This is an optimization exercise on Yosys and OpenROAD, whose aim is a short achievable clock period and few clock cycles, not a production implementation. At most, simulation tests tie the RTL to the original design; equivalence was not proved. Some runs may be left out. An edit can pass the tests and still lose a function that they never use. Function not checked in run 4: the RTL went through the layout flow alone.

==> design.v <==
    localparam ADD     = 4'b0000;
    localparam SUB     = 4'b0001;
    localparam OR      = 4'b0010;
    localparam AND     = 4'b0011;
    localparam XOR     = 4'b0100;
    localparam NOT     = 4'b0101;
    localparam READ    = 4'b0110;
    localparam WRITE   = 4'b0111;
    localparam LOAD    = 4'b1000;
    localparam CMP     = 4'b1001;
    localparam SHIFT   = 4'b1010;
    localparam JMP     = 4'b1011;
    localparam JMPC    = 4'b1100;
    localparam SPECIAL = 4'b1101;
    localparam STACK   = 4'b1110;
    localparam MEM_NOP   = 2'b00;
    localparam MEM_READ  = 2'b01;
    localparam MEM_WRITE = 2'b10;
    localparam CMP_EQ_BIT       = 0;
    localparam CMP_RA_GT_RB_BIT = 1;
    localparam CMP_RB_GT_RA_BIT = 2;
    localparam CMP_RA_ZERO_BIT  = 3;
    localparam CMP_RB_ZERO_BIT  = 4;
    localparam CMP_CODE_EQ       = 3'b000;
    localparam CMP_CODE_RA_GT_RB = 3'b001;
    localparam CMP_CODE_RB_GT_RA = 3'b010;
    localparam CMP_CODE_RA_ZERO  = 3'b011;
    localparam CMP_CODE_RB_ZERO  = 3'b100;
    localparam FETCH         = 10'b0000000001;
    localparam DECODE        = 10'b0000000010;
    localparam REG_READ      = 10'b0000000100;
    localparam EXEC          = 10'b0000001000;
    localparam STORE         = 10'b0000010000;
    localparam REG_WRITE     = 10'b0000100000;
    localparam FETCH_IRQ_NUM = 10'b0001000000;
    localparam SAVE_PC       = 10'b0010000000;
    localparam ENTER_ISR     = 10'b0100000000;
    localparam DECREMENT_SP  = 10'b1000000000;
    localparam RAM_SIZE  = 16'h8000;
    localparam APP       = 16'h0064;
    localparam TIMER1_COUNT         = RAM_SIZE - 10;
    localparam TIMER_ENABLE         = RAM_SIZE - 9;
    localparam UART_1_RW            = RAM_SIZE - 2;
    localparam UART_1_RX_DATA_READY = RAM_SIZE - 1;
    localparam UART_1_TX_READY      = RAM_SIZE;
module alu(input wire I_clk,
    input wire I_reset,
    input wire I_enable,
    input wire[3:0] I_opcode,
    input wire I_opcode_mode,
    input wire[7:0] I_immediate,
    input wire[15:0] I_pc,
    input wire[15:0] I_rA,
    input wire[15:0] I_rB,
    input wire[2:0] I_compare_code,
    input wire I_irq_active,
    output reg[15:0] O_out,
    output reg O_write_rD,
    output reg O_write_pc,
    output reg O_irq_enable,
    output reg[1:0] O_memory_size,
    output reg[1:0] O_memory_mode);
     localparam ADD     = 4'b0000;
    localparam SUB     = 4'b0001;
    localparam OR      = 4'b0010;
    localparam AND     = 4'b0011;
    localparam XOR     = 4'b0100;
    localparam NOT     = 4'b0101;
    localparam READ    = 4'b0110;
    localparam WRITE   = 4'b0111;
    localparam LOAD    = 4'b1000;
    localparam CMP     = 4'b1001;
    localparam SHIFT   = 4'b1010;
    localparam JMP     = 4'b1011;
    localparam JMPC    = 4'b1100;
    localparam SPECIAL = 4'b1101;
    localparam STACK   = 4'b1110;
     localparam MEM_NOP   = 2'b00;
    localparam MEM_READ  = 2'b01;
    localparam MEM_WRITE = 2'b10;
     localparam CMP_EQ_BIT       = 0;
    localparam CMP_RA_GT_RB_BIT = 1;
    localparam CMP_RB_GT_RA_BIT = 2;
    localparam CMP_RA_ZERO_BIT  = 3;
    localparam CMP_RB_ZERO_BIT  = 4;
    localparam CMP_CODE_EQ       = 3'b000;
    localparam CMP_CODE_RA_GT_RB = 3'b001;
    localparam CMP_CODE_RB_GT_RA = 3'b010;
    localparam CMP_CODE_RA_ZERO  = 3'b011;
    localparam CMP_CODE_RB_ZERO  = 3'b100;
localparam OPCODE_MODE_SIGNED = 1'b0;
localparam OPCODE_MODE_UNSIGNED = 1'b1;
localparam OPCODE_MODE_HI = 1'b1;
localparam OPCODE_MODE_LO = 1'b0;
localparam OPCODE_MODE_IMMEDIATE = 1'b1;
reg irq_recover;
always @(posedge I_clk)
begin: ALU
    if (I_reset) begin
        O_irq_enable <= 0;
        irq_recover <= 0;
    end
    else begin
    if (I_enable == 1) begin
        if (I_opcode == ADD)
        begin
            if (I_opcode_mode == OPCODE_MODE_SIGNED)
            begin
                if (I_immediate[0] == 1) begin
                    O_out <= $signed(I_rA) + $signed({{12{I_immediate[4]}}, I_immediate[4:1]});
                end
                else begin
                    O_out <= $signed(I_rA) + $signed(I_rB);
                end
            end
            else begin
                if (I_immediate[0] == 1) begin
                    O_out <= $unsigned(I_rA) + $unsigned({12'b0, I_immediate[4:1]});
                end
                else begin
                    O_out <= $unsigned(I_rA) + $unsigned(I_rB);
                end
            end
            O_write_pc <= 0;
            O_write_rD <= 1;
            O_memory_mode <= MEM_NOP;
            O_memory_size <= 1;
        end
        else if (I_opcode == SUB)
        begin
            if (I_opcode_mode == OPCODE_MODE_SIGNED)
            begin
                if (I_immediate[0] == 1) begin
                    O_out <= $signed(I_rA) - $signed({{12{I_immediate[4]}}, I_immediate[4:1]});
                end
                else begin
                    O_out <= $signed(I_rA) - $signed(I_rB);
                end
            end
            else begin
                if (I_immediate[0] == 1) begin
                    O_out <= $unsigned(I_rA) - $signed({12'b0, I_immediate[4:1]});
                end
                else begin
                    O_out <= $unsigned(I_rA) - $unsigned(I_rB);
                end
            end
            O_write_pc <= 0;
            O_write_rD <= 1;
            O_memory_mode <= MEM_NOP;
            O_memory_size <= 1;
        end
        else if (I_opcode == OR)
        begin
            if (I_opcode_mode == OPCODE_MODE_IMMEDIATE) begin
                O_out <= I_rA | {11'b0, I_immediate[4:0]};
            end 
            else begin 
                O_out <= I_rA | I_rB;
            end
            O_write_pc <= 0;
            O_write_rD <= 1;
            O_memory_mode <= MEM_NOP;
            O_memory_size <= 1;
        end
        else if (I_opcode == AND)
        begin
            if (I_opcode_mode == OPCODE_MODE_IMMEDIATE) begin
                O_out <= I_rA & {11'b0, I_immediate[4:0]};
            end 
            else begin 
                O_out <= I_rA & I_rB;
            end
            O_write_pc <= 0;
            O_write_rD <= 1;
            O_memory_mode <= MEM_NOP;
            O_memory_size <= 1;
        end
        else if (I_opcode == XOR)
        begin
            if (I_opcode_mode == OPCODE_MODE_IMMEDIATE) begin
                O_out <= I_rA ^ {11'b0, I_immediate[4:0]};
            end 
            else begin 
                O_out <= I_rA ^ I_rB;
            end
            O_write_pc <= 0;
            O_write_rD <= 1;
            O_memory_mode <= MEM_NOP;
            O_memory_size <= 1;
        end
        else if (I_opcode == NOT)
        begin
            O_out <= ~I_rA;
            O_write_pc <= 0;
            O_write_rD <= 1;
            O_memory_mode <= MEM_NOP;
            O_memory_size <= 1;
        end
        else if (I_opcode == READ)
        begin
            O_out <= $signed(I_rA) + $signed({{11{I_immediate[4]}}, I_immediate[4:0]});
            O_write_pc <= 0;
            O_write_rD <= 1;
            O_memory_mode <= MEM_READ;
            O_memory_size <= I_opcode_mode == 1 ? 2 : 1;
        end
        else if (I_opcode == WRITE)
        begin
            O_out <= $signed(I_rA) + $signed({{11{I_immediate[4]}}, I_immediate[4:0]});
            O_write_pc <= 0;
            O_write_rD <= 0;
            O_memory_mode <= MEM_WRITE;
            O_memory_size <= I_opcode_mode == 1 ? 2 : 1;
        end
        else if (I_opcode == LOAD)
        begin
            if (I_opcode_mode == OPCODE_MODE_HI)
            begin
                O_out[15:8] <= I_immediate;
                O_out[7:0] <= 0;
            end
            else begin
                O_out[15:8] <= 0;
                O_out[7:0] <= I_immediate;
            end
            O_write_pc <= 0;
            O_write_rD <= 1;
            O_memory_mode <= MEM_NOP;
            O_memory_size <= 1;
        end
        else if (I_opcode == CMP)
        begin
            if (I_opcode_mode == OPCODE_MODE_SIGNED)
            begin
                O_out[CMP_RB_GT_RA_BIT] <= $signed(I_rA) < $signed(I_rB) ? 1 : 0;
                O_out[CMP_RA_GT_RB_BIT] <= $signed(I_rA) > $signed(I_rB) ? 1 : 0;
                O_out[CMP_EQ_BIT]       <= $signed(I_rA) == $signed(I_rB) ? 1 : 0;
                O_out[CMP_RA_ZERO_BIT]  <= $signed(I_rA) == 0 ? 1 : 0;
                O_out[CMP_RB_ZERO_BIT]  <= $signed(I_rB) == 0 ? 1 : 0;
            end
            else
            begin
                O_out[CMP_RB_GT_RA_BIT] <= $unsigned(I_rA) < $unsigned(I_rB) ? 1 : 0;
                O_out[CMP_RA_GT_RB_BIT] <= $unsigned(I_rA) > $unsigned(I_rB) ? 1 : 0;
                O_out[CMP_EQ_BIT]       <= $unsigned(I_rA) == $unsigned(I_rB) ? 1 : 0;
                O_out[CMP_RA_ZERO_BIT]  <= $unsigned(I_rA) == 0 ? 1 : 0;
                O_out[CMP_RB_ZERO_BIT]  <= $unsigned(I_rB) == 0 ? 1 : 0;
            end
            O_out[15:5] <= 0;
            O_write_pc <= 0;
            O_write_rD <= 1;
            O_memory_mode <= MEM_NOP;
            O_memory_size <= 1;
        end
        else if (I_opcode == SHIFT)
        begin
            if (I_opcode_mode == 1) begin
                O_out <= I_rA >> $unsigned(I_immediate);
            end
            else begin
                O_out <= I_rA << $unsigned(I_immediate);
            end
            O_write_pc <= 0;
            O_write_rD <= 1;
            O_memory_mode <= MEM_NOP;
            O_memory_size <= 1;
        end
        else if (I_opcode == JMP)
        begin
            if (I_opcode_mode == 0) begin
                O_out <= $signed(I_pc) + $signed({{8{I_immediate[7]}}, I_immediate});
            end
            else begin
                O_out <= I_rA;
            end
            O_write_pc <= 1;
            O_write_rD <= 0;
            O_memory_mode <= MEM_NOP;
            O_memory_size <= 1;
        end
        else if (I_opcode == JMPC)
        begin
            if (I_opcode_mode == 1) begin
                O_out <= $signed(I_pc) + $signed({{8{I_immediate[4]}}, I_immediate});
            end
            else begin
                O_out <= I_rB;
            end
            O_memory_mode <= MEM_NOP;
            O_memory_size <= 1;
            O_write_rD <= 0;
            if (I_compare_code == CMP_CODE_EQ)
            begin
                O_write_pc <= I_rA[CMP_EQ_BIT] == 1 ? 1 : 0;
            end
            else if(I_compare_code == CMP_CODE_RA_GT_RB)
            begin
                O_write_pc <= I_rA[CMP_RA_GT_RB_BIT] == 1 ? 1 : 0;
            end
            else if(I_compare_code == CMP_CODE_RB_GT_RA)
            begin
                O_write_pc <= I_rA[CMP_RB_GT_RA_BIT] == 1 ? 1 : 0;
            end
            else if(I_compare_code == CMP_CODE_RA_ZERO)
            begin
                O_write_pc <= I_rA[CMP_RA_ZERO_BIT] == 1 ? 1 : 0;
            end
            else if(I_compare_code == CMP_CODE_RB_ZERO)
            begin
                O_write_pc <= I_rA[CMP_RB_ZERO_BIT] == 1 ? 1 : 0;
            end
        end
        else if(I_opcode == SPECIAL)
        begin
            if (I_immediate[2:0] == 3'b000) begin 
                O_out <= I_pc;
                O_memory_mode <= MEM_NOP;
                O_write_rD <= 1;
                O_write_pc <= 0;
                O_memory_size <= 1;
            end
            else if (I_immediate[2:0] == 3'b001) begin 
                O_out <= I_pc;
                O_memory_mode <= MEM_NOP;
                O_write_rD <= 0;
                O_write_pc <= 0;
                O_memory_size <= 1;
                O_irq_enable <= 1;
                irq_recover <= 1;
            end
            else if (I_immediate[2:0] == 3'b010) begin 
                O_out <= I_pc;
                O_memory_mode <= MEM_NOP;
                O_write_rD <= 0;
                O_write_pc <= 0;
                O_memory_size <= 1;
                O_irq_enable <= 0;
                irq_recover <= 0;
            end
            else if (I_immediate[2:0] == 3'b100) begin 
                O_out <= $signed(I_rA) + 2;
                O_memory_mode <= MEM_READ;
                O_write_rD <= 0;
                O_write_pc <= 1;
                O_memory_size <= 2;
                O_irq_enable <= irq_recover;
            end
        end
        else if(I_opcode == STACK)
        begin
            if (I_opcode_mode == 0) begin
                O_out <= $signed(I_rA) - 2;
                O_memory_mode <= MEM_WRITE;
                O_write_rD <= 1;
                O_write_pc <= 0;
                O_memory_size <= 2;
            end 
            else if (I_opcode_mode == 1) begin
                O_out <= $signed(I_rA) + 2;
                O_memory_mode <= MEM_READ;
                O_write_rD <= 1;
                O_write_pc <= 0;
                O_memory_size <= 2;
            end
        end
    end
    if (I_irq_active) begin
        O_irq_enable <= 0;
    end
    end
end
endmodule
module ctrl_unit(input wire I_clk, 
    input wire I_reset,
    /*verilator lint_off UNUSED*/
    input wire[15:0] I_instruction,
    input wire I_mem_ready,
    input wire I_data_ready,
    input wire I_irq_enabled,
    input wire I_irq_active,
    output reg O_irq_ack,
    output reg[9:0] O_state,
    output reg O_execute,
    output reg O_push_pc);
     localparam ADD     = 4'b0000;
    localparam SUB     = 4'b0001;
    localparam OR      = 4'b0010;
    localparam AND     = 4'b0011;
    localparam XOR     = 4'b0100;
    localparam NOT     = 4'b0101;
    localparam READ    = 4'b0110;
    localparam WRITE   = 4'b0111;
    localparam LOAD    = 4'b1000;
    localparam CMP     = 4'b1001;
    localparam SHIFT   = 4'b1010;
    localparam JMP     = 4'b1011;
    localparam JMPC    = 4'b1100;
    localparam SPECIAL = 4'b1101;
    localparam STACK   = 4'b1110;
     localparam FETCH         = 10'b0000000001;
    localparam DECODE        = 10'b0000000010;
    localparam REG_READ      = 10'b0000000100;
    localparam EXEC          = 10'b0000001000;
    localparam STORE         = 10'b0000010000;
    localparam REG_WRITE     = 10'b0000100000;
    localparam FETCH_IRQ_NUM = 10'b0001000000;
    localparam SAVE_PC       = 10'b0010000000;
    localparam ENTER_ISR     = 10'b0100000000;
    localparam DECREMENT_SP  = 10'b1000000000;
reg mem_wait, wait_irq_number, irq_save_pc;
reg[15:0] instr;
always @(posedge I_clk)
begin: CTRL_UNIT
    if (I_reset == 1) 
    begin
        mem_wait <= 0;
        O_state <= 1;
        O_execute <= 0;
        O_irq_ack <= 0;
        O_push_pc <= 0;
        wait_irq_number <= 0;
        irq_save_pc <= 0;
    end
    else if (O_state == FETCH)
    begin
        if (I_mem_ready == 1 && mem_wait == 0)
        begin
            O_execute <= 1;
            mem_wait <= 1;
        end
        else if (mem_wait == 1)
        begin
            O_execute <= 0;
            if (I_data_ready == 1)
            begin
                mem_wait <= 0;
                O_state <= DECODE;
            end
        end
    end
    else if (O_state == DECODE)
    begin
        O_state <= REG_READ;
        instr <= I_instruction;
    end
    else if (O_state == REG_READ)
    begin
        O_state <= EXEC;
    end
    else if (O_state == EXEC)
    begin
        if (instr[15:12] == WRITE || instr[15:12] == READ || (instr[15:12] == SPECIAL && instr[2:0] == 3'b100) || instr[15:12] == STACK)
        begin
            if (I_mem_ready == 1 && mem_wait == 0)
            begin
                O_execute <= 1;
                mem_wait <= 1;
            end
            O_state <= STORE; 
        end
        else 
        begin
            O_state <= REG_WRITE;
        end
    end
    else if (O_state == STORE)
    begin
        if (I_mem_ready == 1 && mem_wait == 0)
        begin
            O_execute <= 1;
            mem_wait <= 1;
        end
        else if (mem_wait == 1)
        begin
            O_execute <= 0;
            if (((instr[15:12] == WRITE || (instr[15:12] == STACK && instr[8] == 0)) && I_mem_ready == 1) 
                || ((instr[15:12] == READ || (instr[15:12] == SPECIAL && instr[2:0] == 3'b100) || (instr[15:12] == STACK && instr[8])) && I_data_ready == 1))
            begin
                mem_wait <= 0;
                O_state <= REG_WRITE;
            end
        end
    end
    else if (O_state == REG_WRITE)
    begin
        if ((instr[15:12] == STACK && instr[8]) || (instr[15:12] == SPECIAL && instr[2:0] == 3'b100)) begin
            O_state <= DECREMENT_SP;
        end
        else begin
if (I_irq_enabled && I_irq_active && irq_save_pc == 0) begin
                O_irq_ack <= 1;
                O_state <= FETCH_IRQ_NUM;
            end
            else if (irq_save_pc == 1) begin
                irq_save_pc <= 0;
                O_push_pc <= 0;
                O_state <= ENTER_ISR;
            end
            else begin
                O_state <= FETCH;
            end
        end
    end
    else if (O_state == FETCH_IRQ_NUM) begin
        O_irq_ack <= 0;
        if (wait_irq_number == 1) begin
            O_state <= SAVE_PC;
            wait_irq_number <= 0;
        end
        else begin
            wait_irq_number <= 1;
        end
    end
    else if (O_state == SAVE_PC) begin
        irq_save_pc <= 1;
        O_push_pc <= 1;
        O_irq_ack <= 0;
        O_state <= DECODE;
    end
    else if (O_state == ENTER_ISR) begin
        O_state <= FETCH;
    end
    else if (O_state == DECREMENT_SP) begin
        if (I_irq_enabled && I_irq_active && irq_save_pc == 0) begin
            O_irq_ack <= 1;
            O_state <= FETCH_IRQ_NUM;
        end
        else if (irq_save_pc == 1) begin
            irq_save_pc <= 0;
            O_push_pc <= 0;
            O_state <= ENTER_ISR;
        end
        else begin
            O_state <= FETCH;
        end
    end
end
endmodule
module decoder(input wire I_clk,
    input wire I_reset, 
    input wire I_enable,
    input wire[15:0] I_instruction,
    output reg [3:0] O_opcode,
    output reg[2:0] O_rD_select,
    output reg[1:0] O_rD_write_pos,
    output reg[2:0] O_rA_select,
    output reg[2:0] O_rB_select,
    output reg[7:0] O_immediate,
    output reg O_mode);
     localparam ADD     = 4'b0000;
    localparam SUB     = 4'b0001;
    localparam OR      = 4'b0010;
    localparam AND     = 4'b0011;
    localparam XOR     = 4'b0100;
    localparam NOT     = 4'b0101;
    localparam READ    = 4'b0110;
    localparam WRITE   = 4'b0111;
    localparam LOAD    = 4'b1000;
    localparam CMP     = 4'b1001;
    localparam SHIFT   = 4'b1010;
    localparam JMP     = 4'b1011;
    localparam JMPC    = 4'b1100;
    localparam SPECIAL = 4'b1101;
    localparam STACK   = 4'b1110;
always @(posedge I_clk)
begin: decoder
    if (I_enable == 1 && I_reset == 0)
    begin
        O_opcode    <= I_instruction[15:12];
        O_rD_select <= I_instruction[11:9];
        O_rA_select <= I_instruction[7:5];
        O_rB_select <= I_instruction[4:2];
        O_mode      <= I_instruction[8];
        if (I_instruction[15:12] == WRITE)
        begin
            O_immediate <= {{3{I_instruction[11]}}, I_instruction[11:9], I_instruction[1:0]}; 
            O_rD_write_pos <= 0;
        end
        else if(I_instruction[15:12] == LOAD || I_instruction[15:12] == JMP)
        begin
            O_immediate <= I_instruction[7:0];
            if (I_instruction[8] == 0) begin
                O_rD_write_pos <= 1;
            end
            else begin
                O_rD_write_pos <= 2;
            end
        end
        else begin
            O_immediate <= {{3{I_instruction[4]}}, I_instruction[4:0]};
            O_rD_write_pos <= 0;
        end
    end
end
endmodule
module mem_ctrl(input wire I_clk,
    input wire I_reset, 
    input wire I_exec,
    input wire I_write,
    input wire[1:0] I_size,
    input wire[15:0] I_addr, 
    input wire[15:0] I_data,
    input wire MEM_ready,
    input wire[15:0] MEM_data_in,
    input wire MEM_data_ready,
    output reg[15:0] O_data, 
    output reg O_data_ready,
    output reg O_ready,
    output reg MEM_exec,
    output reg MEM_write,
    output reg[15:0] MEM_addr,
    output reg[1:0] MEM_size,
    output reg[15:0] MEM_data_out);
reg[1:0] state;
always @(*)
begin
    MEM_addr = I_addr;
    MEM_write = I_write;
    MEM_size = I_size;
    MEM_data_out = I_data;
    O_data = MEM_data_in;
    if (state == 0)
    begin
        O_ready = MEM_ready && !I_exec;
    end
    else
    begin
        O_ready = 0;
    end
end
always @(posedge I_clk)
begin: MEM_CTRL
    if (I_reset == 1) begin
        state <= 0;
        MEM_exec <= 0;
        O_data_ready <= 0;
    end
    else begin
        if (state == 0 && I_exec == 1 && MEM_ready == 1) 
        begin
            O_data_ready <= 0;
            MEM_exec <= 1;
            if (I_write == 1) 
            begin
                state <= 2;
            end
            else
            begin
                state <= 1;
            end
        end
        else if (state == 1)
        begin
            MEM_exec <= 0;
            if (MEM_data_ready == 1)
            begin
                O_data_ready <= 1;
                state <= 2;  
            end
        end
        else if (state == 2)
        begin
            MEM_exec <= 0;
            O_data_ready <= 0;
            if (MEM_ready == 1)
            begin
                state <= 0;
            end
        end
    end
end
endmodule
module pc(input wire I_clk,
    input wire I_reset,
    input wire I_enable,
    input wire[15:0] I_in,
    input wire I_write,
    output reg[15:0] O_out);
always @(posedge I_clk)
begin: PC
    if (I_reset == 1) begin
        O_out <= 0;
    end
    else if (I_enable == 1)
    begin
        if (I_write == 1)
        begin
            O_out <= I_in;
        end
        else begin
            O_out <= O_out + 2;
        end
    end
end
endmodule
module register(input wire I_clk,
    input wire I_reset, 
    input wire I_enable,
    input wire[2:0] I_rD_select,
    input wire[2:0] I_rA_select,
    input wire[2:0] I_rB_select,
    input wire[15:0] I_rD_in,
    input wire I_rD_write,
    input wire[1:0] I_rD_write_pos,
    output reg[15:0] O_rA_out,
    output reg[15:0] O_rB_out);
reg[15:0] registers[0:7];
integer i;
always @(posedge I_clk)
begin: register
    if (I_reset) begin
        for (i=0; i < 8; i=i+1) begin
            registers[i] <= 0;
        end
    end
    else if (I_enable == 1)
    begin
        O_rA_out <= registers[I_rA_select];
        O_rB_out <= registers[I_rB_select];
        if (I_rD_write == 1)
        begin
            if (I_rD_write_pos == 0) begin
                registers[I_rD_select] <= I_rD_in;
            end
            else if (I_rD_write_pos == 1) begin
                registers[I_rD_select][7:0] <= I_rD_in[7:0];
            end
            else if(I_rD_write_pos == 2) begin
                registers[I_rD_select][15:8] <= I_rD_in[15:8];
            end
        end
    end
end
endmodule
module core(input wire I_clk, 
    input wire I_reset,
    input wire I_irq_active,
    input wire MEM_ready,
    input wire[15:0] MEM_data_in, 
    input wire MEM_data_ready,
    output reg O_irq_ack,
    output reg MEM_exec, 
    output reg MEM_write,
    output reg[1:0] MEM_size, 
    output reg[15:0] MEM_addr, 
    output reg[15:0] MEM_data_out);
     localparam ADD     = 4'b0000;
    localparam SUB     = 4'b0001;
    localparam OR      = 4'b0010;
    localparam AND     = 4'b0011;
    localparam XOR     = 4'b0100;
    localparam NOT     = 4'b0101;
    localparam READ    = 4'b0110;
    localparam WRITE   = 4'b0111;
    localparam LOAD    = 4'b1000;
    localparam CMP     = 4'b1001;
    localparam SHIFT   = 4'b1010;
    localparam JMP     = 4'b1011;
    localparam JMPC    = 4'b1100;
    localparam SPECIAL = 4'b1101;
    localparam STACK   = 4'b1110;
     localparam FETCH         = 10'b0000000001;
    localparam DECODE        = 10'b0000000010;
    localparam REG_READ      = 10'b0000000100;
    localparam EXEC          = 10'b0000001000;
    localparam STORE         = 10'b0000010000;
    localparam REG_WRITE     = 10'b0000100000;
    localparam FETCH_IRQ_NUM = 10'b0001000000;
    localparam SAVE_PC       = 10'b0010000000;
    localparam ENTER_ISR     = 10'b0100000000;
    localparam DECREMENT_SP  = 10'b1000000000;
     localparam MEM_NOP   = 2'b00;
    localparam MEM_READ  = 2'b01;
    localparam MEM_WRITE = 2'b10;
    localparam RAM_SIZE  = 16'h8000;
    localparam APP       = 16'h0064;
    localparam TIMER1_COUNT         = RAM_SIZE - 10;
    localparam TIMER_ENABLE         = RAM_SIZE - 9;
    localparam UART_1_RW            = RAM_SIZE - 2;
    localparam UART_1_RX_DATA_READY = RAM_SIZE - 1;
    localparam UART_1_TX_READY      = RAM_SIZE;
localparam PUSH_PC_INSTRUCTION = {STACK, 4'b1110, {3{1'b1}}, 5'b00001};
reg alu_enable, decoder_enable, register_enable, pc_enable, mem_enable;
wire push_pc;
reg write_rD, pc_write, mem_write;
wire alu_pc_write, mem_ready, mem_execute, mem_data_ready, alu_write_rD, mode, irq_ack, alu_irq_enable;
wire[1:0] rD_write_pos;
reg[1:0] memory_mode, memory_size, alu_memory_size;
reg[2:0] reg_rD_select, rD_select, rA_select, rB_select;
reg[3:0] opcode;
reg[7:0] immediate;
reg[15:0] irq_number, pc_out, pc_in, rA_out, rB_out, alu_out, register_in, instruction, mem_addr, mem_data_in, mem_data_out;
/*verilator lint_off UNUSED*/
reg[9:0] state;
reg read_irq_number;
reg[15:0] instruction_q;
alu alu(.I_clk(I_clk),
    .I_reset(I_reset), 
    .I_enable(alu_enable),
    .I_opcode(opcode),
    .I_opcode_mode(mode),
    .I_immediate(immediate),
    .I_pc(pc_out),
    .I_rA(rA_out),
    .I_rB(rB_out),
    .I_compare_code(rD_select),
    .I_irq_active(irq_ack),
    .O_memory_mode(memory_mode),
    .O_memory_size(alu_memory_size),
    .O_out(alu_out),
    .O_write_rD(alu_write_rD),
    .O_write_pc(alu_pc_write),
    .O_irq_enable(alu_irq_enable));
ctrl_unit ctrl_unit(.I_clk(I_clk),
    .I_reset(I_reset),
    .I_irq_active(I_irq_active),
    .I_irq_enabled(alu_irq_enable), 
    .I_instruction(instruction),
    .I_mem_ready(mem_ready),
    .I_data_ready(mem_data_ready),
    .O_irq_ack(irq_ack),
    .O_state(state),
    .O_execute(mem_execute),
    .O_push_pc(push_pc));
decoder decoder(.I_clk(I_clk), 
    .I_reset(I_reset), 
    .I_enable(decoder_enable),
    .I_instruction(instruction),
    .O_opcode(opcode),
    .O_rD_select(rD_select),
    .O_rD_write_pos(rD_write_pos),
    .O_rA_select(rA_select),
    .O_rB_select(rB_select),
    .O_immediate(immediate),
    .O_mode(mode));
mem_ctrl mem_ctrl(.I_clk(I_clk), 
    .I_reset(I_reset), 
    .I_exec(mem_execute),
    .I_write(mem_write),
    .I_size(memory_size),
    .I_addr(mem_addr),
    .I_data(mem_data_in),
    .O_data(mem_data_out),
    .O_data_ready(mem_data_ready),
    .O_ready(mem_ready),
    .MEM_ready(MEM_ready),
    .MEM_exec(MEM_exec),
    .MEM_write(MEM_write),
    .MEM_size(MEM_size),
    .MEM_addr(MEM_addr),
    .MEM_data_out(MEM_data_out),
    .MEM_data_in(MEM_data_in),
    .MEM_data_ready(MEM_data_ready));
register register(.I_clk(I_clk), 
    .I_reset(I_reset), 
    .I_enable(register_enable),
    .I_rD_write(write_rD),
    .I_rD_select(reg_rD_select),
    .I_rD_write_pos(rD_write_pos),
    .I_rA_select(rA_select),
    .I_rB_select(rB_select),
    .O_rA_out(rA_out),
    .O_rB_out(rB_out),
    .I_rD_in(register_in));
pc pc(.I_clk(I_clk),
    .I_reset(I_reset), 
    .I_in(pc_in),
    .I_enable(pc_enable),
    .I_write(pc_write),
    .O_out(pc_out));
always @(posedge I_clk)
begin: INSTRUCTION_HOLD
    if (state == DECODE) begin
        instruction_q <= instruction;
    end
end
always @(posedge I_clk)
begin: IRQ_READ_NUMBER
    if (I_reset == 1) begin
        read_irq_number <= 0;
    end
    else if (irq_ack == 1) begin
        read_irq_number <= 1;
    end
    if (read_irq_number == 1) begin
        irq_number <= MEM_data_in;
        read_irq_number <= 0;
    end
end
always @(*)
begin
    begin
        if (state == DECODE) begin
            instruction = push_pc ? PUSH_PC_INSTRUCTION : MEM_data_in; 
        end
        else begin
            instruction = instruction_q;
        end
        decoder_enable = state == DECODE;
        register_enable = (state == REG_READ) || (state == REG_WRITE) || (state == DECREMENT_SP);
        alu_enable = state == EXEC;
        mem_enable = (state == STORE) || (state == SAVE_PC);
        pc_enable = (state == REG_WRITE) || (state == ENTER_ISR);
        mem_data_in = (opcode == STACK && instruction[0] == 1) ? pc_out : rB_out;
        write_rD = ((state == REG_WRITE) && alu_write_rD) || (state == DECREMENT_SP);
        memory_size = (state == FETCH) ? 2 : alu_memory_size;
        O_irq_ack = irq_ack;
        if (state != FETCH && ((opcode == SPECIAL && instruction[2:0] == 3'b100) || (opcode == STACK && instruction[8] == 1))) begin
            mem_addr = rA_out;
        end
        else begin
            mem_addr = mem_enable ? alu_out : pc_out;
        end
        if (state == DECREMENT_SP) begin
            reg_rD_select = rA_select;
        end
        else begin
            reg_rD_select = rD_select;
        end
        if (state == ENTER_ISR) begin
            pc_in = APP + irq_number * 2;
            pc_write = 1;
        end
        else if (instruction[15:12] == SPECIAL && instruction[2:0] == 3'b100) begin
            pc_in = mem_data_out;
            pc_write = 1;
        end
        else begin
            pc_in = alu_out;
            pc_write = alu_pc_write;
        end
        if (memory_mode == MEM_READ && state != DECREMENT_SP) begin
            register_in = mem_data_out;
        end
        else begin
            register_in = alu_out;
        end
        if (mem_enable && memory_mode == MEM_WRITE)
        begin
            mem_write = 1;
        end
        else begin
            mem_write = 0;
        end
    end
end
endmodule
==> run.sh <==
#!/bin/bash
# synth_recipe.tcl (not shown) runs the flow's synth.tcl, then flattens the netlist and writes it again
# the make line also repeats each setting of config.mk as NAME=value (left out here)
make -C /OpenROAD-flow-scripts/flow DESIGN_CONFIG=/design/flow/config.mk WORK_HOME=/design/flow/orfs CLKGATE_MAP_FILE= SYNTH_SCRIPT=/design/flow/synth_recipe.tcl finish
==> config.mk <==
export PLATFORM = sky130hd
export DESIGN_NAME = core
export DESIGN_NICKNAME = core
export VERILOG_FILES = /design/flow/design.v
export SDC_FILE = /design/flow/constraint.sdc
export NUM_CORES = 4
export LEC_CHECK = 0
export CAP_MARGIN = 20
export CORE_MARGIN = 2
export CORE_UTILIZATION = 40
export SLEW_MARGIN = 20
==> constraint.sdc <==
create_clock -name core_clock -period 7.0 [get_ports {I_clk}]
set_input_delay 1.4000 -clock core_clock [delete_from_list [all_inputs] [get_ports {I_clk}]]
set_output_delay 1.4000 -clock core_clock [all_outputs]
set_load 0.01 [all_outputs]
==> run summary, run 1 <==
* Status: finished clean
* Count of final max-slew check failures at 0
* Buffering overhead at 4.04%
* Worst EP required at 5600 ps
* Most frequent cell after synthesis: nor2_1
* Critical-path cell list: or4_1 -> nor2_1 -> nand3_1 -> inv_2 -> nor2_1 -> a21oi_1 -> nor3b_2 -> buf_4 -> nand2_1 -> o21ai_1 -> clkdlybuf4s50_1
* First-pass GRT wire length at between 150000 and 200000 um
* Worst-Margin Slew at around 1300 ps
* Commonest cells in the netlist: nor2_1 (351), edfxtp_1 (245), nand2_1 (233)
* Vias in the first global route at approximately 23000
* GRT Total Usage at 33.8%
* Max incr delay on CP at between 500 and 600 ps
* Multi-input gate share of total cell area at 57.4%
* Worst reg-to-reg setup slack at 2250 ps
* Hold Crit Depth at 2
* Slew headroom at 14.4%
* Num rows at 91
* Non-CTS inverters at 96
* Adder-cell share of the synthesized area at 6.34%
* Final Non-Filler Cells at 3540
* Register Area at between 8000 and 9000 um^2
* Dpl cells at roughly 3500
* Cell accounting for the most synthesized area: edfxtp_1
* Unrepaired setup endpoints after global routing: no
* Setup violators final at 0
* Drt via density at 6.75
* DR vias at 23880
* CTS tree: yes
* Final Hold Slack at 474 ps
* Clk_skew at 42.6 ps
* Max_cap viols at 0
* # IOs at 58
* Clock network area share at 3.56%
* Async SR Flop Fraction at 0%
* Delay-heaviest family, CP: simple AND/OR/NAND/NOR gates
* Setup repair bufs after CTS at 0
Testbench counts for the RTL of run 1, summed over its fixed seeds: cycles 399,212.
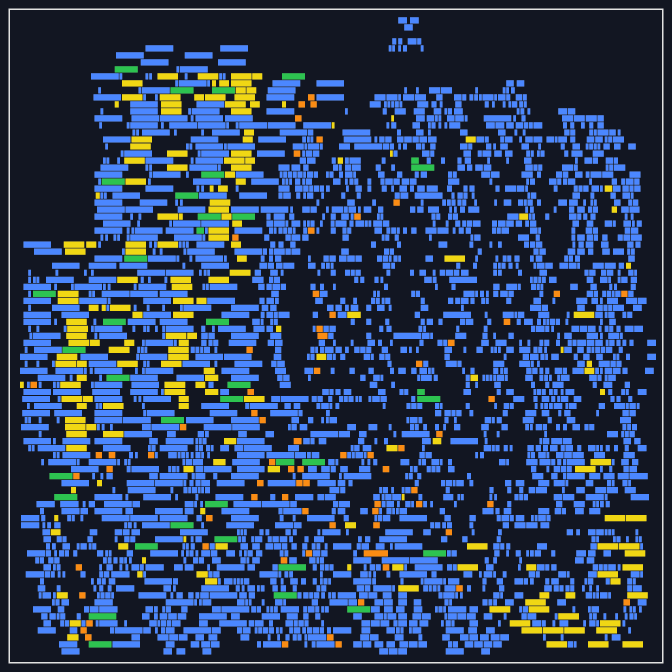
Figure 1: run 1, sizing map.
[blue] x1 and smaller | cells: 2452 | share: 89%
[orange] x3 and x4 | cells: 72 | share: 2.6%
[green] x6 and larger | cells: 37 | share: 1.3%
[yellow] x2 | cells: 182 | share: 6.6%
Non-CTS buffers: 126
setup ws final: 1060 ps
post-route cell area: 27200 um^2

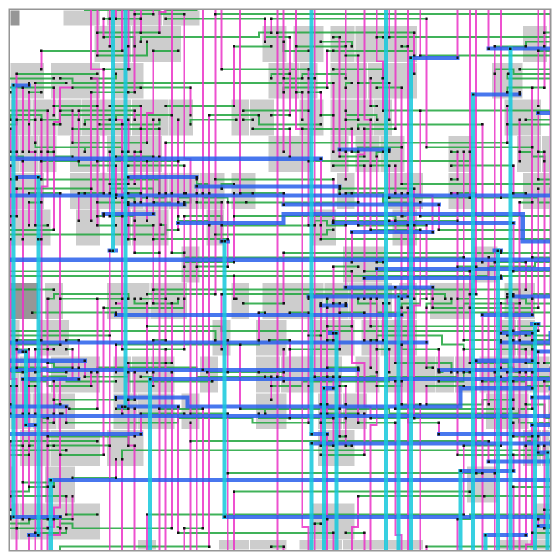
Figure 2: run 1, a small window of the routed layout.
Window x 106 to 146, y 157 to 197 um. Cells in grey, sequential cells in the stronger grey; small squares are vias.
[magenta] M2
[blue] M3
[green] M1
[cyan] M4
cells with their middle in the window: 113
most frequent: nor2_1 (12), nand2_1 (12), a21oi_1 (10)
sequential cells in the window: 0

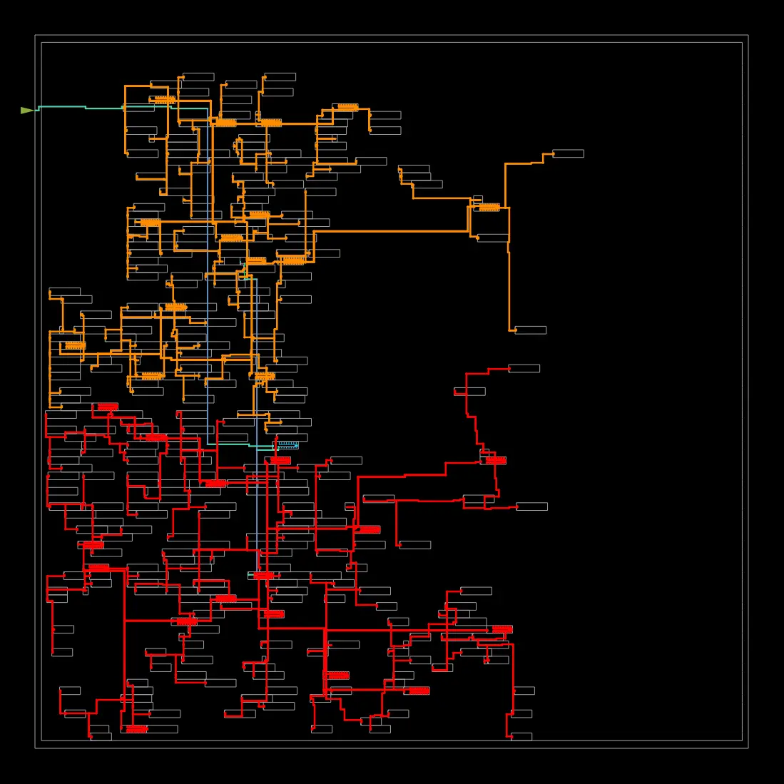
Figure 3: run 1, clock tree after CTS.
total CTS buffers: 31
number of sequential cells: 284
Clock Tree Root: clkbuf_16

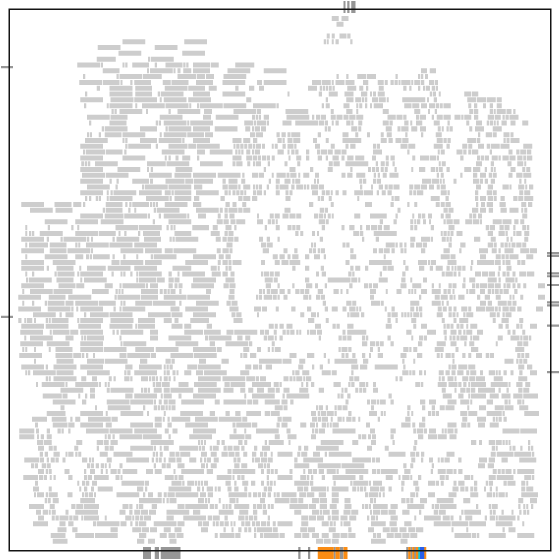
Figure 4: run 1, pin map.
Pins as bars across the die edge, other pins in grey.
[cyan] MEM_exec | pins: 1 | direction: output | edge: bottom
[blue] MEM_size | pins: 2 | direction: output | edge: bottom
[orange] MEM_addr | pins: 16 | direction: output | edge: bottom
all pins by edge: 43 bottom, 9 right, 4 top, 2 left
Die Ht: 253 um
Die X: 253 um
IO Port Bufs: 57

==> run 2: a larger rewrite; changed files in full <==
==> design.v <==
    localparam ADD     = 4'b0000;
    localparam SUB     = 4'b0001;
    localparam OR      = 4'b0010;
    localparam AND     = 4'b0011;
    localparam XOR     = 4'b0100;
    localparam NOT     = 4'b0101;
    localparam READ    = 4'b0110;
    localparam WRITE   = 4'b0111;
    localparam LOAD    = 4'b1000;
    localparam CMP     = 4'b1001;
    localparam SHIFT   = 4'b1010;
    localparam JMP     = 4'b1011;
    localparam JMPC    = 4'b1100;
    localparam SPECIAL = 4'b1101;
    localparam STACK   = 4'b1110;
    localparam MEM_NOP   = 2'b00;
    localparam MEM_READ  = 2'b01;
    localparam MEM_WRITE = 2'b10;
    localparam CMP_EQ_BIT       = 0;
    localparam CMP_RA_GT_RB_BIT = 1;
    localparam CMP_RB_GT_RA_BIT = 2;
    localparam CMP_RA_ZERO_BIT  = 3;
    localparam CMP_RB_ZERO_BIT  = 4;
    localparam CMP_CODE_EQ       = 3'b000;
    localparam CMP_CODE_RA_GT_RB = 3'b001;
    localparam CMP_CODE_RB_GT_RA = 3'b010;
    localparam CMP_CODE_RA_ZERO  = 3'b011;
    localparam CMP_CODE_RB_ZERO  = 3'b100;
    localparam FETCH         = 10'b0000000001;
    localparam DECODE        = 10'b0000000010;
    localparam REG_READ      = 10'b0000000100;
    localparam EXEC          = 10'b0000001000;
    localparam STORE         = 10'b0000010000;
    localparam REG_WRITE     = 10'b0000100000;
    localparam FETCH_IRQ_NUM = 10'b0001000000;
    localparam SAVE_PC       = 10'b0010000000;
    localparam ENTER_ISR     = 10'b0100000000;
    localparam DECREMENT_SP  = 10'b1000000000;
    localparam RAM_SIZE  = 16'h8000;
    localparam APP       = 16'h0064;
    localparam TIMER1_COUNT         = RAM_SIZE - 10;
    localparam TIMER_ENABLE         = RAM_SIZE - 9;
    localparam UART_1_RW            = RAM_SIZE - 2;
    localparam UART_1_RX_DATA_READY = RAM_SIZE - 1;
    localparam UART_1_TX_READY      = RAM_SIZE;
module core(input wire I_clk,
    input wire I_reset,
    input wire I_irq_active,
    input wire MEM_ready,
    input wire[15:0] MEM_data_in,
    input wire MEM_data_ready,
    output reg O_irq_ack,
    output reg MEM_exec,
    output reg MEM_write,
    output reg[1:0] MEM_size,
    output reg[15:0] MEM_addr,
    output reg[15:0] MEM_data_out);
     localparam ADD     = 4'b0000;
    localparam SUB     = 4'b0001;
    localparam OR      = 4'b0010;
    localparam AND     = 4'b0011;
    localparam XOR     = 4'b0100;
    localparam NOT     = 4'b0101;
    localparam READ    = 4'b0110;
    localparam WRITE   = 4'b0111;
    localparam LOAD    = 4'b1000;
    localparam CMP     = 4'b1001;
    localparam SHIFT   = 4'b1010;
    localparam JMP     = 4'b1011;
    localparam JMPC    = 4'b1100;
    localparam SPECIAL = 4'b1101;
    localparam STACK   = 4'b1110;
localparam OK_FETCH = 2'd0, OK_KILL = 2'd1, OK_READ = 2'd2, OK_WRITE = 2'd3;
localparam M_RUN = 3'd0, M_DRAIN = 3'd1, M_ACK = 3'd2, M_NUM = 3'd3, M_PUSH = 3'd4;
localparam APP = 16'h0064;
reg        r_fetch;              
reg        o_v;                  
reg [1:0]  o_kind;
reg [15:0] fpc;                  
reg [15:0] npc;                  
reg [1:0]  ib_cnt;               
reg [15:0] ib0, ib1;
reg        ir_v;
reg [15:0] ir, ipc;
reg [1:0]  st;
reg [15:0] regs [0:7];
reg        ie, rec, irq_q;
reg [2:0]  mode;
reg [15:0] irqn;
reg [15:0] A, B, bop, lop, moff, tgt_rel;
reg        cin;
reg [15:0] sum_q, log_q, shf_q, sp_q;
reg [4:0]  cmp_q;
wire [3:0] op = ir[15:12];
wire m = ir[8];
wire [2:0] rd = ir[11:9], ra = ir[7:5], rb = ir[4:2];
wire is_add   = op == ADD;
wire is_sub   = op == SUB;
wire is_or    = op == OR;
wire is_and   = op == AND;
wire is_xor   = op == XOR;
wire is_not   = op == NOT;
wire is_read  = op == READ;
wire is_write = op == WRITE;
wire is_load  = op == LOAD;
wire is_cmp   = op == CMP;
wire is_shift = op == SHIFT;
wire is_jmp   = op == JMP;
wire is_jmpc  = op == JMPC;
wire is_spec  = op == SPECIAL;
wire is_spc   = is_spec && ir[2:0] == 3'b000;
wire is_ei    = is_spec && ir[2:0] == 3'b001;
wire is_di    = is_spec && ir[2:0] == 3'b010;
wire is_reti  = is_spec && ir[2:0] == 3'b100;
wire is_push  = op == STACK && !m;
wire is_pop   = op == STACK && m;
wire is_rdop  = is_read || is_pop || is_reti;
wire is_wrop  = is_write || is_push;
wire is_memop = is_rdop || is_wrop;
wire is_logic = is_or || is_and || is_xor || is_not || is_load || is_spc;
wire wb_en    = is_add || is_sub || is_logic || is_cmp || is_shift || is_push || is_pop || is_reti;
wire acc = MEM_exec && MEM_ready;
wire s0 = ir_v && st == 2'd0;
wire s1 = ir_v && st == 2'd1;
wire s2 = ir_v && st == 2'd2;
wire s3 = ir_v && st == 2'd3;
wire flag = (rd == 3'd0) ? A[0] : (rd == 3'd1) ? A[1] : (rd == 3'd2) ? A[2] :
            (rd == 3'd3) ? A[3] : (rd == 3'd4) ? A[4] : 1'b0;
wire br_taken = is_jmp || (is_jmpc && flag);
wire [15:0] br_tgt = (is_jmp && !m) || (is_jmpc && m) ? tgt_rel : is_jmp ? A : B;
wire rd_done = s3 && is_rdop && MEM_data_ready && o_v && o_kind == OK_READ;
wire redirect_br = s1 && br_taken;
wire redirect_reti = rd_done && is_reti;
wire irq_vec_go = mode == M_PUSH && acc;
wire redirect = redirect_br || redirect_reti || irq_vec_go;
wire [15:0] vec = APP + {irqn[14:0], 1'b0};
wire [15:0] rtgt = redirect_reti ? MEM_data_in : irq_vec_go ? vec : br_tgt;
wire ir_done = (s2 && !is_memop) || ((s2 || s3) && is_wrop && acc) || rd_done;
wire ir_free = !ir_v || ir_done;
wire irq_take = mode == M_RUN && ir_free && ie && irq_q && !redirect_reti;
wire kill = redirect || irq_take;
wire fc = MEM_data_ready && o_v && o_kind == OK_FETCH;
wire ir_load = mode == M_RUN && ir_free && !irq_take && !redirect && (ib_cnt != 2'd0 || fc);
wire [15:0] ir_src = (ib_cnt != 2'd0) ? ib0 : MEM_data_in;
wire fetch_ok = ({1'b0, ib_cnt} + {2'b0, o_v && o_kind == OK_FETCH}) <= 3'd1;
wire [15:0] maddr = A + moff;
wire [15:0] wdata = (is_push && ir[0]) ? ipc : B;
wire [1:0]  msize = (is_read || is_write) ? (m ? 2'd2 : 2'd1) : 2'd2;
wire dreq = s1 && is_memop;
wire [15:0] rA_v = regs[ra];
wire [15:0] rB_v = regs[rb];
wire [15:0] imm4 = m ? {12'b0, ir[4:1]} : {{12{ir[4]}}, ir[4:1]};
wire [15:0] bsrc = ir[0] ? imm4 : rB_v;
wire eq = A == B;
wire lt = m ? (A < B) : ($signed(A) < $signed(B));
wire gt = !lt && !eq;
wire [15:0] res = (is_add || is_sub) ? sum_q :
                  is_logic ? log_q :
                  is_shift ? shf_q :
                  is_cmp ? {11'b0, cmp_q} : sp_q;
wire [2:0] wb_addr = (is_pop || is_reti) ? ra : rd;
wire [1:0] wb_mask = is_load ? (m ? 2'b10 : 2'b01) : 2'b11;
integer i;
always @(posedge I_clk) begin
    if (I_reset) begin
        MEM_exec <= 1'b0;
        r_fetch <= 1'b0;
        o_v <= 1'b0;
        o_kind <= OK_FETCH;
        fpc <= 16'h0000;
        npc <= 16'h0000;
        ib_cnt <= 2'd0;
        ir_v <= 1'b0;
        st <= 2'd0;
        ie <= 1'b0;
        rec <= 1'b0;
        irq_q <= 1'b0;
        mode <= M_RUN;
        O_irq_ack <= 1'b0;
        for (i = 0; i < 8; i = i + 1)
            regs[i] <= 16'h0000;
    end
    else begin
        irq_q <= I_irq_active;
        if (mode == M_NUM) begin
            MEM_exec <= 1'b1;
            r_fetch <= 1'b0;
            MEM_write <= 1'b1;
            MEM_size <= 2'd2;
            MEM_addr <= regs[7] - 16'd2;
            MEM_data_out <= npc;
        end
        else if (dreq) begin
            MEM_exec <= 1'b1;
            r_fetch <= 1'b0;
            MEM_write <= is_wrop;
            MEM_size <= msize;
            MEM_addr <= maddr;
            MEM_data_out <= wdata;
        end
        else if (redirect) begin
            MEM_exec <= 1'b1;
            r_fetch <= 1'b1;
            MEM_write <= 1'b0;
            MEM_size <= 2'd2;
            MEM_addr <= rtgt;
        end
        else if (irq_take || acc) begin
            MEM_exec <= 1'b0;
        end
        else if (!MEM_exec && mode == M_RUN && fetch_ok) begin
            MEM_exec <= 1'b1;
            r_fetch <= 1'b1;
            MEM_write <= 1'b0;
            MEM_size <= 2'd2;
            MEM_addr <= fpc;
        end
        if (redirect)
            fpc <= rtgt;
        else if (acc && r_fetch)
            fpc <= fpc + 16'd2;
        if (acc) begin
            o_v <= 1'b1;
            o_kind <= r_fetch ? (kill ? OK_KILL : OK_FETCH) : (MEM_write ? OK_WRITE : OK_READ);
        end
        else begin
            if (MEM_data_ready)
                o_v <= 1'b0;
            if (kill && o_kind == OK_FETCH)
                o_kind <= OK_KILL;
        end
        if (kill) begin
            ib_cnt <= 2'd0;
        end
        else begin
            if (ir_load && ib_cnt != 2'd0) begin
                if (fc) begin
                    if (ib_cnt == 2'd1) begin
                        ib0 <= MEM_data_in;
                    end
                    else begin
                        ib0 <= ib1;
                        ib1 <= MEM_data_in;
                    end
                end
                else begin
                    ib0 <= ib1;
                    ib_cnt <= ib_cnt - 2'd1;
                end
            end
            else if (fc && !ir_load) begin
                if (ib_cnt == 2'd0)
                    ib0 <= MEM_data_in;
                else
                    ib1 <= MEM_data_in;
                ib_cnt <= ib_cnt + 2'd1;
            end
        end
        if (redirect)
            npc <= rtgt;
        else if (ir_load)
            npc <= npc + 16'd2;
        if (ir_load) begin
            ir <= ir_src;
            ipc <= npc;
            ir_v <= 1'b1;
            st <= 2'd0;
        end
        else if (ir_done || irq_take) begin
            ir_v <= 1'b0;
        end
        else if (ir_v) begin
            if (st != 2'd3)
                st <= st + 2'd1;
        end
        if (s0) begin
            A <= rA_v;
            B <= rB_v;
            bop <= is_sub ? ~bsrc : bsrc;
            cin <= is_sub;
            lop <= m ? {11'b0, ir[4:0]} : rB_v;
            moff <= is_read ? {{11{ir[4]}}, ir[4:0]} :
                    is_write ? {{11{ir[11]}}, ir[11:9], ir[1:0]} :
                    is_push ? 16'hFFFE : 16'h0000;
            tgt_rel <= ipc + (is_jmp ? {{8{ir[7]}}, ir[7:0]} : {{11{ir[4]}}, ir[4:0]});
        end
        if (s1) begin
            sum_q <= A + bop + {15'b0, cin};
            log_q <= is_or ? (A | lop) : is_and ? (A & lop) : is_xor ? (A ^ lop) :
                     is_not ? ~A : is_load ? {ir[7:0], ir[7:0]} : ipc;
            shf_q <= ir[4] ? 16'h0000 : (m ? (A >> ir[3:0]) : (A << ir[3:0]));
            cmp_q <= {B == 16'h0000, A == 16'h0000, lt, gt, eq};
            sp_q <= is_push ? A - 16'd2 : A + 16'd2;
            if (is_ei) begin
                ie <= 1'b1;
                rec <= 1'b1;
            end
            if (is_di) begin
                ie <= 1'b0;
                rec <= 1'b0;
            end
        end
        if (s2 && wb_en) begin
            if (wb_mask[0]) regs[wb_addr][7:0] <= res[7:0];
            if (wb_mask[1]) regs[wb_addr][15:8] <= res[15:8];
        end
        if (rd_done) begin
            if (is_reti)
                ie <= rec;
            else
                regs[rd] <= MEM_data_in;
        end
        case (mode)
            M_RUN: begin
                if (irq_take)
                    mode <= M_DRAIN;
            end
            M_DRAIN: begin
                if (!o_v && !MEM_exec) begin
                    O_irq_ack <= 1'b1;
                    ie <= 1'b0;
                    mode <= M_ACK;
                end
            end
            M_ACK: begin
                O_irq_ack <= 1'b0;
                mode <= M_NUM;
            end
            M_NUM: begin
                irqn <= MEM_data_in;
                regs[7] <= regs[7] - 16'd2;
                mode <= M_PUSH;
            end
            default: begin
                if (acc)
                    mode <= M_RUN;
            end
        endcase
    end
end
endmodule
==> config.mk <==
export PLATFORM = sky130hd
export DESIGN_NAME = core
export DESIGN_NICKNAME = core
export VERILOG_FILES = /design/flow/design.v
export SDC_FILE = /design/flow/constraint.sdc
export NUM_CORES = 4
export LEC_CHECK = 0
export ABC_CLOCK_PERIOD_IN_PS = 2400
export CAP_MARGIN = 20
export CORE_MARGIN = 2
export CORE_UTILIZATION = 40
export SETUP_SLACK_MARGIN = 4.6
export SLEW_MARGIN = 20
export TNS_END_PERCENT = 100
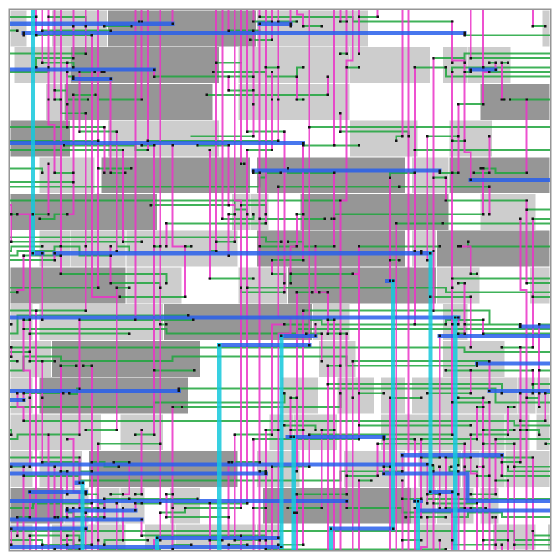
Figure 5: run 2, a small window of the routed layout.
Window x 111 to 151, y 164 to 204 um. Cells in grey, sequential cells in the stronger grey; small squares are vias.
[cyan] M4
[blue] M3
[green] M1
[magenta] M2
sequential cells in the window: 17
cells with their middle in the window: 83
most frequent: edfxtp_1 (17), xor2_1 (6)
netlist names of flops here include: regs (8), A (5), bop (4)

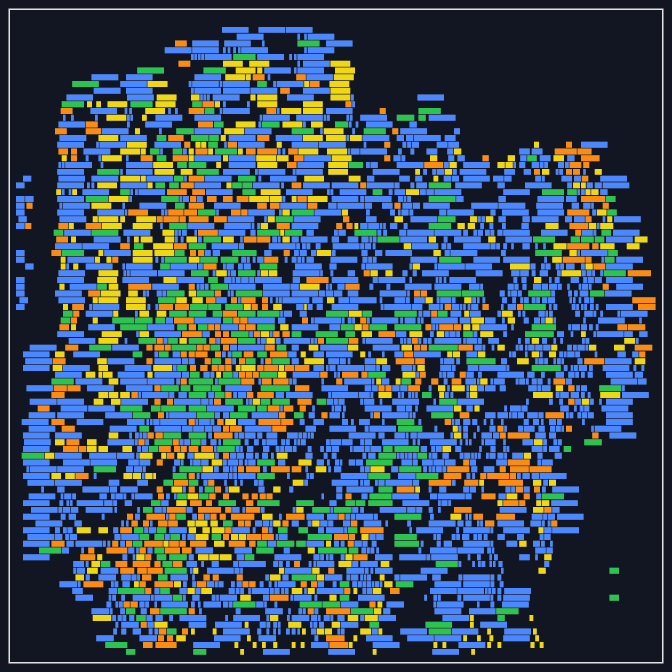
Figure 6: run 2, sizing map.
[orange] x3 and x4 | cells: 414 | share: 14%
[blue] x1 and smaller | cells: 1815 | share: 62%
[green] x6 and larger | cells: 284 | share: 9.7%
[yellow] x2 | cells: 411 | share: 14%

==> run summary, run 2 <==
* IO Port Bufs at 57
* WHS Endpoint: O_irq_ack
* Cell repeated most along the worst path: buf_6
* Fraction of layout cells with a size suffix above 1 at 37.9%
* Worst EP required at 7360 ps
* Clk_skew at 24.9 ps
* Num rows at 94
* Mapped Nets at 2655
* Clock network area share at 5.02%
* Final ANT Viol Nets at 0
* Synth area leaders: edfxtp_1 (45%), mux4_2 (5.7%), ha_1 (5.4%)
* Worst reg-to-reg setup slack at 3730 ps
* Clk sinks at 448
* Cell accounting for the most synthesized area: edfxtp_1
* Clock Tree Root: clkbuf_16
* DP HPWL at 67000 um
* # IOs at 58
* Vias in the first global route at 22413
* Setup ws final at 3730 ps
* Grt met2 use at 44.0%
* Setup repair bufs after CTS at 210
* CP Launch Type: register
* Clock transition at path regs at around 70 ps
* Setup tns final at 0 ps
* Register Area at about 13000 um^2
* Drt via density at between 6 and 7
* Post-route cell area at ~37000 um^2
* Number of sequential cells at 448
* Max incr delay on CP at 470 ps
* Setup violators final at 0
* Wirelength per Cell at roughly 29 um
* Delay-heaviest family, CP: compound AO/OA/AOI/OAI gates
* Synth Flop Type: edfxtp_1
* DRT met1 WL at around 42000 um
* Multi-input logic area at roughly 16000 um^2
* Worst Hold Launch: O_irq_ack
* Met2 wire length at 48000 um
* Adder-cell share of the synthesized area at ~5.8%
* DRT iter0 DRCs at ~3600
* Area after DPL at 28900 um^2
* Count of final max-slew check failures at 0
* Buffering overhead at a little over an eighth
* Place WS at around 2000 ps
* Critical-path cell list: buf_6 -> buf_6 -> nor2b_1 -> o211ai_1 -> o31a_1 -> a31oi_4 -> buf_6 -> a21o_1 -> a2111o_1 -> buf_6 -> a31oi_4 -> buf_6 -> buf_12
* Worst R2R Start: ir[12]
* Yosys top cell area share at 44.7%
* Non-CTS buffers at between 400 and 500
* Unique masters post-synth at 83
* Grt ovf at 0
* CTS tree: yes
* Commonest non-fill, non-tap cell in the layout: edfxtp_1
* Slew headroom at 34.4%
* Fillers at 5285
* Hold Crit Depth at 2
* Xor and xnor fraction of the mapped netlist area at 3.54%
* Max_cap viols at 0
* Multi-input gate share of total cell area at 42.8%
* Post-synth EDFFs at 397
* Top class by area: multi-input combinational cells
* Crit path max fanout at 4
* Avg Cell Area, Syn at 10.6 um^2
* Synth Area in Simple Gates at 14.5%
* Latest clock arrival within the worst-skew pair at 640 ps
* Final Hold Slack at 505 ps
* Sequential-to-total area share from yosys stat at around half
* Worst-Margin Slew at slightly below 1000 ps
* Post-synthesis compound-gate area fraction at 14.3%
* Highest metal used: met5
* Largest net degree at the start of global routing at between 40 and 50
* Die area at 68800 um^2
* Total CTS buffers at 51
* First-pass GRT wire length at 152000 um
* Most frequent cell after synthesis: edfxtp_1
* Status: finished clean
* Met3 usage at slightly below 7%
* Final Non-Filler Cells at 3788
* GRT Total Usage at 29.8%
* Dpl cells at 3335
* Die X at around 260 um
* Residual DRC at 0
* Die Ht at 262 um
* Async SR Flop Fraction at 0%
* DR vias at 24226
* Commonest cells in the netlist: edfxtp_1 (397), nor2_1 (286), nand2_1 (231)
* Non-CTS inverters at 101
* Unrepaired setup endpoints after global routing: yes
Testbench counts for the RTL of run 2, summed over its fixed seeds: cycles 128,395.
==> inputs of run 3 (changes only) <==
--- a/config.mk
+++ b/config.mk
@@ -7,3 +7,2 @@
 export LEC_CHECK = 0
-export ABC_CLOCK_PERIOD_IN_PS = 2400
 export CAP_MARGIN = 20
@@ -11,4 +10,2 @@
 export CORE_UTILIZATION = 40
-export SETUP_SLACK_MARGIN = 4.6
 export SLEW_MARGIN = 20
-export TNS_END_PERCENT = 100
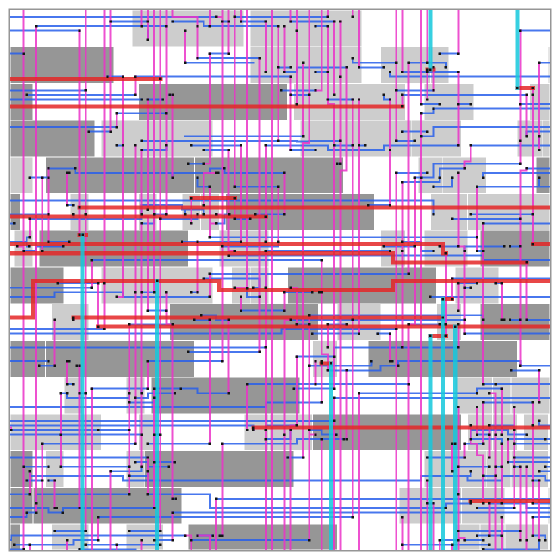
Figure 7: run 3, a small window of the routed layout.
Window x 111 to 151, y 164 to 204 um. Cells in grey, sequential cells in the stronger grey; small squares are vias.
[red] M3
[magenta] M2
[cyan] M4
[blue] M1
sequential cells in the window: 16
netlist names of flops here include: regs (12), bop (3)
cells with their middle in the window: 71
most frequent: edfxtp_1 (16), nor2_1 (10)

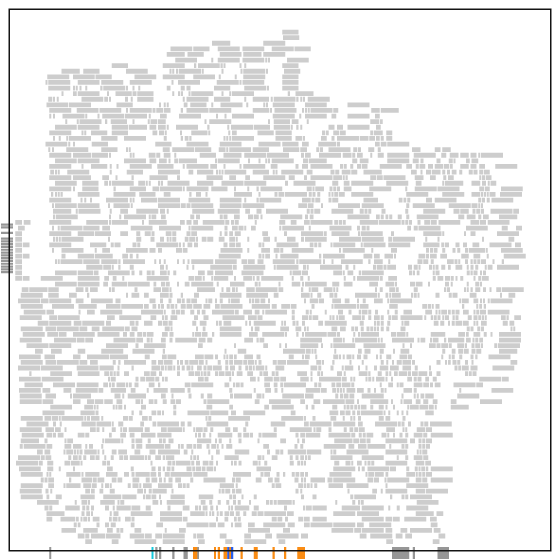
Figure 8: run 3, pin map.
Pins as bars across the die edge, other pins in grey.
[blue] MEM_size | pins: 2 | direction: output | edge: bottom
[cyan] MEM_exec | pins: 1 | direction: output | edge: bottom
[orange] MEM_addr | pins: 16 | direction: output | edge: bottom
all pins by edge: 42 bottom, 16 left

==> run summary, run 3 <==
* Slew headroom at about a quarter
* Clock transition at path regs at 60 ps
* Setup violators final at 0
* Post-synth EDFFs at 397
* Yosys top cell area share at 44.7%
* WHS Endpoint: O_irq_ack
* Post-route cell area at 29900 um^2
* Final number of hold-violating endpoints at 0
* Final Hold Slack at 491 ps
* CP Launch Type: register
* Count of final max-slew check failures at 0
* Clock network area share at 5.72%
* Adder-cell share of the synthesized area at 5.77%
* Multi-input logic area at approximately 13000 um^2
* Unique masters post-synth at a little over 80
* Commonest cells in the netlist: edfxtp_1 (397), nor2_1 (286), nand2_1 (231)
* Highest metal used: met4
* Fillers at slightly above 6000
* Status: finished clean
* Mapped Nets at 2655
* Worst Setup SP: ir[13]
* IO Port Bufs at 57
* Synth Flop Type: edfxtp_1
* DP HPWL at 65200 um
* Worst R2R Start: ir[13]
* Latest clock arrival within the worst-skew pair at between 600 and 700 ps
* Multi-input gate share of total cell area at 43.1%
* Setup tns final at 0 ps
* Non-CTS inverters at slightly above 100
* Number of sequential cells at 448
* Place WS at 2110 ps
* Met3 usage at 4.90%
* Async SR Flop Fraction at 0%
* Num rows at 94
* Delay-heaviest family, CP: compound AO/OA/AOI/OAI gates
* Dpl cells at 3336
* Grt ovf at 0
* Setup ws final at 2150 ps
* Synth area leaders: edfxtp_1 (45%), mux4_2 (5.7%), ha_1 (5.4%)
* Hold Crit Depth at 2
* Final ANT Viol Nets at 0
* Buffering overhead at 2.97%
* Largest net degree at the start of global routing at 70
* Cell accounting for the most synthesized area: edfxtp_1
* Worst Hold Launch: O_irq_ack
* Commonest non-fill, non-tap cell in the layout: edfxtp_1
* RR Endpoint: sp_q[15]
* Unrepaired setup endpoints after global routing: no
* Synth Area in Simple Gates at 14.5%
* Die area at 68800 um^2
* Non-CTS buffers at 100
* DRT iter0 DRCs at 2538
* Avg Cell Area, Syn at 10.6 um^2
* Vias in the first global route at 20169
* FF-to-FF path depth at 12
* Fraction of layout cells with a size suffix above 1 at between 10% and 20%
* Max_cap viols at 0
* Clk_skew at 36.2 ps
* Clock Tree Root: clkbuf_16
* Max incr delay on CP at 810 ps
* First-pass GRT wire length at 133000 um
* Sequential-to-total area share from yosys stat at 48.5%
* Wirelength per Cell at 26.6 um
* Grt met2 use at 39.9%
* Final Non-Filler Cells at about 3400
* GRT Total Usage at 25.8%
* # IOs at between 50 and 60
* Top class by area: flip-flops and latches
* Residual DRC at 0
* Met3 Wirelength at around 9000 um
* Total CTS buffers at 52
* DRT met1 WL at 37300 um
* Area after DPL at 28200 um^2
* Setup repair bufs after CTS at 0
* Drt via density at 6.17
* DR vias at around 21000
* Die Ht at 262 um
* Most frequent cell after synthesis: edfxtp_1
* Critical-path cell list: nand2b_1 -> or3_1 -> inv_1 -> ha_1 -> nor2b_1 -> o21ai_0 -> a21boi_0 -> o41ai_1 -> o211ai_1 -> a31o_2 -> a21oi_1 -> xnor2_1
* Worst-Margin Slew at between 1000 and 1500 ps
* Die X at 262 um
* Met2 wire length at a little over 40000 um
## Run 4: files that changed since run 3, shown whole
==> design.v <==
    localparam ADD     = 4'b0000;
    localparam SUB     = 4'b0001;
    localparam OR      = 4'b0010;
    localparam AND     = 4'b0011;
    localparam XOR     = 4'b0100;
    localparam NOT     = 4'b0101;
    localparam READ    = 4'b0110;
    localparam WRITE   = 4'b0111;
    localparam LOAD    = 4'b1000;
    localparam CMP     = 4'b1001;
    localparam SHIFT   = 4'b1010;
    localparam JMP     = 4'b1011;
    localparam JMPC    = 4'b1100;
    localparam SPECIAL = 4'b1101;
    localparam STACK   = 4'b1110;
    localparam MEM_NOP   = 2'b00;
    localparam MEM_READ  = 2'b01;
    localparam MEM_WRITE = 2'b10;
    localparam CMP_EQ_BIT       = 0;
    localparam CMP_RA_GT_RB_BIT = 1;
    localparam CMP_RB_GT_RA_BIT = 2;
    localparam CMP_RA_ZERO_BIT  = 3;
    localparam CMP_RB_ZERO_BIT  = 4;
    localparam CMP_CODE_EQ       = 3'b000;
    localparam CMP_CODE_RA_GT_RB = 3'b001;
    localparam CMP_CODE_RB_GT_RA = 3'b010;
    localparam CMP_CODE_RA_ZERO  = 3'b011;
    localparam CMP_CODE_RB_ZERO  = 3'b100;
    localparam FETCH         = 10'b0000000001;
    localparam DECODE        = 10'b0000000010;
    localparam REG_READ      = 10'b0000000100;
    localparam EXEC          = 10'b0000001000;
    localparam STORE         = 10'b0000010000;
    localparam REG_WRITE     = 10'b0000100000;
    localparam FETCH_IRQ_NUM = 10'b0001000000;
    localparam SAVE_PC       = 10'b0010000000;
    localparam ENTER_ISR     = 10'b0100000000;
    localparam DECREMENT_SP  = 10'b1000000000;
    localparam RAM_SIZE  = 16'h8000;
    localparam APP       = 16'h0064;
    localparam TIMER1_COUNT         = RAM_SIZE - 10;
    localparam TIMER_ENABLE         = RAM_SIZE - 9;
    localparam UART_1_RW            = RAM_SIZE - 2;
    localparam UART_1_RX_DATA_READY = RAM_SIZE - 1;
    localparam UART_1_TX_READY      = RAM_SIZE;
module core(input wire I_clk,
    input wire I_reset,
    input wire I_irq_active,
    input wire MEM_ready,
    input wire[15:0] MEM_data_in,
    input wire MEM_data_ready,
    output reg O_irq_ack,
    output reg MEM_exec,
    output reg MEM_write,
    output reg[1:0] MEM_size,
    output reg[15:0] MEM_addr,
    output reg[15:0] MEM_data_out);
     localparam ADD     = 4'b0000;
    localparam SUB     = 4'b0001;
    localparam OR      = 4'b0010;
    localparam AND     = 4'b0011;
    localparam XOR     = 4'b0100;
    localparam NOT     = 4'b0101;
    localparam READ    = 4'b0110;
    localparam WRITE   = 4'b0111;
    localparam LOAD    = 4'b1000;
    localparam CMP     = 4'b1001;
    localparam SHIFT   = 4'b1010;
    localparam JMP     = 4'b1011;
    localparam JMPC    = 4'b1100;
    localparam SPECIAL = 4'b1101;
    localparam STACK   = 4'b1110;
localparam OK_FETCH = 2'd0, OK_KILL = 2'd1, OK_READ = 2'd2, OK_WRITE = 2'd3;
localparam M_RUN = 3'd0, M_DRAIN = 3'd1, M_ACK = 3'd2, M_NUM = 3'd3, M_PUSH = 3'd4;
localparam W_SUM = 3'd0, W_LOG = 3'd1, W_SHF = 3'd2, W_CMP = 3'd3, W_SP = 3'd4, W_LD = 3'd5;
localparam APP = 16'h0064;
localparam CI = 4;               
reg        r_fetch;              
reg        o_v;                  
reg [1:0]  o_kind;
reg [15:0] o_addr;
reg [15:0] fpc;                  
reg [15:0] npc;                  
reg [1:0]  ib_cnt;               
reg [15:0] ib0, ib1;
reg        ie, rec, irq_q;
reg [2:0]  mode;
reg [15:0] irqn;
reg [127:0] rf;                  
localparam CN = 1 << CI, TW = 15 - CI;
reg [CN-1:0]       cv;
reg [CN*TW-1:0]    ctag;
reg [CN*16-1:0]    cdat;
reg        d_v;
reg [15:0] d_ir, d_pc;
reg        x_v, x_st;
reg [15:0] x_ir, x_pc;
reg [15:0] A, B, bop, lop, moff, tgt_rel;
reg        cin;
reg [15:0] sum_q, log_q, shf_q, sp_q, ld_q;
reg [4:0]  cmp_q;
reg        w_v, w_en1, w_en2;
reg [2:0]  w_a1, w_a2, w_sel;
reg [1:0]  w_mask;
wire [3:0] op = x_ir[15:12];
wire m = x_ir[8];
wire [2:0] rd = x_ir[11:9], ra = x_ir[7:5];
wire is_add   = op == ADD;
wire is_sub   = op == SUB;
wire is_or    = op == OR;
wire is_and   = op == AND;
wire is_xor   = op == XOR;
wire is_not   = op == NOT;
wire is_read  = op == READ;
wire is_write = op == WRITE;
wire is_load  = op == LOAD;
wire is_cmp   = op == CMP;
wire is_shift = op == SHIFT;
wire is_jmp   = op == JMP;
wire is_jmpc  = op == JMPC;
wire is_spec  = op == SPECIAL;
wire is_spc   = is_spec && x_ir[2:0] == 3'b000;
wire is_ei    = is_spec && x_ir[2:0] == 3'b001;
wire is_di    = is_spec && x_ir[2:0] == 3'b010;
wire is_reti  = is_spec && x_ir[2:0] == 3'b100;
wire is_push  = op == STACK && !m;
wire is_pop   = op == STACK && m;
wire is_rdop  = is_read || is_pop || is_reti;
wire is_wrop  = is_write || is_push;
wire is_memop = is_rdop || is_wrop;
wire is_logic = is_or || is_and || is_xor || is_not || is_load || is_spc;
wire x_wen1   = is_add || is_sub || is_logic || is_cmp || is_shift || is_read || is_push || is_pop || is_reti;
wire [2:0] x_a1 = is_reti ? ra : rd;
wire x_wen2   = is_pop;
wire [2:0] x_sel = (is_add || is_sub) ? W_SUM : is_logic ? W_LOG : is_shift ? W_SHF :
                   is_cmp ? W_CMP : (is_read || is_pop) ? W_LD : W_SP;
wire [3:0] dop = d_ir[15:12];
wire dm = d_ir[8];
wire [2:0] d_ra = d_ir[7:5], d_rb = d_ir[4:2];
wire d_spec = dop == SPECIAL;
wire d_uses_a = !(dop == LOAD || (dop == JMP && !dm) || (d_spec && d_ir[2:0] != 3'b100) || dop == 4'hF);
wire d_uses_b = ((dop == ADD || dop == SUB) && !d_ir[0]) ||
                ((dop == OR || dop == AND || dop == XOR) && !dm) ||
                dop == WRITE || dop == CMP || (dop == JMPC && !dm) ||
                (dop == STACK && !dm && !d_ir[0]);
wire hazard = x_v && ((d_uses_a && ((x_wen1 && x_a1 == d_ra) || (x_wen2 && ra == d_ra))) ||
                      (d_uses_b && ((x_wen1 && x_a1 == d_rb) || (x_wen2 && ra == d_rb))));
wire [15:0] res = (w_sel == W_SUM) ? sum_q : (w_sel == W_LOG) ? log_q : (w_sel == W_SHF) ? shf_q :
                  (w_sel == W_CMP) ? {11'b0, cmp_q} : (w_sel == W_LD) ? ld_q : sp_q;
reg [15:0] rA_v, rB_v;
always @(*) begin
    rA_v = rf[16*d_ra +: 16];
    if (w_v && w_en2 && w_a2 == d_ra)
        rA_v = sp_q;
    if (w_v && w_en1 && w_a1 == d_ra) begin
        if (w_mask[0]) rA_v[7:0] = res[7:0];
        if (w_mask[1]) rA_v[15:8] = res[15:8];
    end
    rB_v = rf[16*d_rb +: 16];
    if (w_v && w_en2 && w_a2 == d_rb)
        rB_v = sp_q;
    if (w_v && w_en1 && w_a1 == d_rb) begin
        if (w_mask[0]) rB_v[7:0] = res[7:0];
        if (w_mask[1]) rB_v[15:8] = res[15:8];
    end
end
wire [15:0] imm4 = dm ? {12'b0, d_ir[4:1]} : {{12{d_ir[4]}}, d_ir[4:1]};
wire [15:0] bsrc = d_ir[0] ? imm4 : rB_v;
wire hit     = cv[fpc[CI:1]]     && ctag[TW*fpc[CI:1] +: TW]     == fpc[15:CI+1];
wire hit_rel = cv[tgt_rel[CI:1]] && ctag[TW*tgt_rel[CI:1] +: TW] == tgt_rel[15:CI+1];
wire hit_A   = cv[A[CI:1]]       && ctag[TW*A[CI:1] +: TW]       == A[15:CI+1];
wire hit_B   = cv[B[CI:1]]       && ctag[TW*B[CI:1] +: TW]       == B[15:CI+1];
wire [15:0] cdata = cdat[16*fpc[CI:1] +: 16];
wire acc = MEM_exec && MEM_ready;
wire x_first = x_v && !x_st;
wire x_wait = x_v && x_st;
wire flag = (rd == 3'd0) ? A[0] : (rd == 3'd1) ? A[1] : (rd == 3'd2) ? A[2] :
            (rd == 3'd3) ? A[3] : (rd == 3'd4) ? A[4] : 1'b0;
wire br_taken = is_jmp || (is_jmpc && flag);
wire [15:0] br_tgt = (is_jmp && !m) || (is_jmpc && m) ? tgt_rel : is_jmp ? A : B;
wire wr_done = x_wait && is_wrop && acc && !r_fetch;
wire rd_done = x_wait && is_rdop && MEM_data_ready && o_v && o_kind == OK_READ;
wire x_done = (x_first && !is_memop) || wr_done || rd_done;
wire x_free = !x_v || x_done;
wire redirect_br = x_first && br_taken;
wire redirect_reti = rd_done && is_reti;
wire irq_vec_go = mode == M_PUSH && acc;
wire redirect = redirect_br || redirect_reti || irq_vec_go;
wire [15:0] vec = APP + {irqn[14:0], 1'b0};
wire rt_hit = redirect_br && (((is_jmp && !m) || (is_jmpc && m)) ? hit_rel : is_jmp ? hit_A : hit_B);
wire [15:0] rtgt = redirect_reti ? MEM_data_in : irq_vec_go ? vec : br_tgt;
wire irq_take = mode == M_RUN && ie && irq_q && x_free && !redirect;
wire kill = redirect || irq_take;
wire o_live = o_v && o_kind == OK_FETCH;
wire fc = MEM_data_ready && o_live;
wire ch = mode == M_RUN && hit && !o_live && ib_cnt != 2'd2;
wire d_adv = d_v && x_free && !hazard && !kill;
wire d_load = (!d_v || d_adv) && !kill && mode == M_RUN && (ib_cnt != 2'd0 || fc || ch);
wire [15:0] new_instr = fc ? MEM_data_in : cdata;
wire [15:0] d_src = (ib_cnt != 2'd0) ? ib0 : new_instr;
wire fetch_ok = ({1'b0, ib_cnt} + {2'b0, o_live}) <= 3'd1;
wire [15:0] maddr = A + moff;
wire [15:0] wdata = (is_push && x_ir[0]) ? x_pc : B;
wire [1:0]  msize = (is_read || is_write) ? (m ? 2'd2 : 2'd1) : 2'd2;
wire dreq = x_first && is_memop;
wire eq = A == B;
wire lt = m ? (A < B) : ($signed(A) < $signed(B));
wire gt = !lt && !eq;
integer i;
always @(posedge I_clk) begin
    if (I_reset) begin
        MEM_exec <= 1'b0;
        r_fetch <= 1'b0;
        o_v <= 1'b0;
        o_kind <= OK_FETCH;
        fpc <= 16'h0000;
        npc <= 16'h0000;
        ib_cnt <= 2'd0;
        d_v <= 1'b0;
        x_v <= 1'b0;
        x_st <= 1'b0;
        w_v <= 1'b0;
        ie <= 1'b0;
        rec <= 1'b0;
        irq_q <= 1'b0;
        mode <= M_RUN;
        O_irq_ack <= 1'b0;
        for (i = 0; i < 8; i = i + 1)
            rf[16*i +: 16] <= 16'h0000;
        cv <= {CN{1'b0}};
    end
    else begin
        irq_q <= I_irq_active;
        if (mode == M_NUM) begin
            MEM_exec <= 1'b1;
            r_fetch <= 1'b0;
            MEM_write <= 1'b1;
            MEM_size <= 2'd2;
            MEM_addr <= rf[127:112] - 16'd2;
            MEM_data_out <= npc;
        end
        else if (dreq) begin
            MEM_exec <= 1'b1;
            r_fetch <= 1'b0;
            MEM_write <= is_wrop;
            MEM_size <= msize;
            MEM_addr <= maddr;
            MEM_data_out <= wdata;
        end
        else if (redirect) begin
            MEM_exec <= !rt_hit;
            r_fetch <= 1'b1;
            MEM_write <= 1'b0;
            MEM_size <= 2'd2;
            MEM_addr <= rtgt;
        end
        else if (irq_take || acc || (ch && r_fetch)) begin
            MEM_exec <= 1'b0;
        end
        else if (!MEM_exec && mode == M_RUN && fetch_ok && !hit) begin
            MEM_exec <= 1'b1;
            r_fetch <= 1'b1;
            MEM_write <= 1'b0;
            MEM_size <= 2'd2;
            MEM_addr <= fpc;
        end
        if (redirect)
            fpc <= rtgt;
        else if ((acc && r_fetch) || ch)
            fpc <= fpc + 16'd2;
        if (acc) begin
            o_v <= 1'b1;
            o_addr <= MEM_addr;
            o_kind <= r_fetch ? ((kill || ch) ? OK_KILL : OK_FETCH) : (MEM_write ? OK_WRITE : OK_READ);
        end
        else begin
            if (MEM_data_ready)
                o_v <= 1'b0;
            if (kill && o_kind == OK_FETCH)
                o_kind <= OK_KILL;
        end
        if (MEM_data_ready && o_v && (o_kind == OK_FETCH || o_kind == OK_KILL)) begin
            cv[o_addr[CI:1]] <= 1'b1;
            ctag[TW*o_addr[CI:1] +: TW] <= o_addr[15:CI+1];
            cdat[16*o_addr[CI:1] +: 16] <= MEM_data_in;
        end
        if (kill) begin
            ib_cnt <= 2'd0;
        end
        else begin
            if (d_load && ib_cnt != 2'd0) begin
                if (fc || ch) begin
                    if (ib_cnt == 2'd1) begin
                        ib0 <= new_instr;
                    end
                    else begin
                        ib0 <= ib1;
                        ib1 <= new_instr;
                    end
                end
                else begin
                    ib0 <= ib1;
                    ib_cnt <= ib_cnt - 2'd1;
                end
            end
            else if ((fc || ch) && !d_load) begin
                if (ib_cnt == 2'd0)
                    ib0 <= new_instr;
                else
                    ib1 <= new_instr;
                ib_cnt <= ib_cnt + 2'd1;
            end
        end
        if (redirect)
            npc <= rtgt;
        else if (irq_take)
            npc <= d_v ? d_pc : npc;
        else if (d_load)
            npc <= npc + 16'd2;
        if (d_load) begin
            d_ir <= d_src;
            d_pc <= npc;
            d_v <= 1'b1;
        end
        else if (d_adv || kill) begin
            d_v <= 1'b0;
        end
        if (d_adv) begin
            x_v <= 1'b1;
            x_st <= 1'b0;
            x_ir <= d_ir;
            x_pc <= d_pc;
            A <= rA_v;
            B <= rB_v;
            bop <= (dop == SUB) ? ~bsrc : bsrc;
            cin <= dop == SUB;
            lop <= dm ? {11'b0, d_ir[4:0]} : rB_v;
            moff <= (dop == READ) ? {{11{d_ir[4]}}, d_ir[4:0]} :
                    (dop == WRITE) ? {{11{d_ir[11]}}, d_ir[11:9], d_ir[1:0]} :
                    (dop == STACK && !dm) ? 16'hFFFE : 16'h0000;
            tgt_rel <= d_pc + ((dop == JMP) ? {{8{d_ir[7]}}, d_ir[7:0]} : {{11{d_ir[4]}}, d_ir[4:0]});
        end
        else if (x_done) begin
            x_v <= 1'b0;
        end
        else if (x_v) begin
            x_st <= 1'b1;
        end
        if (x_first) begin
            sum_q <= A + bop + {15'b0, cin};
            log_q <= is_or ? (A | lop) : is_and ? (A & lop) : is_xor ? (A ^ lop) :
                     is_not ? ~A : is_load ? {x_ir[7:0], x_ir[7:0]} : x_pc;
            shf_q <= x_ir[4] ? 16'h0000 : (m ? (A >> x_ir[3:0]) : (A << x_ir[3:0]));
            cmp_q <= {B == 16'h0000, A == 16'h0000, lt, gt, eq};
            sp_q <= is_push ? A - 16'd2 : A + 16'd2;
            if (is_ei) begin
                ie <= 1'b1;
                rec <= 1'b1;
            end
            if (is_di) begin
                ie <= 1'b0;
                rec <= 1'b0;
            end
        end
        if (rd_done) begin
            ld_q <= MEM_data_in;
            if (is_reti)
                ie <= rec;
        end
        w_v <= x_done;
        if (x_done) begin
            w_en1 <= x_wen1;
            w_a1 <= x_a1;
            w_en2 <= x_wen2;
            w_a2 <= ra;
            w_sel <= x_sel;
            w_mask <= is_load ? (m ? 2'b10 : 2'b01) : 2'b11;
        end
        if (w_v && w_en2)
            rf[16*w_a2 +: 16] <= sp_q;
        if (w_v && w_en1) begin
            if (w_mask[0]) rf[16*w_a1 +: 8] <= res[7:0];
            if (w_mask[1]) rf[16*w_a1+8 +: 8] <= res[15:8];
        end
        case (mode)
            M_RUN: begin
                if (irq_take)
                    mode <= M_DRAIN;
            end
            M_DRAIN: begin
                if (!o_v && !MEM_exec && !w_v) begin
                    O_irq_ack <= 1'b1;
                    ie <= 1'b0;
                    mode <= M_ACK;
                end
            end
            M_ACK: begin
                O_irq_ack <= 1'b0;
                mode <= M_NUM;
            end
            M_NUM: begin
                irqn <= MEM_data_in;
                rf[127:112] <= rf[127:112] - 16'd2;
                mode <= M_PUSH;
            end
            default: begin
                if (acc)
                    mode <= M_RUN;
            end
        endcase
    end
end
endmodule
==> config.mk <==
export PLATFORM = sky130hd
export DESIGN_NAME = core
export DESIGN_NICKNAME = core
export VERILOG_FILES = /design/flow/design.v
export SDC_FILE = /design/flow/constraint.sdc
export NUM_CORES = 4
export LEC_CHECK = 0
export ABC_CLOCK_PERIOD_IN_PS = 2400
export CAP_MARGIN = 20
export CORE_MARGIN = 2
export CORE_UTILIZATION = 40
export SETUP_SLACK_MARGIN = 4.6
export SLEW_MARGIN = 20
export TNS_END_PERCENT = 100
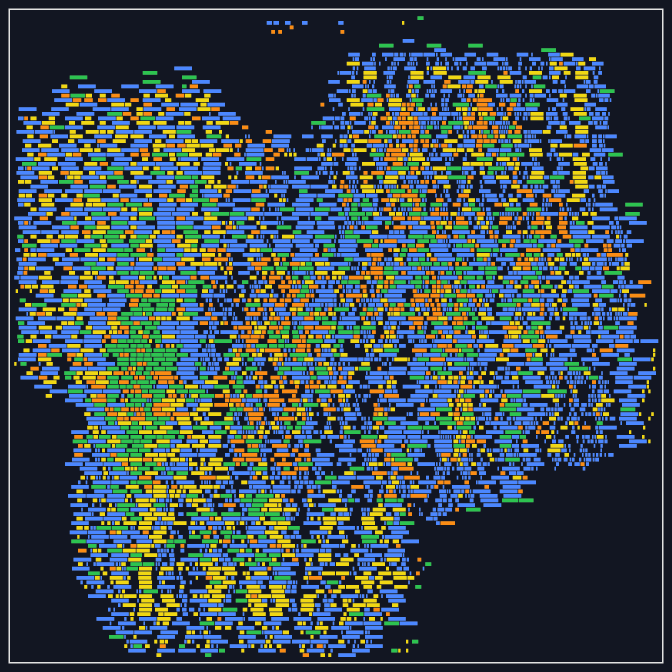
Figure 9: run 4, sizing map.
[yellow] x2 | cells: 1179 | share: 19%
[blue] x1 and smaller | cells: 3398 | share: 55%
[green] x6 and larger | cells: 686 | share: 11%
[orange] x3 and x4 | cells: 878 | share: 14%
Non-CTS buffers: 925
Area Growth Syn to Fin: 38.9%
post-route cell area: 82700 um^2
setup ws final: 3320 ps

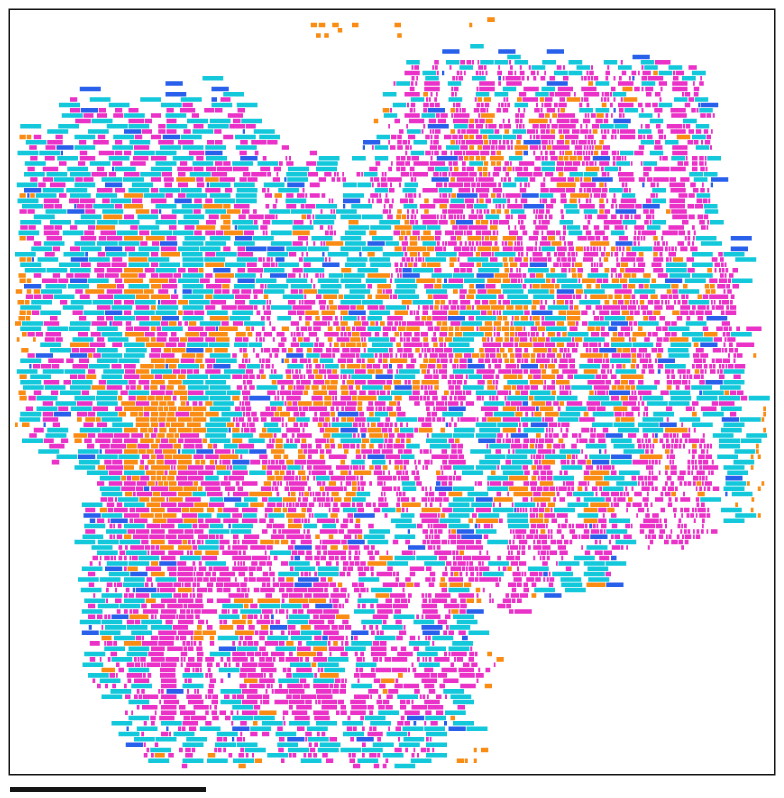
Figure 10: run 4, cells coloured by class.
Bar = 100 um.
[blue] clock drivers and dummy loads | cells: 210 | share of their area: 4.9%
[cyan] registers | cells: 971 | share of their area: 34%
[magenta] remaining logic cells | cells: 4035 | share of their area: 47%
[orange] remaining buffers and delay cells | cells: 925 | share of their area: 14%

==> run summary, run 4 <==
* Status: finished clean
* Clock Tree Root: clkbuf_16
* Slew headroom at 22.7%
* Fraction of layout cells with a size suffix above 1 at 44.7%
* Total CTS buffers at 113
* Area after DPL at 62500 um^2
* Count of final max-slew check failures at 0
* Sequential-to-total area share from yosys stat at between 40% and 50%
* Async SR Flop Fraction at 0%
* Top class by area: multi-input combinational cells
* First-pass GRT wire length at 357000 um
* DP HPWL at 146000 um
* IO Port Bufs at 57
* DRT iter0 DRCs at 8880
* Register Area at around 27000 um^2
* Synth area leaders: edfxtp_1 (39%), mux4_2 (12%), mux2_2 (6.6%)
* Die area at 152000 um^2
* Worst-Margin Slew at 1150 ps
* Clock network area share at 4.71%
* Non-CTS inverters at between 100 and 150
* RR Endpoint: ib0[1]
* Max_cap viols at 0
* CTS tree: yes
* Drt via density at 6.79
* Max incr delay on CP at 470 ps
* Worst R2R Start: fpc[2]
* Die Ht at 390 um
* Num rows at approximately 140
* Cell accounting for the most synthesized area: edfxtp_1
* GRT Total Usage at 32.1%
* Commonest non-fill, non-tap cell in the layout: edfxtp_1
* Number of sequential cells at ~1000
* Final Hold Slack at around 450 ps
* Post-synthesis compound-gate area fraction at 13.1%
* Setup tns final at 0 ps
* Dpl cells at slightly above 7000
* CP Launch Type: register
* Latest clock arrival within the worst-skew pair at 810 ps
* Unrepaired setup endpoints after global routing: yes
* Residual DRC at 0
* Mapped Nets at 5503
* Clk sinks at 971
* Setup violators final at 0
* Grt ovf at 0
* Crit path max fanout at 9
* Yosys top cell area share at 39.2%
==> inputs of run 5 (changes only) <==
--- a/design.v
+++ b/design.v
@@ -76,3 +76,4 @@
 localparam APP = 16'h0064;
-localparam CI = 4;               
+localparam CI = 4;
+localparam DW = 30;               
 reg        r_fetch;              
@@ -85,2 +86,3 @@
 reg [15:0] ib0, ib1;
+reg        ib_wp, ib_rp;
 reg        ie, rec, irq_q;
@@ -107,31 +109,29 @@
 wire [2:0] rd = x_ir[11:9], ra = x_ir[7:5];
-wire is_add   = op == ADD;
-wire is_sub   = op == SUB;
-wire is_or    = op == OR;
-wire is_and   = op == AND;
-wire is_xor   = op == XOR;
-wire is_not   = op == NOT;
-wire is_read  = op == READ;
-wire is_write = op == WRITE;
-wire is_load  = op == LOAD;
-wire is_cmp   = op == CMP;
-wire is_shift = op == SHIFT;
-wire is_jmp   = op == JMP;
-wire is_jmpc  = op == JMPC;
-wire is_spec  = op == SPECIAL;
-wire is_spc   = is_spec && x_ir[2:0] == 3'b000;
-wire is_ei    = is_spec && x_ir[2:0] == 3'b001;
-wire is_di    = is_spec && x_ir[2:0] == 3'b010;
-wire is_reti  = is_spec && x_ir[2:0] == 3'b100;
-wire is_push  = op == STACK && !m;
-wire is_pop   = op == STACK && m;
-wire is_rdop  = is_read || is_pop || is_reti;
-wire is_wrop  = is_write || is_push;
-wire is_memop = is_rdop || is_wrop;
-wire is_logic = is_or || is_and || is_xor || is_not || is_load || is_spc;
-wire x_wen1   = is_add || is_sub || is_logic || is_cmp || is_shift || is_read || is_push || is_pop || is_reti;
-wire [2:0] x_a1 = is_reti ? ra : rd;
-wire x_wen2   = is_pop;
-wire [2:0] x_sel = (is_add || is_sub) ? W_SUM : is_logic ? W_LOG : is_shift ? W_SHF :
-                   is_cmp ? W_CMP : (is_read || is_pop) ? W_LD : W_SP;
+wire [DW-1:0] d_dec;
+reg  [DW-1:0] x_dec;
+idec dec_d(.i(d_ir), .o(d_dec));
+wire is_sub   = x_dec[0];
+wire is_or    = x_dec[1];
+wire is_and   = x_dec[2];
+wire is_xor   = x_dec[3];
+wire is_not   = x_dec[4];
+wire is_read  = x_dec[5];
+wire is_write = x_dec[6];
+wire is_load  = x_dec[7];
+wire is_jmp   = x_dec[8];
+wire is_jmpc  = x_dec[9];
+wire is_ei    = x_dec[10];
+wire is_di    = x_dec[11];
+wire is_reti  = x_dec[12];
+wire is_push  = x_dec[13];
+wire is_rdop  = x_dec[14];
+wire is_wrop  = x_dec[15];
+wire is_memop = x_dec[16];
+wire x_wen1   = x_dec[17];
+wire x_wen2   = x_dec[18];
+wire br_rel   = x_dec[19];
+wire [2:0] x_a1  = x_dec[22:20];
+wire [2:0] x_sel = x_dec[25:23];
+wire [1:0] x_mask = x_dec[27:26];
+wire [1:0] msize  = x_dec[29:28];
 wire [3:0] dop = d_ir[15:12];
@@ -168,7 +168,17 @@
 wire [15:0] bsrc = d_ir[0] ? imm4 : rB_v;
-wire hit     = cv[fpc[CI:1]]     && ctag[TW*fpc[CI:1] +: TW]     == fpc[15:CI+1];
-wire hit_rel = cv[tgt_rel[CI:1]] && ctag[TW*tgt_rel[CI:1] +: TW] == tgt_rel[15:CI+1];
-wire hit_A   = cv[A[CI:1]]       && ctag[TW*A[CI:1] +: TW]       == A[15:CI+1];
-wire hit_B   = cv[B[CI:1]]       && ctag[TW*B[CI:1] +: TW]       == B[15:CI+1];
-wire [15:0] cdata = cdat[16*fpc[CI:1] +: 16];
+wire fill = MEM_data_ready && o_v && (o_kind == OK_FETCH || o_kind == OK_KILL);
+wire [CI-1:0] fidx = o_addr[CI:1];
+wire [15:0] fpc2 = fpc + 16'd2;
+wire hc_f   = cv[fpc[CI:1]]     && ctag[TW*fpc[CI:1] +: TW]     == fpc[15:CI+1]     && !(fill && fidx == fpc[CI:1]);
+wire hc_f2  = cv[fpc2[CI:1]]    && ctag[TW*fpc2[CI:1] +: TW]    == fpc2[15:CI+1]    && !(fill && fidx == fpc2[CI:1]);
+wire hc_rel = cv[tgt_rel[CI:1]] && ctag[TW*tgt_rel[CI:1] +: TW] == tgt_rel[15:CI+1] && !(fill && fidx == tgt_rel[CI:1]);
+wire hc_A   = cv[A[CI:1]]       && ctag[TW*A[CI:1] +: TW]       == A[15:CI+1]       && !(fill && fidx == A[CI:1]);
+wire hc_B   = cv[B[CI:1]]       && ctag[TW*B[CI:1] +: TW]       == B[15:CI+1]       && !(fill && fidx == B[CI:1]);
+wire [15:0] cd_f   = cdat[16*fpc[CI:1] +: 16];
+wire [15:0] cd_f2  = cdat[16*fpc2[CI:1] +: 16];
+wire [15:0] cd_rel = cdat[16*tgt_rel[CI:1] +: 16];
+wire [15:0] cd_A   = cdat[16*A[CI:1] +: 16];
+wire [15:0] cd_B   = cdat[16*B[CI:1] +: 16];
+reg hit;                         
+reg [15:0] cdata;                
 wire acc = MEM_exec && MEM_ready;
@@ -176,6 +186,8 @@
 wire x_wait = x_v && x_st;
-wire flag = (rd == 3'd0) ? A[0] : (rd == 3'd1) ? A[1] : (rd == 3'd2) ? A[2] :
-            (rd == 3'd3) ? A[3] : (rd == 3'd4) ? A[4] : 1'b0;
-wire br_taken = is_jmp || (is_jmpc && flag);
-wire [15:0] br_tgt = (is_jmp && !m) || (is_jmpc && m) ? tgt_rel : is_jmp ? A : B;
+reg  br_taken;                   
+wire [2:0] d_c = d_ir[11:9];
+wire d_flag = (d_c == 3'd0) ? rA_v[0] : (d_c == 3'd1) ? rA_v[1] : (d_c == 3'd2) ? rA_v[2] :
+              (d_c == 3'd3) ? rA_v[3] : (d_c == 3'd4) ? rA_v[4] : 1'b0;
+wire d_taken = dop == JMP || (dop == JMPC && d_flag);
+wire [15:0] br_tgt = br_rel ? tgt_rel : is_jmp ? A : B;
 wire wr_done = x_wait && is_wrop && acc && !r_fetch;
@@ -189,3 +201,4 @@
 wire [15:0] vec = APP + {irqn[14:0], 1'b0};
-wire rt_hit = redirect_br && (((is_jmp && !m) || (is_jmpc && m)) ? hit_rel : is_jmp ? hit_A : hit_B);
+wire rt_hit = redirect_br && (br_rel ? hc_rel : is_jmp ? hc_A : hc_B);
+wire [15:0] rt_cd = br_rel ? cd_rel : is_jmp ? cd_A : cd_B;
 wire [15:0] rtgt = redirect_reti ? MEM_data_in : irq_vec_go ? vec : br_tgt;
@@ -199,3 +212,5 @@
 wire [15:0] new_instr = fc ? MEM_data_in : cdata;
-wire [15:0] d_src = (ib_cnt != 2'd0) ? ib0 : new_instr;
+wire [15:0] d_src = (ib_cnt != 2'd0) ? (ib_rp ? ib1 : ib0) : new_instr;
+wire ib_pop = d_load && ib_cnt != 2'd0;
+wire ib_keep = (fc || ch) && !(d_load && ib_cnt == 2'd0);
 wire fetch_ok = ({1'b0, ib_cnt} + {2'b0, o_live}) <= 3'd1;
@@ -203,3 +218,2 @@
 wire [15:0] wdata = (is_push && x_ir[0]) ? x_pc : B;
-wire [1:0]  msize = (is_read || is_write) ? (m ? 2'd2 : 2'd1) : 2'd2;
 wire dreq = x_first && is_memop;
@@ -218,2 +232,4 @@
         ib_cnt <= 2'd0;
+        ib_wp <= 1'b0;
+        ib_rp <= 1'b0;
         d_v <= 1'b0;
@@ -230,2 +246,3 @@
         cv <= {CN{1'b0}};
+        hit <= 1'b0;
     end
@@ -266,6 +283,16 @@
         end
-        if (redirect)
+        if (redirect) begin
             fpc <= rtgt;
-        else if ((acc && r_fetch) || ch)
-            fpc <= fpc + 16'd2;
+            hit <= rt_hit;
+            cdata <= rt_cd;
+        end
+        else if ((acc && r_fetch) || ch) begin
+            fpc <= fpc2;
+            hit <= hc_f2;
+            cdata <= cd_f2;
+        end
+        else begin
+            hit <= hc_f;
+            cdata <= cd_f;
+        end
         if (acc) begin
@@ -281,3 +308,3 @@
         end
-        if (MEM_data_ready && o_v && (o_kind == OK_FETCH || o_kind == OK_KILL)) begin
+        if (fill) begin
             cv[o_addr[CI:1]] <= 1'b1;
@@ -286,28 +313,15 @@
         end
+        if (fc || ch) begin
+            if (ib_wp) ib1 <= new_instr;
+            else       ib0 <= new_instr;
+        end
         if (kill) begin
             ib_cnt <= 2'd0;
+            ib_wp <= 1'b0;
+            ib_rp <= 1'b0;
         end
         else begin
-            if (d_load && ib_cnt != 2'd0) begin
-                if (fc || ch) begin
-                    if (ib_cnt == 2'd1) begin
-                        ib0 <= new_instr;
-                    end
-                    else begin
-                        ib0 <= ib1;
-                        ib1 <= new_instr;
-                    end
-                end
-                else begin
-                    ib0 <= ib1;
-                    ib_cnt <= ib_cnt - 2'd1;
-                end
-            end
-            else if ((fc || ch) && !d_load) begin
-                if (ib_cnt == 2'd0)
-                    ib0 <= new_instr;
-                else
-                    ib1 <= new_instr;
-                ib_cnt <= ib_cnt + 2'd1;
-            end
+            ib_cnt <= ib_cnt + {1'b0, ib_keep} - {1'b0, ib_pop};
+            if (ib_keep) ib_wp <= !ib_wp;
+            if (ib_pop) ib_rp <= !ib_rp;
         end
@@ -331,2 +345,4 @@
             x_ir <= d_ir;
+            x_dec <= d_dec;
+            br_taken <= d_taken;
             x_pc <= d_pc;
@@ -376,3 +392,3 @@
             w_sel <= x_sel;
-            w_mask <= is_load ? (m ? 2'b10 : 2'b01) : 2'b11;
+            w_mask <= x_mask;
         end
@@ -413 +429,55 @@
 endmodule
+module idec(input wire [15:0] i, output wire [29:0] o);
+     localparam ADD     = 4'b0000;
+    localparam SUB     = 4'b0001;
+    localparam OR      = 4'b0010;
+    localparam AND     = 4'b0011;
+    localparam XOR     = 4'b0100;
+    localparam NOT     = 4'b0101;
+    localparam READ    = 4'b0110;
+    localparam WRITE   = 4'b0111;
+    localparam LOAD    = 4'b1000;
+    localparam CMP     = 4'b1001;
+    localparam SHIFT   = 4'b1010;
+    localparam JMP     = 4'b1011;
+    localparam JMPC    = 4'b1100;
+    localparam SPECIAL = 4'b1101;
+    localparam STACK   = 4'b1110;
+localparam W_SUM = 3'd0, W_LOG = 3'd1, W_SHF = 3'd2, W_CMP = 3'd3, W_SP = 3'd4, W_LD = 3'd5;
+wire [3:0] op = i[15:12];
+wire m = i[8];
+wire is_add   = op == ADD;
+wire is_sub   = op == SUB;
+wire is_or    = op == OR;
+wire is_and   = op == AND;
+wire is_xor   = op == XOR;
+wire is_not   = op == NOT;
+wire is_read  = op == READ;
+wire is_write = op == WRITE;
+wire is_load  = op == LOAD;
+wire is_cmp   = op == CMP;
+wire is_shift = op == SHIFT;
+wire is_jmp   = op == JMP;
+wire is_jmpc  = op == JMPC;
+wire is_spec  = op == SPECIAL;
+wire is_spc   = is_spec && i[2:0] == 3'b000;
+wire is_ei    = is_spec && i[2:0] == 3'b001;
+wire is_di    = is_spec && i[2:0] == 3'b010;
+wire is_reti  = is_spec && i[2:0] == 3'b100;
+wire is_push  = op == STACK && !m;
+wire is_pop   = op == STACK && m;
+wire is_rdop  = is_read || is_pop || is_reti;
+wire is_wrop  = is_write || is_push;
+wire is_memop = is_rdop || is_wrop;
+wire is_logic = is_or || is_and || is_xor || is_not || is_load || is_spc;
+wire wen1     = is_add || is_sub || is_logic || is_cmp || is_shift || is_read || is_push || is_pop || is_reti;
+wire [2:0] a1 = is_reti ? i[7:5] : i[11:9];
+wire wen2     = is_pop;
+wire br_rel   = (is_jmp && !m) || (is_jmpc && m);
+wire [2:0] sel = (is_add || is_sub) ? W_SUM : is_logic ? W_LOG : is_shift ? W_SHF :
+                 is_cmp ? W_CMP : (is_read || is_pop) ? W_LD : W_SP;
+wire [1:0] mask = is_load ? (m ? 2'b10 : 2'b01) : 2'b11;
+wire [1:0] msize = (is_read || is_write) ? (m ? 2'd2 : 2'd1) : 2'd2;
+assign o = {msize, mask, sel, a1, br_rel, wen2, wen1, is_memop, is_wrop, is_rdop, is_push, is_reti,
+            is_di, is_ei, is_jmpc, is_jmp, is_load, is_write, is_read, is_not, is_xor, is_and, is_or, is_sub};
+endmodule
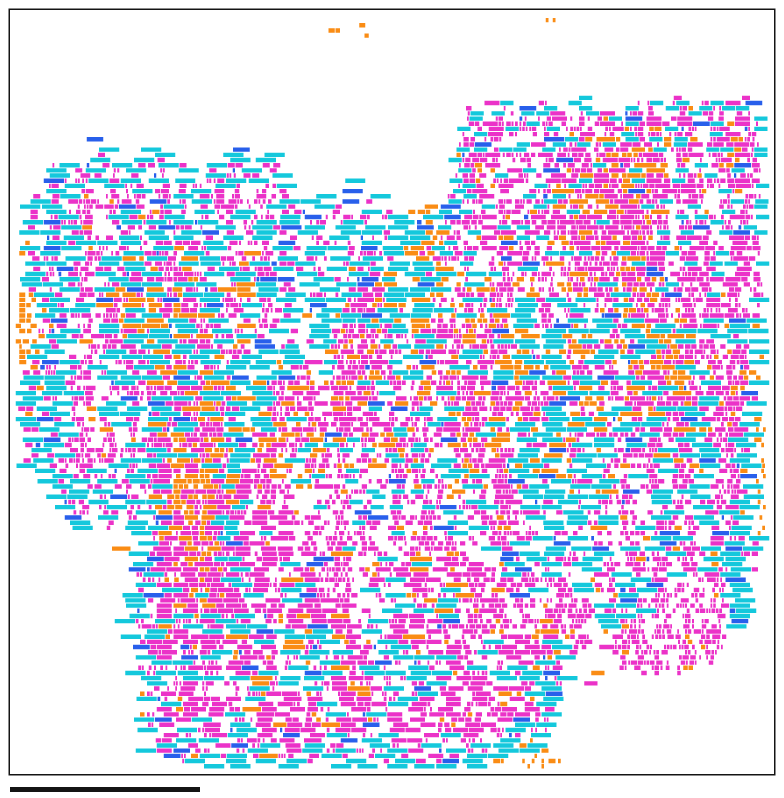
Figure 11: run 5, cells coloured by class.
Bar = 100 um.
[cyan] registers | cells: 1010 | share of their area: 35%
[blue] clock drivers and dummy loads | cells: 218 | share of their area: 4.7%
[magenta] remaining logic cells | cells: 4429 | share of their area: 47%
[orange] remaining buffers and delay cells | cells: 841 | share of their area: 13%
num rows: 145
core box area: 156000 um^2
sequential cell area share: 34.0%
post-route cell area: 83400 um^2
Final Util: 53.3%

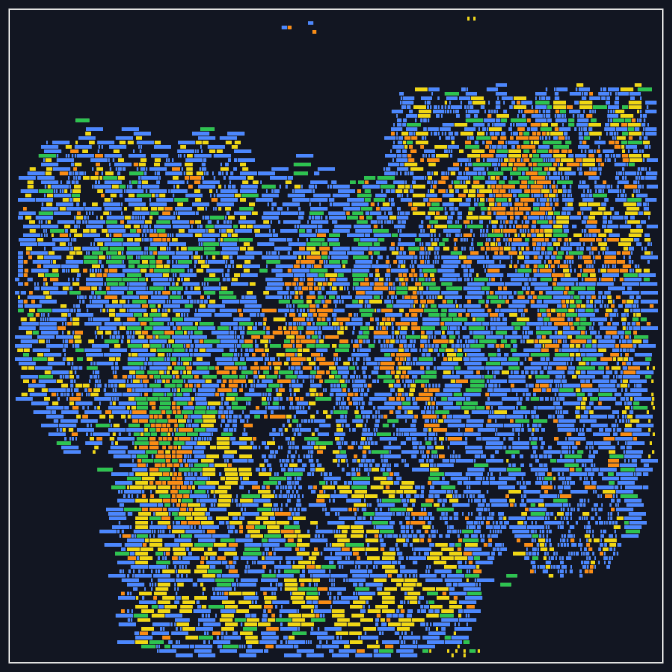
Figure 12: run 5, sizing map.
[yellow] x2 | cells: 990 | share: 15%
[blue] x1 and smaller | cells: 4132 | share: 64%
[orange] x3 and x4 | cells: 797 | share: 12%
[green] x6 and larger | cells: 579 | share: 8.9%
setup ws final: 3720 ps
Area Growth Syn to Fin: 32.3%
Non-CTS buffers: 841

==> run summary, run 5 <==
* Max incr delay on CP at 470 ps
* # IOs at just under 60
* Hold Crit Depth at 0
* Multi-input gate share of total cell area at between 40% and 50%
* Sequential-to-total area share from yosys stat at 45.0%
* Area after DPL at 66000 um^2
* Clock Tree Root: clkbuf_16
* Highest metal used: met5
* Final Non-Filler Cells at 8562
* Clk_skew at 71.2 ps
* Worst R2R Start: A[4]
* Adder-cell share of the synthesized area at approximately 2.7%
* Clock transition at path regs at approximately 70 ps
* DRT iter0 DRCs at 9926
* Clock network area share at 4.59%
* Final Hold Slack at 409 ps
* Total CTS buffers at about 110
* Synth area leaders: edfxtp_1 (39%), mux4_2 (11%), dfxtp_1 (6.3%)
* IO Port Bufs at 57
* Setup repair bufs after CTS at slightly below 400
* Place WS at between 1000 and 1500 ps
* Grt ovf at 0
* Count of final max-slew check failures at 0
* Residual DRC at 0
* DP HPWL at 159000 um
* CTS tree: yes
* WHS Endpoint: w_mask[0]
* Worst-Margin Slew at 1150 ps
* Fillers at 12882
* Most frequent cell after synthesis: nand2_1
* Delay-heaviest family, CP: compound AO/OA/AOI/OAI gates
* Latest clock arrival within the worst-skew pair at 790 ps
* Met3 usage at 10.1%
* Die area at 161000 um^2
* Clk sinks at just over 1000
* Commonest non-fill, non-tap cell in the layout: edfxtp_1
* First-pass GRT wire length at 378000 um
* GRT Total Usage at a little under a third
* Setup violators final at 0
* Register Area at 28400 um^2
* Fraction of layout cells with a size suffix above 1 at 36.4%
* Die Ht at 401 um
* Final ANT Viol Nets at 0
* Max_cap viols at 0
* Avg Cell Area, Syn at 10.7 um^2
* Met3 Wirelength at 44900 um
* Xor and xnor fraction of the mapped netlist area at under 10%
* Status: finished clean
* Grt met2 use at 46.5%
* Worst reg-to-reg setup slack at 3720 ps
* Yosys top cell area share at 38.7%
* RR Endpoint: MEM_exec
* Largest net degree at the start of global routing at 97
* Number of sequential cells at ~1000
* FF-to-FF path depth at 10
* Unrepaired setup endpoints after global routing: yes
* Mapped Nets at 6025
* Die X at 401 um
Testbench counts for the RTL of run 5, summed over its fixed seeds: cycles 96,845.
==> inputs of run 6 (changes only) <==
--- a/design.v
+++ b/design.v
@@ -73,3 +73,3 @@
 localparam OK_FETCH = 2'd0, OK_KILL = 2'd1, OK_READ = 2'd2, OK_WRITE = 2'd3;
-localparam M_RUN = 3'd0, M_DRAIN = 3'd1, M_ACK = 3'd2, M_NUM = 3'd3, M_PUSH = 3'd4;
+localparam M_RUN = 3'd0, M_DRAIN = 3'd1, M_ACK = 3'd2, M_NUM = 3'd3, M_PUSH = 3'd4, M_VEC = 3'd5;
 localparam W_SUM = 3'd0, W_LOG = 3'd1, W_SHF = 3'd2, W_CMP = 3'd3, W_SP = 3'd4, W_LD = 3'd5;
@@ -97,3 +97,4 @@
 reg [15:0] d_ir, d_pc;
-reg        x_v, x_st;
+reg        x_v;
+reg [1:0]  x_st;
 reg [15:0] x_ir, x_pc;
@@ -170,3 +171,4 @@
 wire [CI-1:0] fidx = o_addr[CI:1];
-wire [15:0] fpc2 = fpc + 16'd2;
+wire [15:0] fpc2;
+add16 add_fpc2(.a(fpc), .b(16'd2), .ci(1'b0), .s(fpc2));
 wire hc_f   = cv[fpc[CI:1]]     && ctag[TW*fpc[CI:1] +: TW]     == fpc[15:CI+1]     && !(fill && fidx == fpc[CI:1]);
@@ -174,4 +176,2 @@
 wire hc_rel = cv[tgt_rel[CI:1]] && ctag[TW*tgt_rel[CI:1] +: TW] == tgt_rel[15:CI+1] && !(fill && fidx == tgt_rel[CI:1]);
-wire hc_A   = cv[A[CI:1]]       && ctag[TW*A[CI:1] +: TW]       == A[15:CI+1]       && !(fill && fidx == A[CI:1]);
-wire hc_B   = cv[B[CI:1]]       && ctag[TW*B[CI:1] +: TW]       == B[15:CI+1]       && !(fill && fidx == B[CI:1]);
 wire [15:0] cd_f   = cdat[16*fpc[CI:1] +: 16];
@@ -179,4 +179,2 @@
 wire [15:0] cd_rel = cdat[16*tgt_rel[CI:1] +: 16];
-wire [15:0] cd_A   = cdat[16*A[CI:1] +: 16];
-wire [15:0] cd_B   = cdat[16*B[CI:1] +: 16];
 reg hit;                         
@@ -184,4 +182,5 @@
 wire acc = MEM_exec && MEM_ready;
-wire x_first = x_v && !x_st;
-wire x_wait = x_v && x_st;
+wire x_first = x_v && x_st == 2'd0;
+wire x_wait = x_v && x_st == 2'd1;
+wire reti_fin = x_v && x_st == 2'd2;    
 reg  br_taken;                   
@@ -194,12 +193,12 @@
 wire rd_done = x_wait && is_rdop && MEM_data_ready && o_v && o_kind == OK_READ;
-wire x_done = (x_first && !is_memop) || wr_done || rd_done;
+wire x_done = (x_first && !is_memop) || wr_done || (rd_done && !is_reti) || reti_fin;
 wire x_free = !x_v || x_done;
 wire redirect_br = x_first && br_taken;
-wire redirect_reti = rd_done && is_reti;
-wire irq_vec_go = mode == M_PUSH && acc;
+wire redirect_reti = reti_fin;
+wire irq_vec_go = mode == M_VEC;
 wire redirect = redirect_br || redirect_reti || irq_vec_go;
 wire [15:0] vec = APP + {irqn[14:0], 1'b0};
-wire rt_hit = redirect_br && (br_rel ? hc_rel : is_jmp ? hc_A : hc_B);
-wire [15:0] rt_cd = br_rel ? cd_rel : is_jmp ? cd_A : cd_B;
-wire [15:0] rtgt = redirect_reti ? MEM_data_in : irq_vec_go ? vec : br_tgt;
+wire rt_hit = redirect_br && br_rel && hc_rel;
+wire [15:0] rt_cd = cd_rel;
+wire [15:0] rtgt = redirect_reti ? ld_q : irq_vec_go ? vec : br_tgt;
 wire irq_take = mode == M_RUN && ie && irq_q && x_free && !redirect;
@@ -216,3 +215,7 @@
 wire fetch_ok = ({1'b0, ib_cnt} + {2'b0, o_live}) <= 3'd1;
-wire [15:0] maddr = A + moff;
+wire [15:0] maddr, sum_d, sp_d, tgt_d;
+add16 add_maddr(.a(A), .b(moff), .ci(1'b0), .s(maddr));
+add16 add_sum(.a(A), .b(bop), .ci(cin), .s(sum_d));
+add16 add_sp(.a(A), .b(is_push ? 16'hFFFE : 16'h0002), .ci(1'b0), .s(sp_d));
+add16 add_tgt(.a(d_pc), .b((dop == JMP) ? {{8{d_ir[7]}}, d_ir[7:0]} : {{11{d_ir[4]}}, d_ir[4:0]}), .ci(1'b0), .s(tgt_d));
 wire [15:0] wdata = (is_push && x_ir[0]) ? x_pc : B;
@@ -222,2 +225,31 @@
 wire gt = !lt && !eq;
+reg        q_ld, q_ld_d, q_write, q_write_i;
+reg [1:0]  q_size, q_size_i;
+reg [15:0] q_addr, q_addr_i, q_dout, q_dout_i;
+always @(*) begin
+    q_ld = 1'b1;
+    q_ld_d = 1'b0;
+    q_write = 1'b0;
+    q_size = 2'd2;
+    q_addr = fpc;
+    q_dout = npc;
+    if (mode == M_NUM) begin
+        q_ld_d = 1'b1;
+        q_write = 1'b1;
+        q_addr = rf[127:112] - 16'd2;
+    end
+    else if (dreq) begin
+        q_ld_d = 1'b1;
+        q_write = is_wrop;
+        q_size = msize;
+        q_addr = maddr;
+        q_dout = wdata;
+    end
+    else if (redirect) begin
+        q_addr = rtgt;
+    end
+    else if (MEM_exec) begin
+        q_ld = 1'b0;
+    end
+end
 integer i;
@@ -236,3 +268,3 @@
         x_v <= 1'b0;
-        x_st <= 1'b0;
+        x_st <= 2'd0;
         w_v <= 1'b0;
@@ -250,17 +282,5 @@
         irq_q <= I_irq_active;
-        if (mode == M_NUM) begin
+        if (mode == M_NUM || dreq) begin
             MEM_exec <= 1'b1;
             r_fetch <= 1'b0;
-            MEM_write <= 1'b1;
-            MEM_size <= 2'd2;
-            MEM_addr <= rf[127:112] - 16'd2;
-            MEM_data_out <= npc;
-        end
-        else if (dreq) begin
-            MEM_exec <= 1'b1;
-            r_fetch <= 1'b0;
-            MEM_write <= is_wrop;
-            MEM_size <= msize;
-            MEM_addr <= maddr;
-            MEM_data_out <= wdata;
         end
@@ -269,5 +289,2 @@
             r_fetch <= 1'b1;
-            MEM_write <= 1'b0;
-            MEM_size <= 2'd2;
-            MEM_addr <= rtgt;
         end
@@ -279,6 +296,11 @@
             r_fetch <= 1'b1;
-            MEM_write <= 1'b0;
-            MEM_size <= 2'd2;
-            MEM_addr <= fpc;
         end
+        MEM_write <= q_ld ? q_write : q_write_i;
+        q_write_i <= q_ld ? q_write : MEM_write;
+        MEM_size <= q_ld ? q_size : q_size_i;
+        q_size_i <= q_ld ? q_size : MEM_size;
+        MEM_addr <= q_ld ? q_addr : q_addr_i;
+        q_addr_i <= q_ld ? q_addr : MEM_addr;
+        MEM_data_out <= q_ld_d ? q_dout : q_dout_i;
+        q_dout_i <= q_ld_d ? q_dout : MEM_data_out;
         if (redirect) begin
@@ -299,4 +321,4 @@
             o_v <= 1'b1;
-            o_addr <= MEM_addr;
-            o_kind <= r_fetch ? ((kill || ch) ? OK_KILL : OK_FETCH) : (MEM_write ? OK_WRITE : OK_READ);
+            o_addr <= q_addr_i;
+            o_kind <= r_fetch ? ((kill || ch) ? OK_KILL : OK_FETCH) : (q_write_i ? OK_WRITE : OK_READ);
         end
@@ -323,3 +345,7 @@
         else begin
-            ib_cnt <= ib_cnt + {1'b0, ib_keep} - {1'b0, ib_pop};
+            case ({ib_keep, ib_pop})
+                2'b10: ib_cnt <= ib_cnt + 2'd1;
+                2'b01: ib_cnt <= ib_cnt - 2'd1;
+                default: ;
+            endcase
             if (ib_keep) ib_wp <= !ib_wp;
@@ -343,3 +369,3 @@
             x_v <= 1'b1;
-            x_st <= 1'b0;
+            x_st <= 2'd0;
             x_ir <= d_ir;
@@ -356,3 +382,3 @@
                     (dop == STACK && !dm) ? 16'hFFFE : 16'h0000;
-            tgt_rel <= d_pc + ((dop == JMP) ? {{8{d_ir[7]}}, d_ir[7:0]} : {{11{d_ir[4]}}, d_ir[4:0]});
+            tgt_rel <= tgt_d;
         end
@@ -361,7 +387,10 @@
         end
-        else if (x_v) begin
-            x_st <= 1'b1;
+        else if (x_first) begin
+            x_st <= 2'd1;
+        end
+        else if (rd_done) begin
+            x_st <= 2'd2;
         end
         if (x_first) begin
-            sum_q <= A + bop + {15'b0, cin};
+            sum_q <= sum_d;
             log_q <= is_or ? (A | lop) : is_and ? (A & lop) : is_xor ? (A ^ lop) :
@@ -370,3 +399,3 @@
             cmp_q <= {B == 16'h0000, A == 16'h0000, lt, gt, eq};
-            sp_q <= is_push ? A - 16'd2 : A + 16'd2;
+            sp_q <= sp_d;
             if (is_ei) begin
@@ -421,5 +450,8 @@
             end
-            default: begin
+            M_PUSH: begin
                 if (acc)
-                    mode <= M_RUN;
+                    mode <= M_VEC;
+            end
+            default: begin
+                mode <= M_RUN;
             end
@@ -483 +515,44 @@
 endmodule
+module add16(input wire [15:0] a, input wire [15:0] b, input wire ci, output wire [15:0] s);
+wire [15:0] p = a ^ b;
+wire [15:0] g0 = (a & b) | {15'b0, p[0] & ci};
+wire [15:0] g1, p1, g2, p2, g3, p3, g4;
+genvar i;
+generate
+    for (i = 0; i < 16; i = i + 1) begin : l1
+        if (i < 1) begin : lo
+            assign g1[i] = g0[i];
+            assign p1[i] = p[i];
+        end else begin : hi
+            assign g1[i] = g0[i] | (p[i] & g0[i-1]);
+            assign p1[i] = p[i] & p[i-1];
+        end
+    end
+    for (i = 0; i < 16; i = i + 1) begin : l2
+        if (i < 2) begin : lo
+            assign g2[i] = g1[i];
+            assign p2[i] = p1[i];
+        end else begin : hi
+            assign g2[i] = g1[i] | (p1[i] & g1[i-2]);
+            assign p2[i] = p1[i] & p1[i-2];
+        end
+    end
+    for (i = 0; i < 16; i = i + 1) begin : l3
+        if (i < 4) begin : lo
+            assign g3[i] = g2[i];
+            assign p3[i] = p2[i];
+        end else begin : hi
+            assign g3[i] = g2[i] | (p2[i] & g2[i-4]);
+            assign p3[i] = p2[i] & p2[i-4];
+        end
+    end
+    for (i = 0; i < 16; i = i + 1) begin : l4
+        if (i < 8) begin : lo
+            assign g4[i] = g3[i];
+        end else begin : hi
+            assign g4[i] = g3[i] | (p3[i] & g3[i-8]);
+        end
+    end
+endgenerate
+assign s = p ^ {g4[14:0], ci};
+endmodule
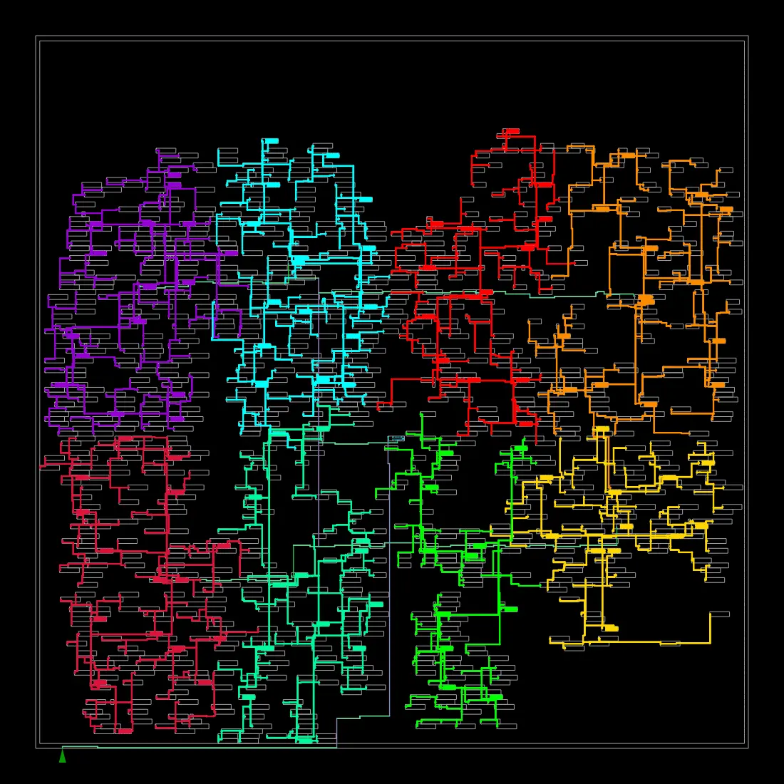
Figure 13: run 6, clock tree after CTS.
H-tree Lvls: 3
number of sequential cells: 1046
clk sinks: 1046
total CTS buffers: 113

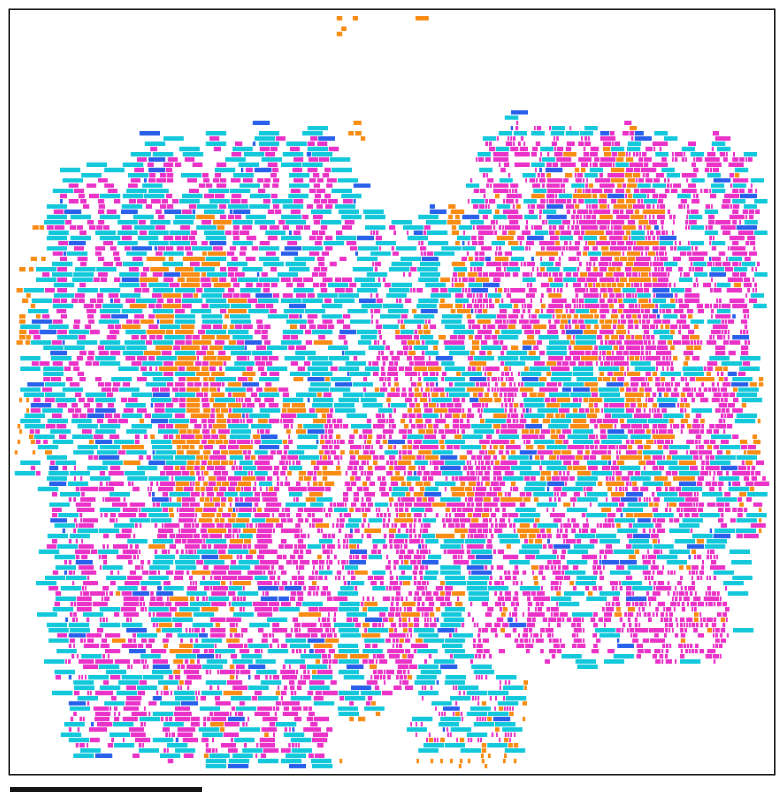
Figure 14: run 6, cells coloured by class.
Bar = 100 um.
[blue] clock drivers and dummy loads | cells: 213 | share of their area: 4.9%
[cyan] registers | cells: 1046 | share of their area: 37%
[orange] remaining buffers and delay cells | cells: 822 | share of their area: 13%
[magenta] remaining logic cells | cells: 3976 | share of their area: 45%

==> run summary, run 6 <==
* GRT Total Usage at between 20 and 30%
* Non-CTS buffers at 822
* RR Endpoint: br_taken
* Non-CTS inverters at between 100 and 150
* Met2 wire length at 108000 um
* Post-synth EDFFs at 848
* Fillers at 12551
* Status: finished clean
* Adder-cell share of the synthesized area at 2.81%
* Sequential-to-total area share from yosys stat at 47.6%
* Max_cap viols at 0
* Met3 Wirelength at 29700 um
* Critical-path cell list: buf_12 -> xor2_1 -> nor4_2 -> buf_6 -> mux2_2 -> mux2_2 -> a22oi_2 -> o21ai_2 -> a22oi_2 -> o22ai_1 -> and2_1
* Setup repair bufs after CTS at 351
* Die Ht at 397 um
* Setup tns final at 0 ps
* # IOs at 58
* Avg Cell Area, Syn at 11.4 um^2
* Cell accounting for the most synthesized area: edfxtp_1
* Buffering overhead at 12.1%
* Unrepaired setup endpoints after global routing: yes
* Clk_skew at 34.6 ps
* Grt met2 use at 43.9%
* Final ANT Viol Nets at 0
* Setup violators final at 0
* Delay-heaviest family, CP: multiplexers
* Wirelength per Cell at between 30 and 40 um
* Place WS at 1970 ps
* Worst reg-to-reg setup slack at between 3000 and 4000 ps
* Mapped Nets at 5568
* Count of final max-slew check failures at 0
* Num rows at approximately 140
* Worst Setup SP: d_ir[7]
* Final Hold Slack at 413 ps
* CP Launch Type: register
* Latest clock arrival within the worst-skew pair at roughly 770 ps
* Residual DRC at 0
* Area after DPL at 64400 um^2
* DP HPWL at 135000 um
* Clock transition at path regs at about 60 ps
* Worst Hold Launch: x_dec[24]
* Highest metal used: met5
* Setup ws final at 3860 ps
* Clock Tree Root: clkbuf_16
* Final Util at 53.1%
* Async SR Flop Fraction at 0%
* Dpl cells at 7228
* CTS tree: yes
* Register Area at approximately 29000 um^2
* Top class by area: multi-input combinational cells
* WHS Endpoint: w_sel[1]
Testbench counts for the RTL of run 6, summed over its fixed seeds: cycles 96,845.
==> inputs of run 7 (changes only) <==
--- a/design.v
+++ b/design.v
@@ -173,7 +173,18 @@
 add16 add_fpc2(.a(fpc), .b(16'd2), .ci(1'b0), .s(fpc2));
-wire hc_f   = cv[fpc[CI:1]]     && ctag[TW*fpc[CI:1] +: TW]     == fpc[15:CI+1]     && !(fill && fidx == fpc[CI:1]);
-wire hc_f2  = cv[fpc2[CI:1]]    && ctag[TW*fpc2[CI:1] +: TW]    == fpc2[15:CI+1]    && !(fill && fidx == fpc2[CI:1]);
-wire hc_rel = cv[tgt_rel[CI:1]] && ctag[TW*tgt_rel[CI:1] +: TW] == tgt_rel[15:CI+1] && !(fill && fidx == tgt_rel[CI:1]);
+wire [CN-1:0] m_f, m_r;
+wire [TW-1:0] ftag = fpc[15:CI+1], ftag1 = fpc[15:CI+1] + 1'b1, rtag = tgt_rel[15:CI+1];
+genvar gi;
+generate
+    for (gi = 0; gi < CN; gi = gi + 1) begin : cmpg
+        assign m_f[gi] = cv[gi] && ctag[TW*gi +: TW] == ftag;
+        assign m_r[gi] = cv[gi] && ctag[TW*gi +: TW] == rtag;
+    end
+endgenerate
+wire [CI-1:0] fi = fpc[CI:1], fi2 = fpc[CI:1] + 1'b1, ri = tgt_rel[CI:1];
+wire m_f2 = (fi != {CI{1'b1}}) ? m_f[fi2] : (cv[0] && ctag[TW-1:0] == ftag1);
+wire hc_f   = m_f[fi] && !(fill && fidx == fi);
+wire hc_f2  = m_f2 && !(fill && fidx == fi2);
+wire hc_rel = m_r[ri] && !(fill && fidx == ri);
 wire [15:0] cd_f   = cdat[16*fpc[CI:1] +: 16];
-wire [15:0] cd_f2  = cdat[16*fpc2[CI:1] +: 16];
+wire [15:0] cd_f2  = cdat[16*fi2 +: 16];
 wire [15:0] cd_rel = cdat[16*tgt_rel[CI:1] +: 16];
@@ -187,4 +198,14 @@
 wire [2:0] d_c = d_ir[11:9];
-wire d_flag = (d_c == 3'd0) ? rA_v[0] : (d_c == 3'd1) ? rA_v[1] : (d_c == 3'd2) ? rA_v[2] :
-              (d_c == 3'd3) ? rA_v[3] : (d_c == 3'd4) ? rA_v[4] : 1'b0;
+reg [7:0] fl;
+integer k;
+always @(*)
+    for (k = 0; k < 8; k = k + 1)
+        fl[k] = (d_c == 3'd0) ? rf[16*k] : (d_c == 3'd1) ? rf[16*k+1] : (d_c == 3'd2) ? rf[16*k+2] :
+                (d_c == 3'd3) ? rf[16*k+3] : (d_c == 3'd4) ? rf[16*k+4] : 1'b0;
+wire res_fl = (d_c == 3'd0) ? res[0] : (d_c == 3'd1) ? res[1] : (d_c == 3'd2) ? res[2] :
+              (d_c == 3'd3) ? res[3] : (d_c == 3'd4) ? res[4] : 1'b0;
+wire sp_fl = (d_c == 3'd0) ? sp_q[0] : (d_c == 3'd1) ? sp_q[1] : (d_c == 3'd2) ? sp_q[2] :
+             (d_c == 3'd3) ? sp_q[3] : (d_c == 3'd4) ? sp_q[4] : 1'b0;
+wire d_flag = (w_v && w_en1 && w_mask[0] && w_a1 == d_ra) ? res_fl :
+              (w_v && w_en2 && w_a2 == d_ra) ? sp_fl : fl[d_ra];
 wire d_taken = dop == JMP || (dop == JMPC && d_flag);
@@ -225,5 +246,5 @@
 wire gt = !lt && !eq;
-reg        q_ld, q_ld_d, q_write, q_write_i;
-reg [1:0]  q_size, q_size_i;
-reg [15:0] q_addr, q_addr_i, q_dout, q_dout_i;
+reg        q_ld, q_ld_d, q_write;
+reg [1:0]  q_size;
+reg [15:0] q_addr, q_dout;
 always @(*) begin
@@ -258,2 +279,6 @@
         MEM_exec <= 1'b0;
+        MEM_write <= 1'b0;
+        MEM_size <= 2'd0;
+        MEM_addr <= 16'h0000;
+        MEM_data_out <= 16'h0000;
         r_fetch <= 1'b0;
@@ -297,10 +322,9 @@
         end
-        MEM_write <= q_ld ? q_write : q_write_i;
-        q_write_i <= q_ld ? q_write : MEM_write;
-        MEM_size <= q_ld ? q_size : q_size_i;
-        q_size_i <= q_ld ? q_size : MEM_size;
-        MEM_addr <= q_ld ? q_addr : q_addr_i;
-        q_addr_i <= q_ld ? q_addr : MEM_addr;
-        MEM_data_out <= q_ld_d ? q_dout : q_dout_i;
-        q_dout_i <= q_ld_d ? q_dout : MEM_data_out;
+        if (q_ld) begin
+            MEM_write <= q_write;
+            MEM_size <= q_size;
+            MEM_addr <= q_addr;
+        end
+        if (q_ld_d)
+            MEM_data_out <= q_dout;
         if (redirect) begin
@@ -321,4 +345,4 @@
             o_v <= 1'b1;
-            o_addr <= q_addr_i;
-            o_kind <= r_fetch ? ((kill || ch) ? OK_KILL : OK_FETCH) : (q_write_i ? OK_WRITE : OK_READ);
+            o_addr <= MEM_addr;
+            o_kind <= r_fetch ? ((kill || ch) ? OK_KILL : OK_FETCH) : (MEM_write ? OK_WRITE : OK_READ);
         end
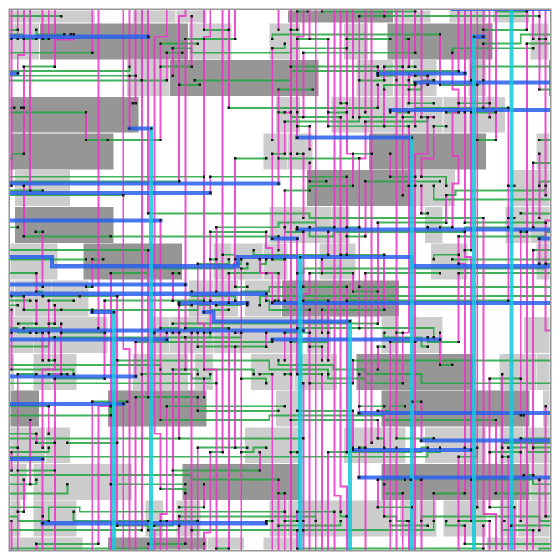
Figure 15: run 7, a small window of the routed layout.
Window x 174 to 214, y 252 to 292 um. Cells in grey, sequential cells in the stronger grey; small squares are vias.
[magenta] M2
[cyan] M4
[blue] M3
[green] M1
netlist names of flops here include: MEM_addr (5), fpc (4), ctag (3)
cells with their middle in the window: 85
most frequent: nand2_1 (10), a21oi_1 (10), edfxtp_1 (6)
sequential cells in the window: 15

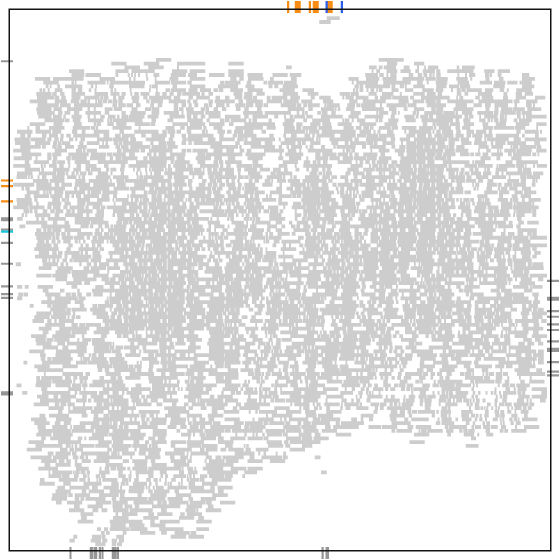
Figure 16: run 7, pin map.
Pins as bars across the die edge, other pins in grey.
[orange] MEM_addr | pins: 16 | direction: output | edge: 13 top, 3 left
[blue] MEM_size | pins: 2 | direction: output | edge: top
[cyan] MEM_exec | pins: 1 | direction: output | edge: left
all pins by edge: 16 top, 15 left, 14 bottom, 13 right
Die Ht: 388 um
Die X: 388 um

==> run summary, run 7 <==
* Sequential cell area share at 37.2%
* Clock transition at path regs at 70 ps
* Residual DRC at 0
* Multi-In Gates at roughly 4200
* Clk sinks at 1011
* Synth Area in Simple Gates at 13.1%
* Setup repair bufs after CTS at 284
* DRT met1 WL at approximately 90000 um
* Starting Density at a little over 40%
* Place WS at about 1900 ps
* Buffering overhead at 10.3%
* Tap Count at about 1900
* Final Util at 51.8%
* Yosys top cell area share at 39.6%
* Worst reg-to-reg setup slack at 4040 ps
* Max incr delay on CP at 450 ps
* Total CTS buffers at 111
* Worst-Margin Slew at 1090 ps
* Max FFs per register at 256
* Met2 wire length at 104000 um
* Avg Cell Area, Syn at 10.3 um^2
* Critical-path cell list: buf_12 -> xor2_1 -> nor4_1 -> a31oi_2 -> o21ai_2 -> a32oi_1 -> mux2i_2 -> nand4_1 -> o41a_1 -> o2bb2ai_1
* Area Growth Syn to Fin at 28.4%
* GRT Total Usage at slightly below 30%
* Fillers at 12441
* Synth area leaders: edfxtp_1 (40%), dfxtp_1 (7.9%), xnor2_1 (5.2%)
* Register Area at between 20000 and 30000 um^2
* Critical path endpoint: hit
* FF-to-FF path depth at 10
* Grt ovf at 0
* Grt met2 use at 44.4%
* Fraction of layout cells with a size suffix above 1 at 28.8%
* Met3 Wirelength at between 20000 and 30000 um
* DP HPWL at 137000 um
* Setup violators final at 0
* Vias in the first global route at 48160
* Largest net degree at the start of global routing at 95
* Core box area at ~150000 um^2
* Worst Hold Launch: x_dec[24]
* Final Hold Slack at 423 ps
* Post-route cell area at around 76000 um^2
* Clock Tree Root: clkbuf_16
* Sequential-to-total area share from yosys stat at 47.5%
* Number of sequential cells at around 1000
* Commonest cells in the netlist: edfxtp_1 (778), nand2_1 (730), nor2_1 (377)
* Worst EP required at 7650 ps
* Met3 usage at 7.08%
* Worst Setup SP: tgt_rel[10]
* Final ANT Viol Nets at 0
* WHS Endpoint: w_sel[1]
* Setup tns final at 0 ps
* Delay-heaviest family, CP: compound AO/OA/AOI/OAI gates
* DRT iter0 DRCs at 7973
* DR vias at between 50000 and 60000
* Count of final max-slew check failures at 0
* Non-CTS inverters at about 120
* Post-synth EDFFs at 778
* Clock network area share at 4.96%
* Xor and xnor fraction of the mapped netlist area at under 10%
* CTS tree: yes
* Clk_skew at 46.9 ps
* Adder-cell share of the synthesized area at under 10%
* IO Port Bufs at 57
* Worst R2R Start: tgt_rel[10]
* Latest clock arrival within the worst-skew pair at roughly 760 ps
* Commonest non-fill, non-tap cell in the layout: edfxtp_1
* Slew headroom at 27.3%
* Crit path max fanout at 17
* Highest metal used: met5
* First-pass GRT wire length at roughly 330000 um
* Top class by area: multi-input combinational cells
* FMAX at 338 MHz
* Unique masters post-synth at 94
* Multi-input logic area at 33200 um^2
* Die area at 151000 um^2
* Cell accounting for the most synthesized area: edfxtp_1
* Multi-input gate share of total cell area at 43.8%
* Max_cap viols at 0
* Mapped Nets at 5891
* Drt via density at 6.44
* Status: finished clean
* Dpl cells at 7438
* RR Endpoint: hit
* Most frequent cell after synthesis: edfxtp_1
* Hold Crit Depth at 0
* H-tree Lvls at 3
* Setup ws final at 4040 ps
* Unrepaired setup endpoints after global routing: yes
* CP Launch Type: register
* Final Non-Filler Cells at a little over 8000
* Wirelength per Cell at 29.1 um
Testbench counts for the RTL of run 7, summed over its fixed seeds: cycles 96,845.

-- what the ideal ports hide --
Ports are ideal in the flow. The routed layouts listed here were re-timed in OpenROAD. Step 1 (the two cells are an assumption about what drives the block):
set clk [get_ports {I_clk}]
set_driving_cell -lib_cell sky130_fd_sc_hd__clkbuf_16 $clk
set_driving_cell -lib_cell sky130_fd_sc_hd__buf_2 [delete_from_list [all_inputs] $clk]
Step 2 adds t to the input delays and takes it off the output delays; t is the mean of the earliest and latest rising clock arrival at the registers after step 1. Input paths then give back, and output paths get back, about the clock's delay inside the block. Three values: ideal ports, drivers, drivers and shift; two values: the first two.
| run | t, ns | slack for setup (ns) | hold WS [ns] | slew at the worst register clock pin (ns) | worst data-port slew with drivers (ns) |
|---|---|---|---|---|---|
| run 1 | 0.648 | 1.056 / 0.997 / 1.547 | 0.474 / 0.474 / 0.474 | 0.08 / 0.08 | 0.06 |
| run 2 | 0.697 | 3.734 / 3.734 / 3.168 | 0.505 / 0.505 / 0.505 | 0.07 / 0.07 | 0.05 |
| run 3 | 0.672 | 2.150 / 2.150 / 2.086 | 0.491 / 0.491 / 0.491 | 0.07 / 0.07 | 0.07 |
| run 4 | 0.849 | 3.320 / 3.320 / 2.685 | 0.446 / 0.446 / 0.446 | 0.08 / 0.08 | 0.28 |
| run 5 | 0.835 | 3.724 / 3.682 / 2.848 | 0.409 / 0.409 / 0.409 | 0.07 / 0.07 | 0.22 |
| run 6 | 0.829 | 3.859 / 3.859 / 3.072 | 0.413 / 0.413 / 0.413 | 0.08 / 0.08 | 0.22 |
| run 7 | 0.816 | 4.042 / 4.003 / 3.188 | 0.423 / 0.423 / 0.423 | 0.07 / 0.07 | 0.18 |
After both steps every run listed still meets setup and hold. The setup slack of run 5, which loses most, moves by -0.042 ns with the drivers and by -0.876 ns with both steps.
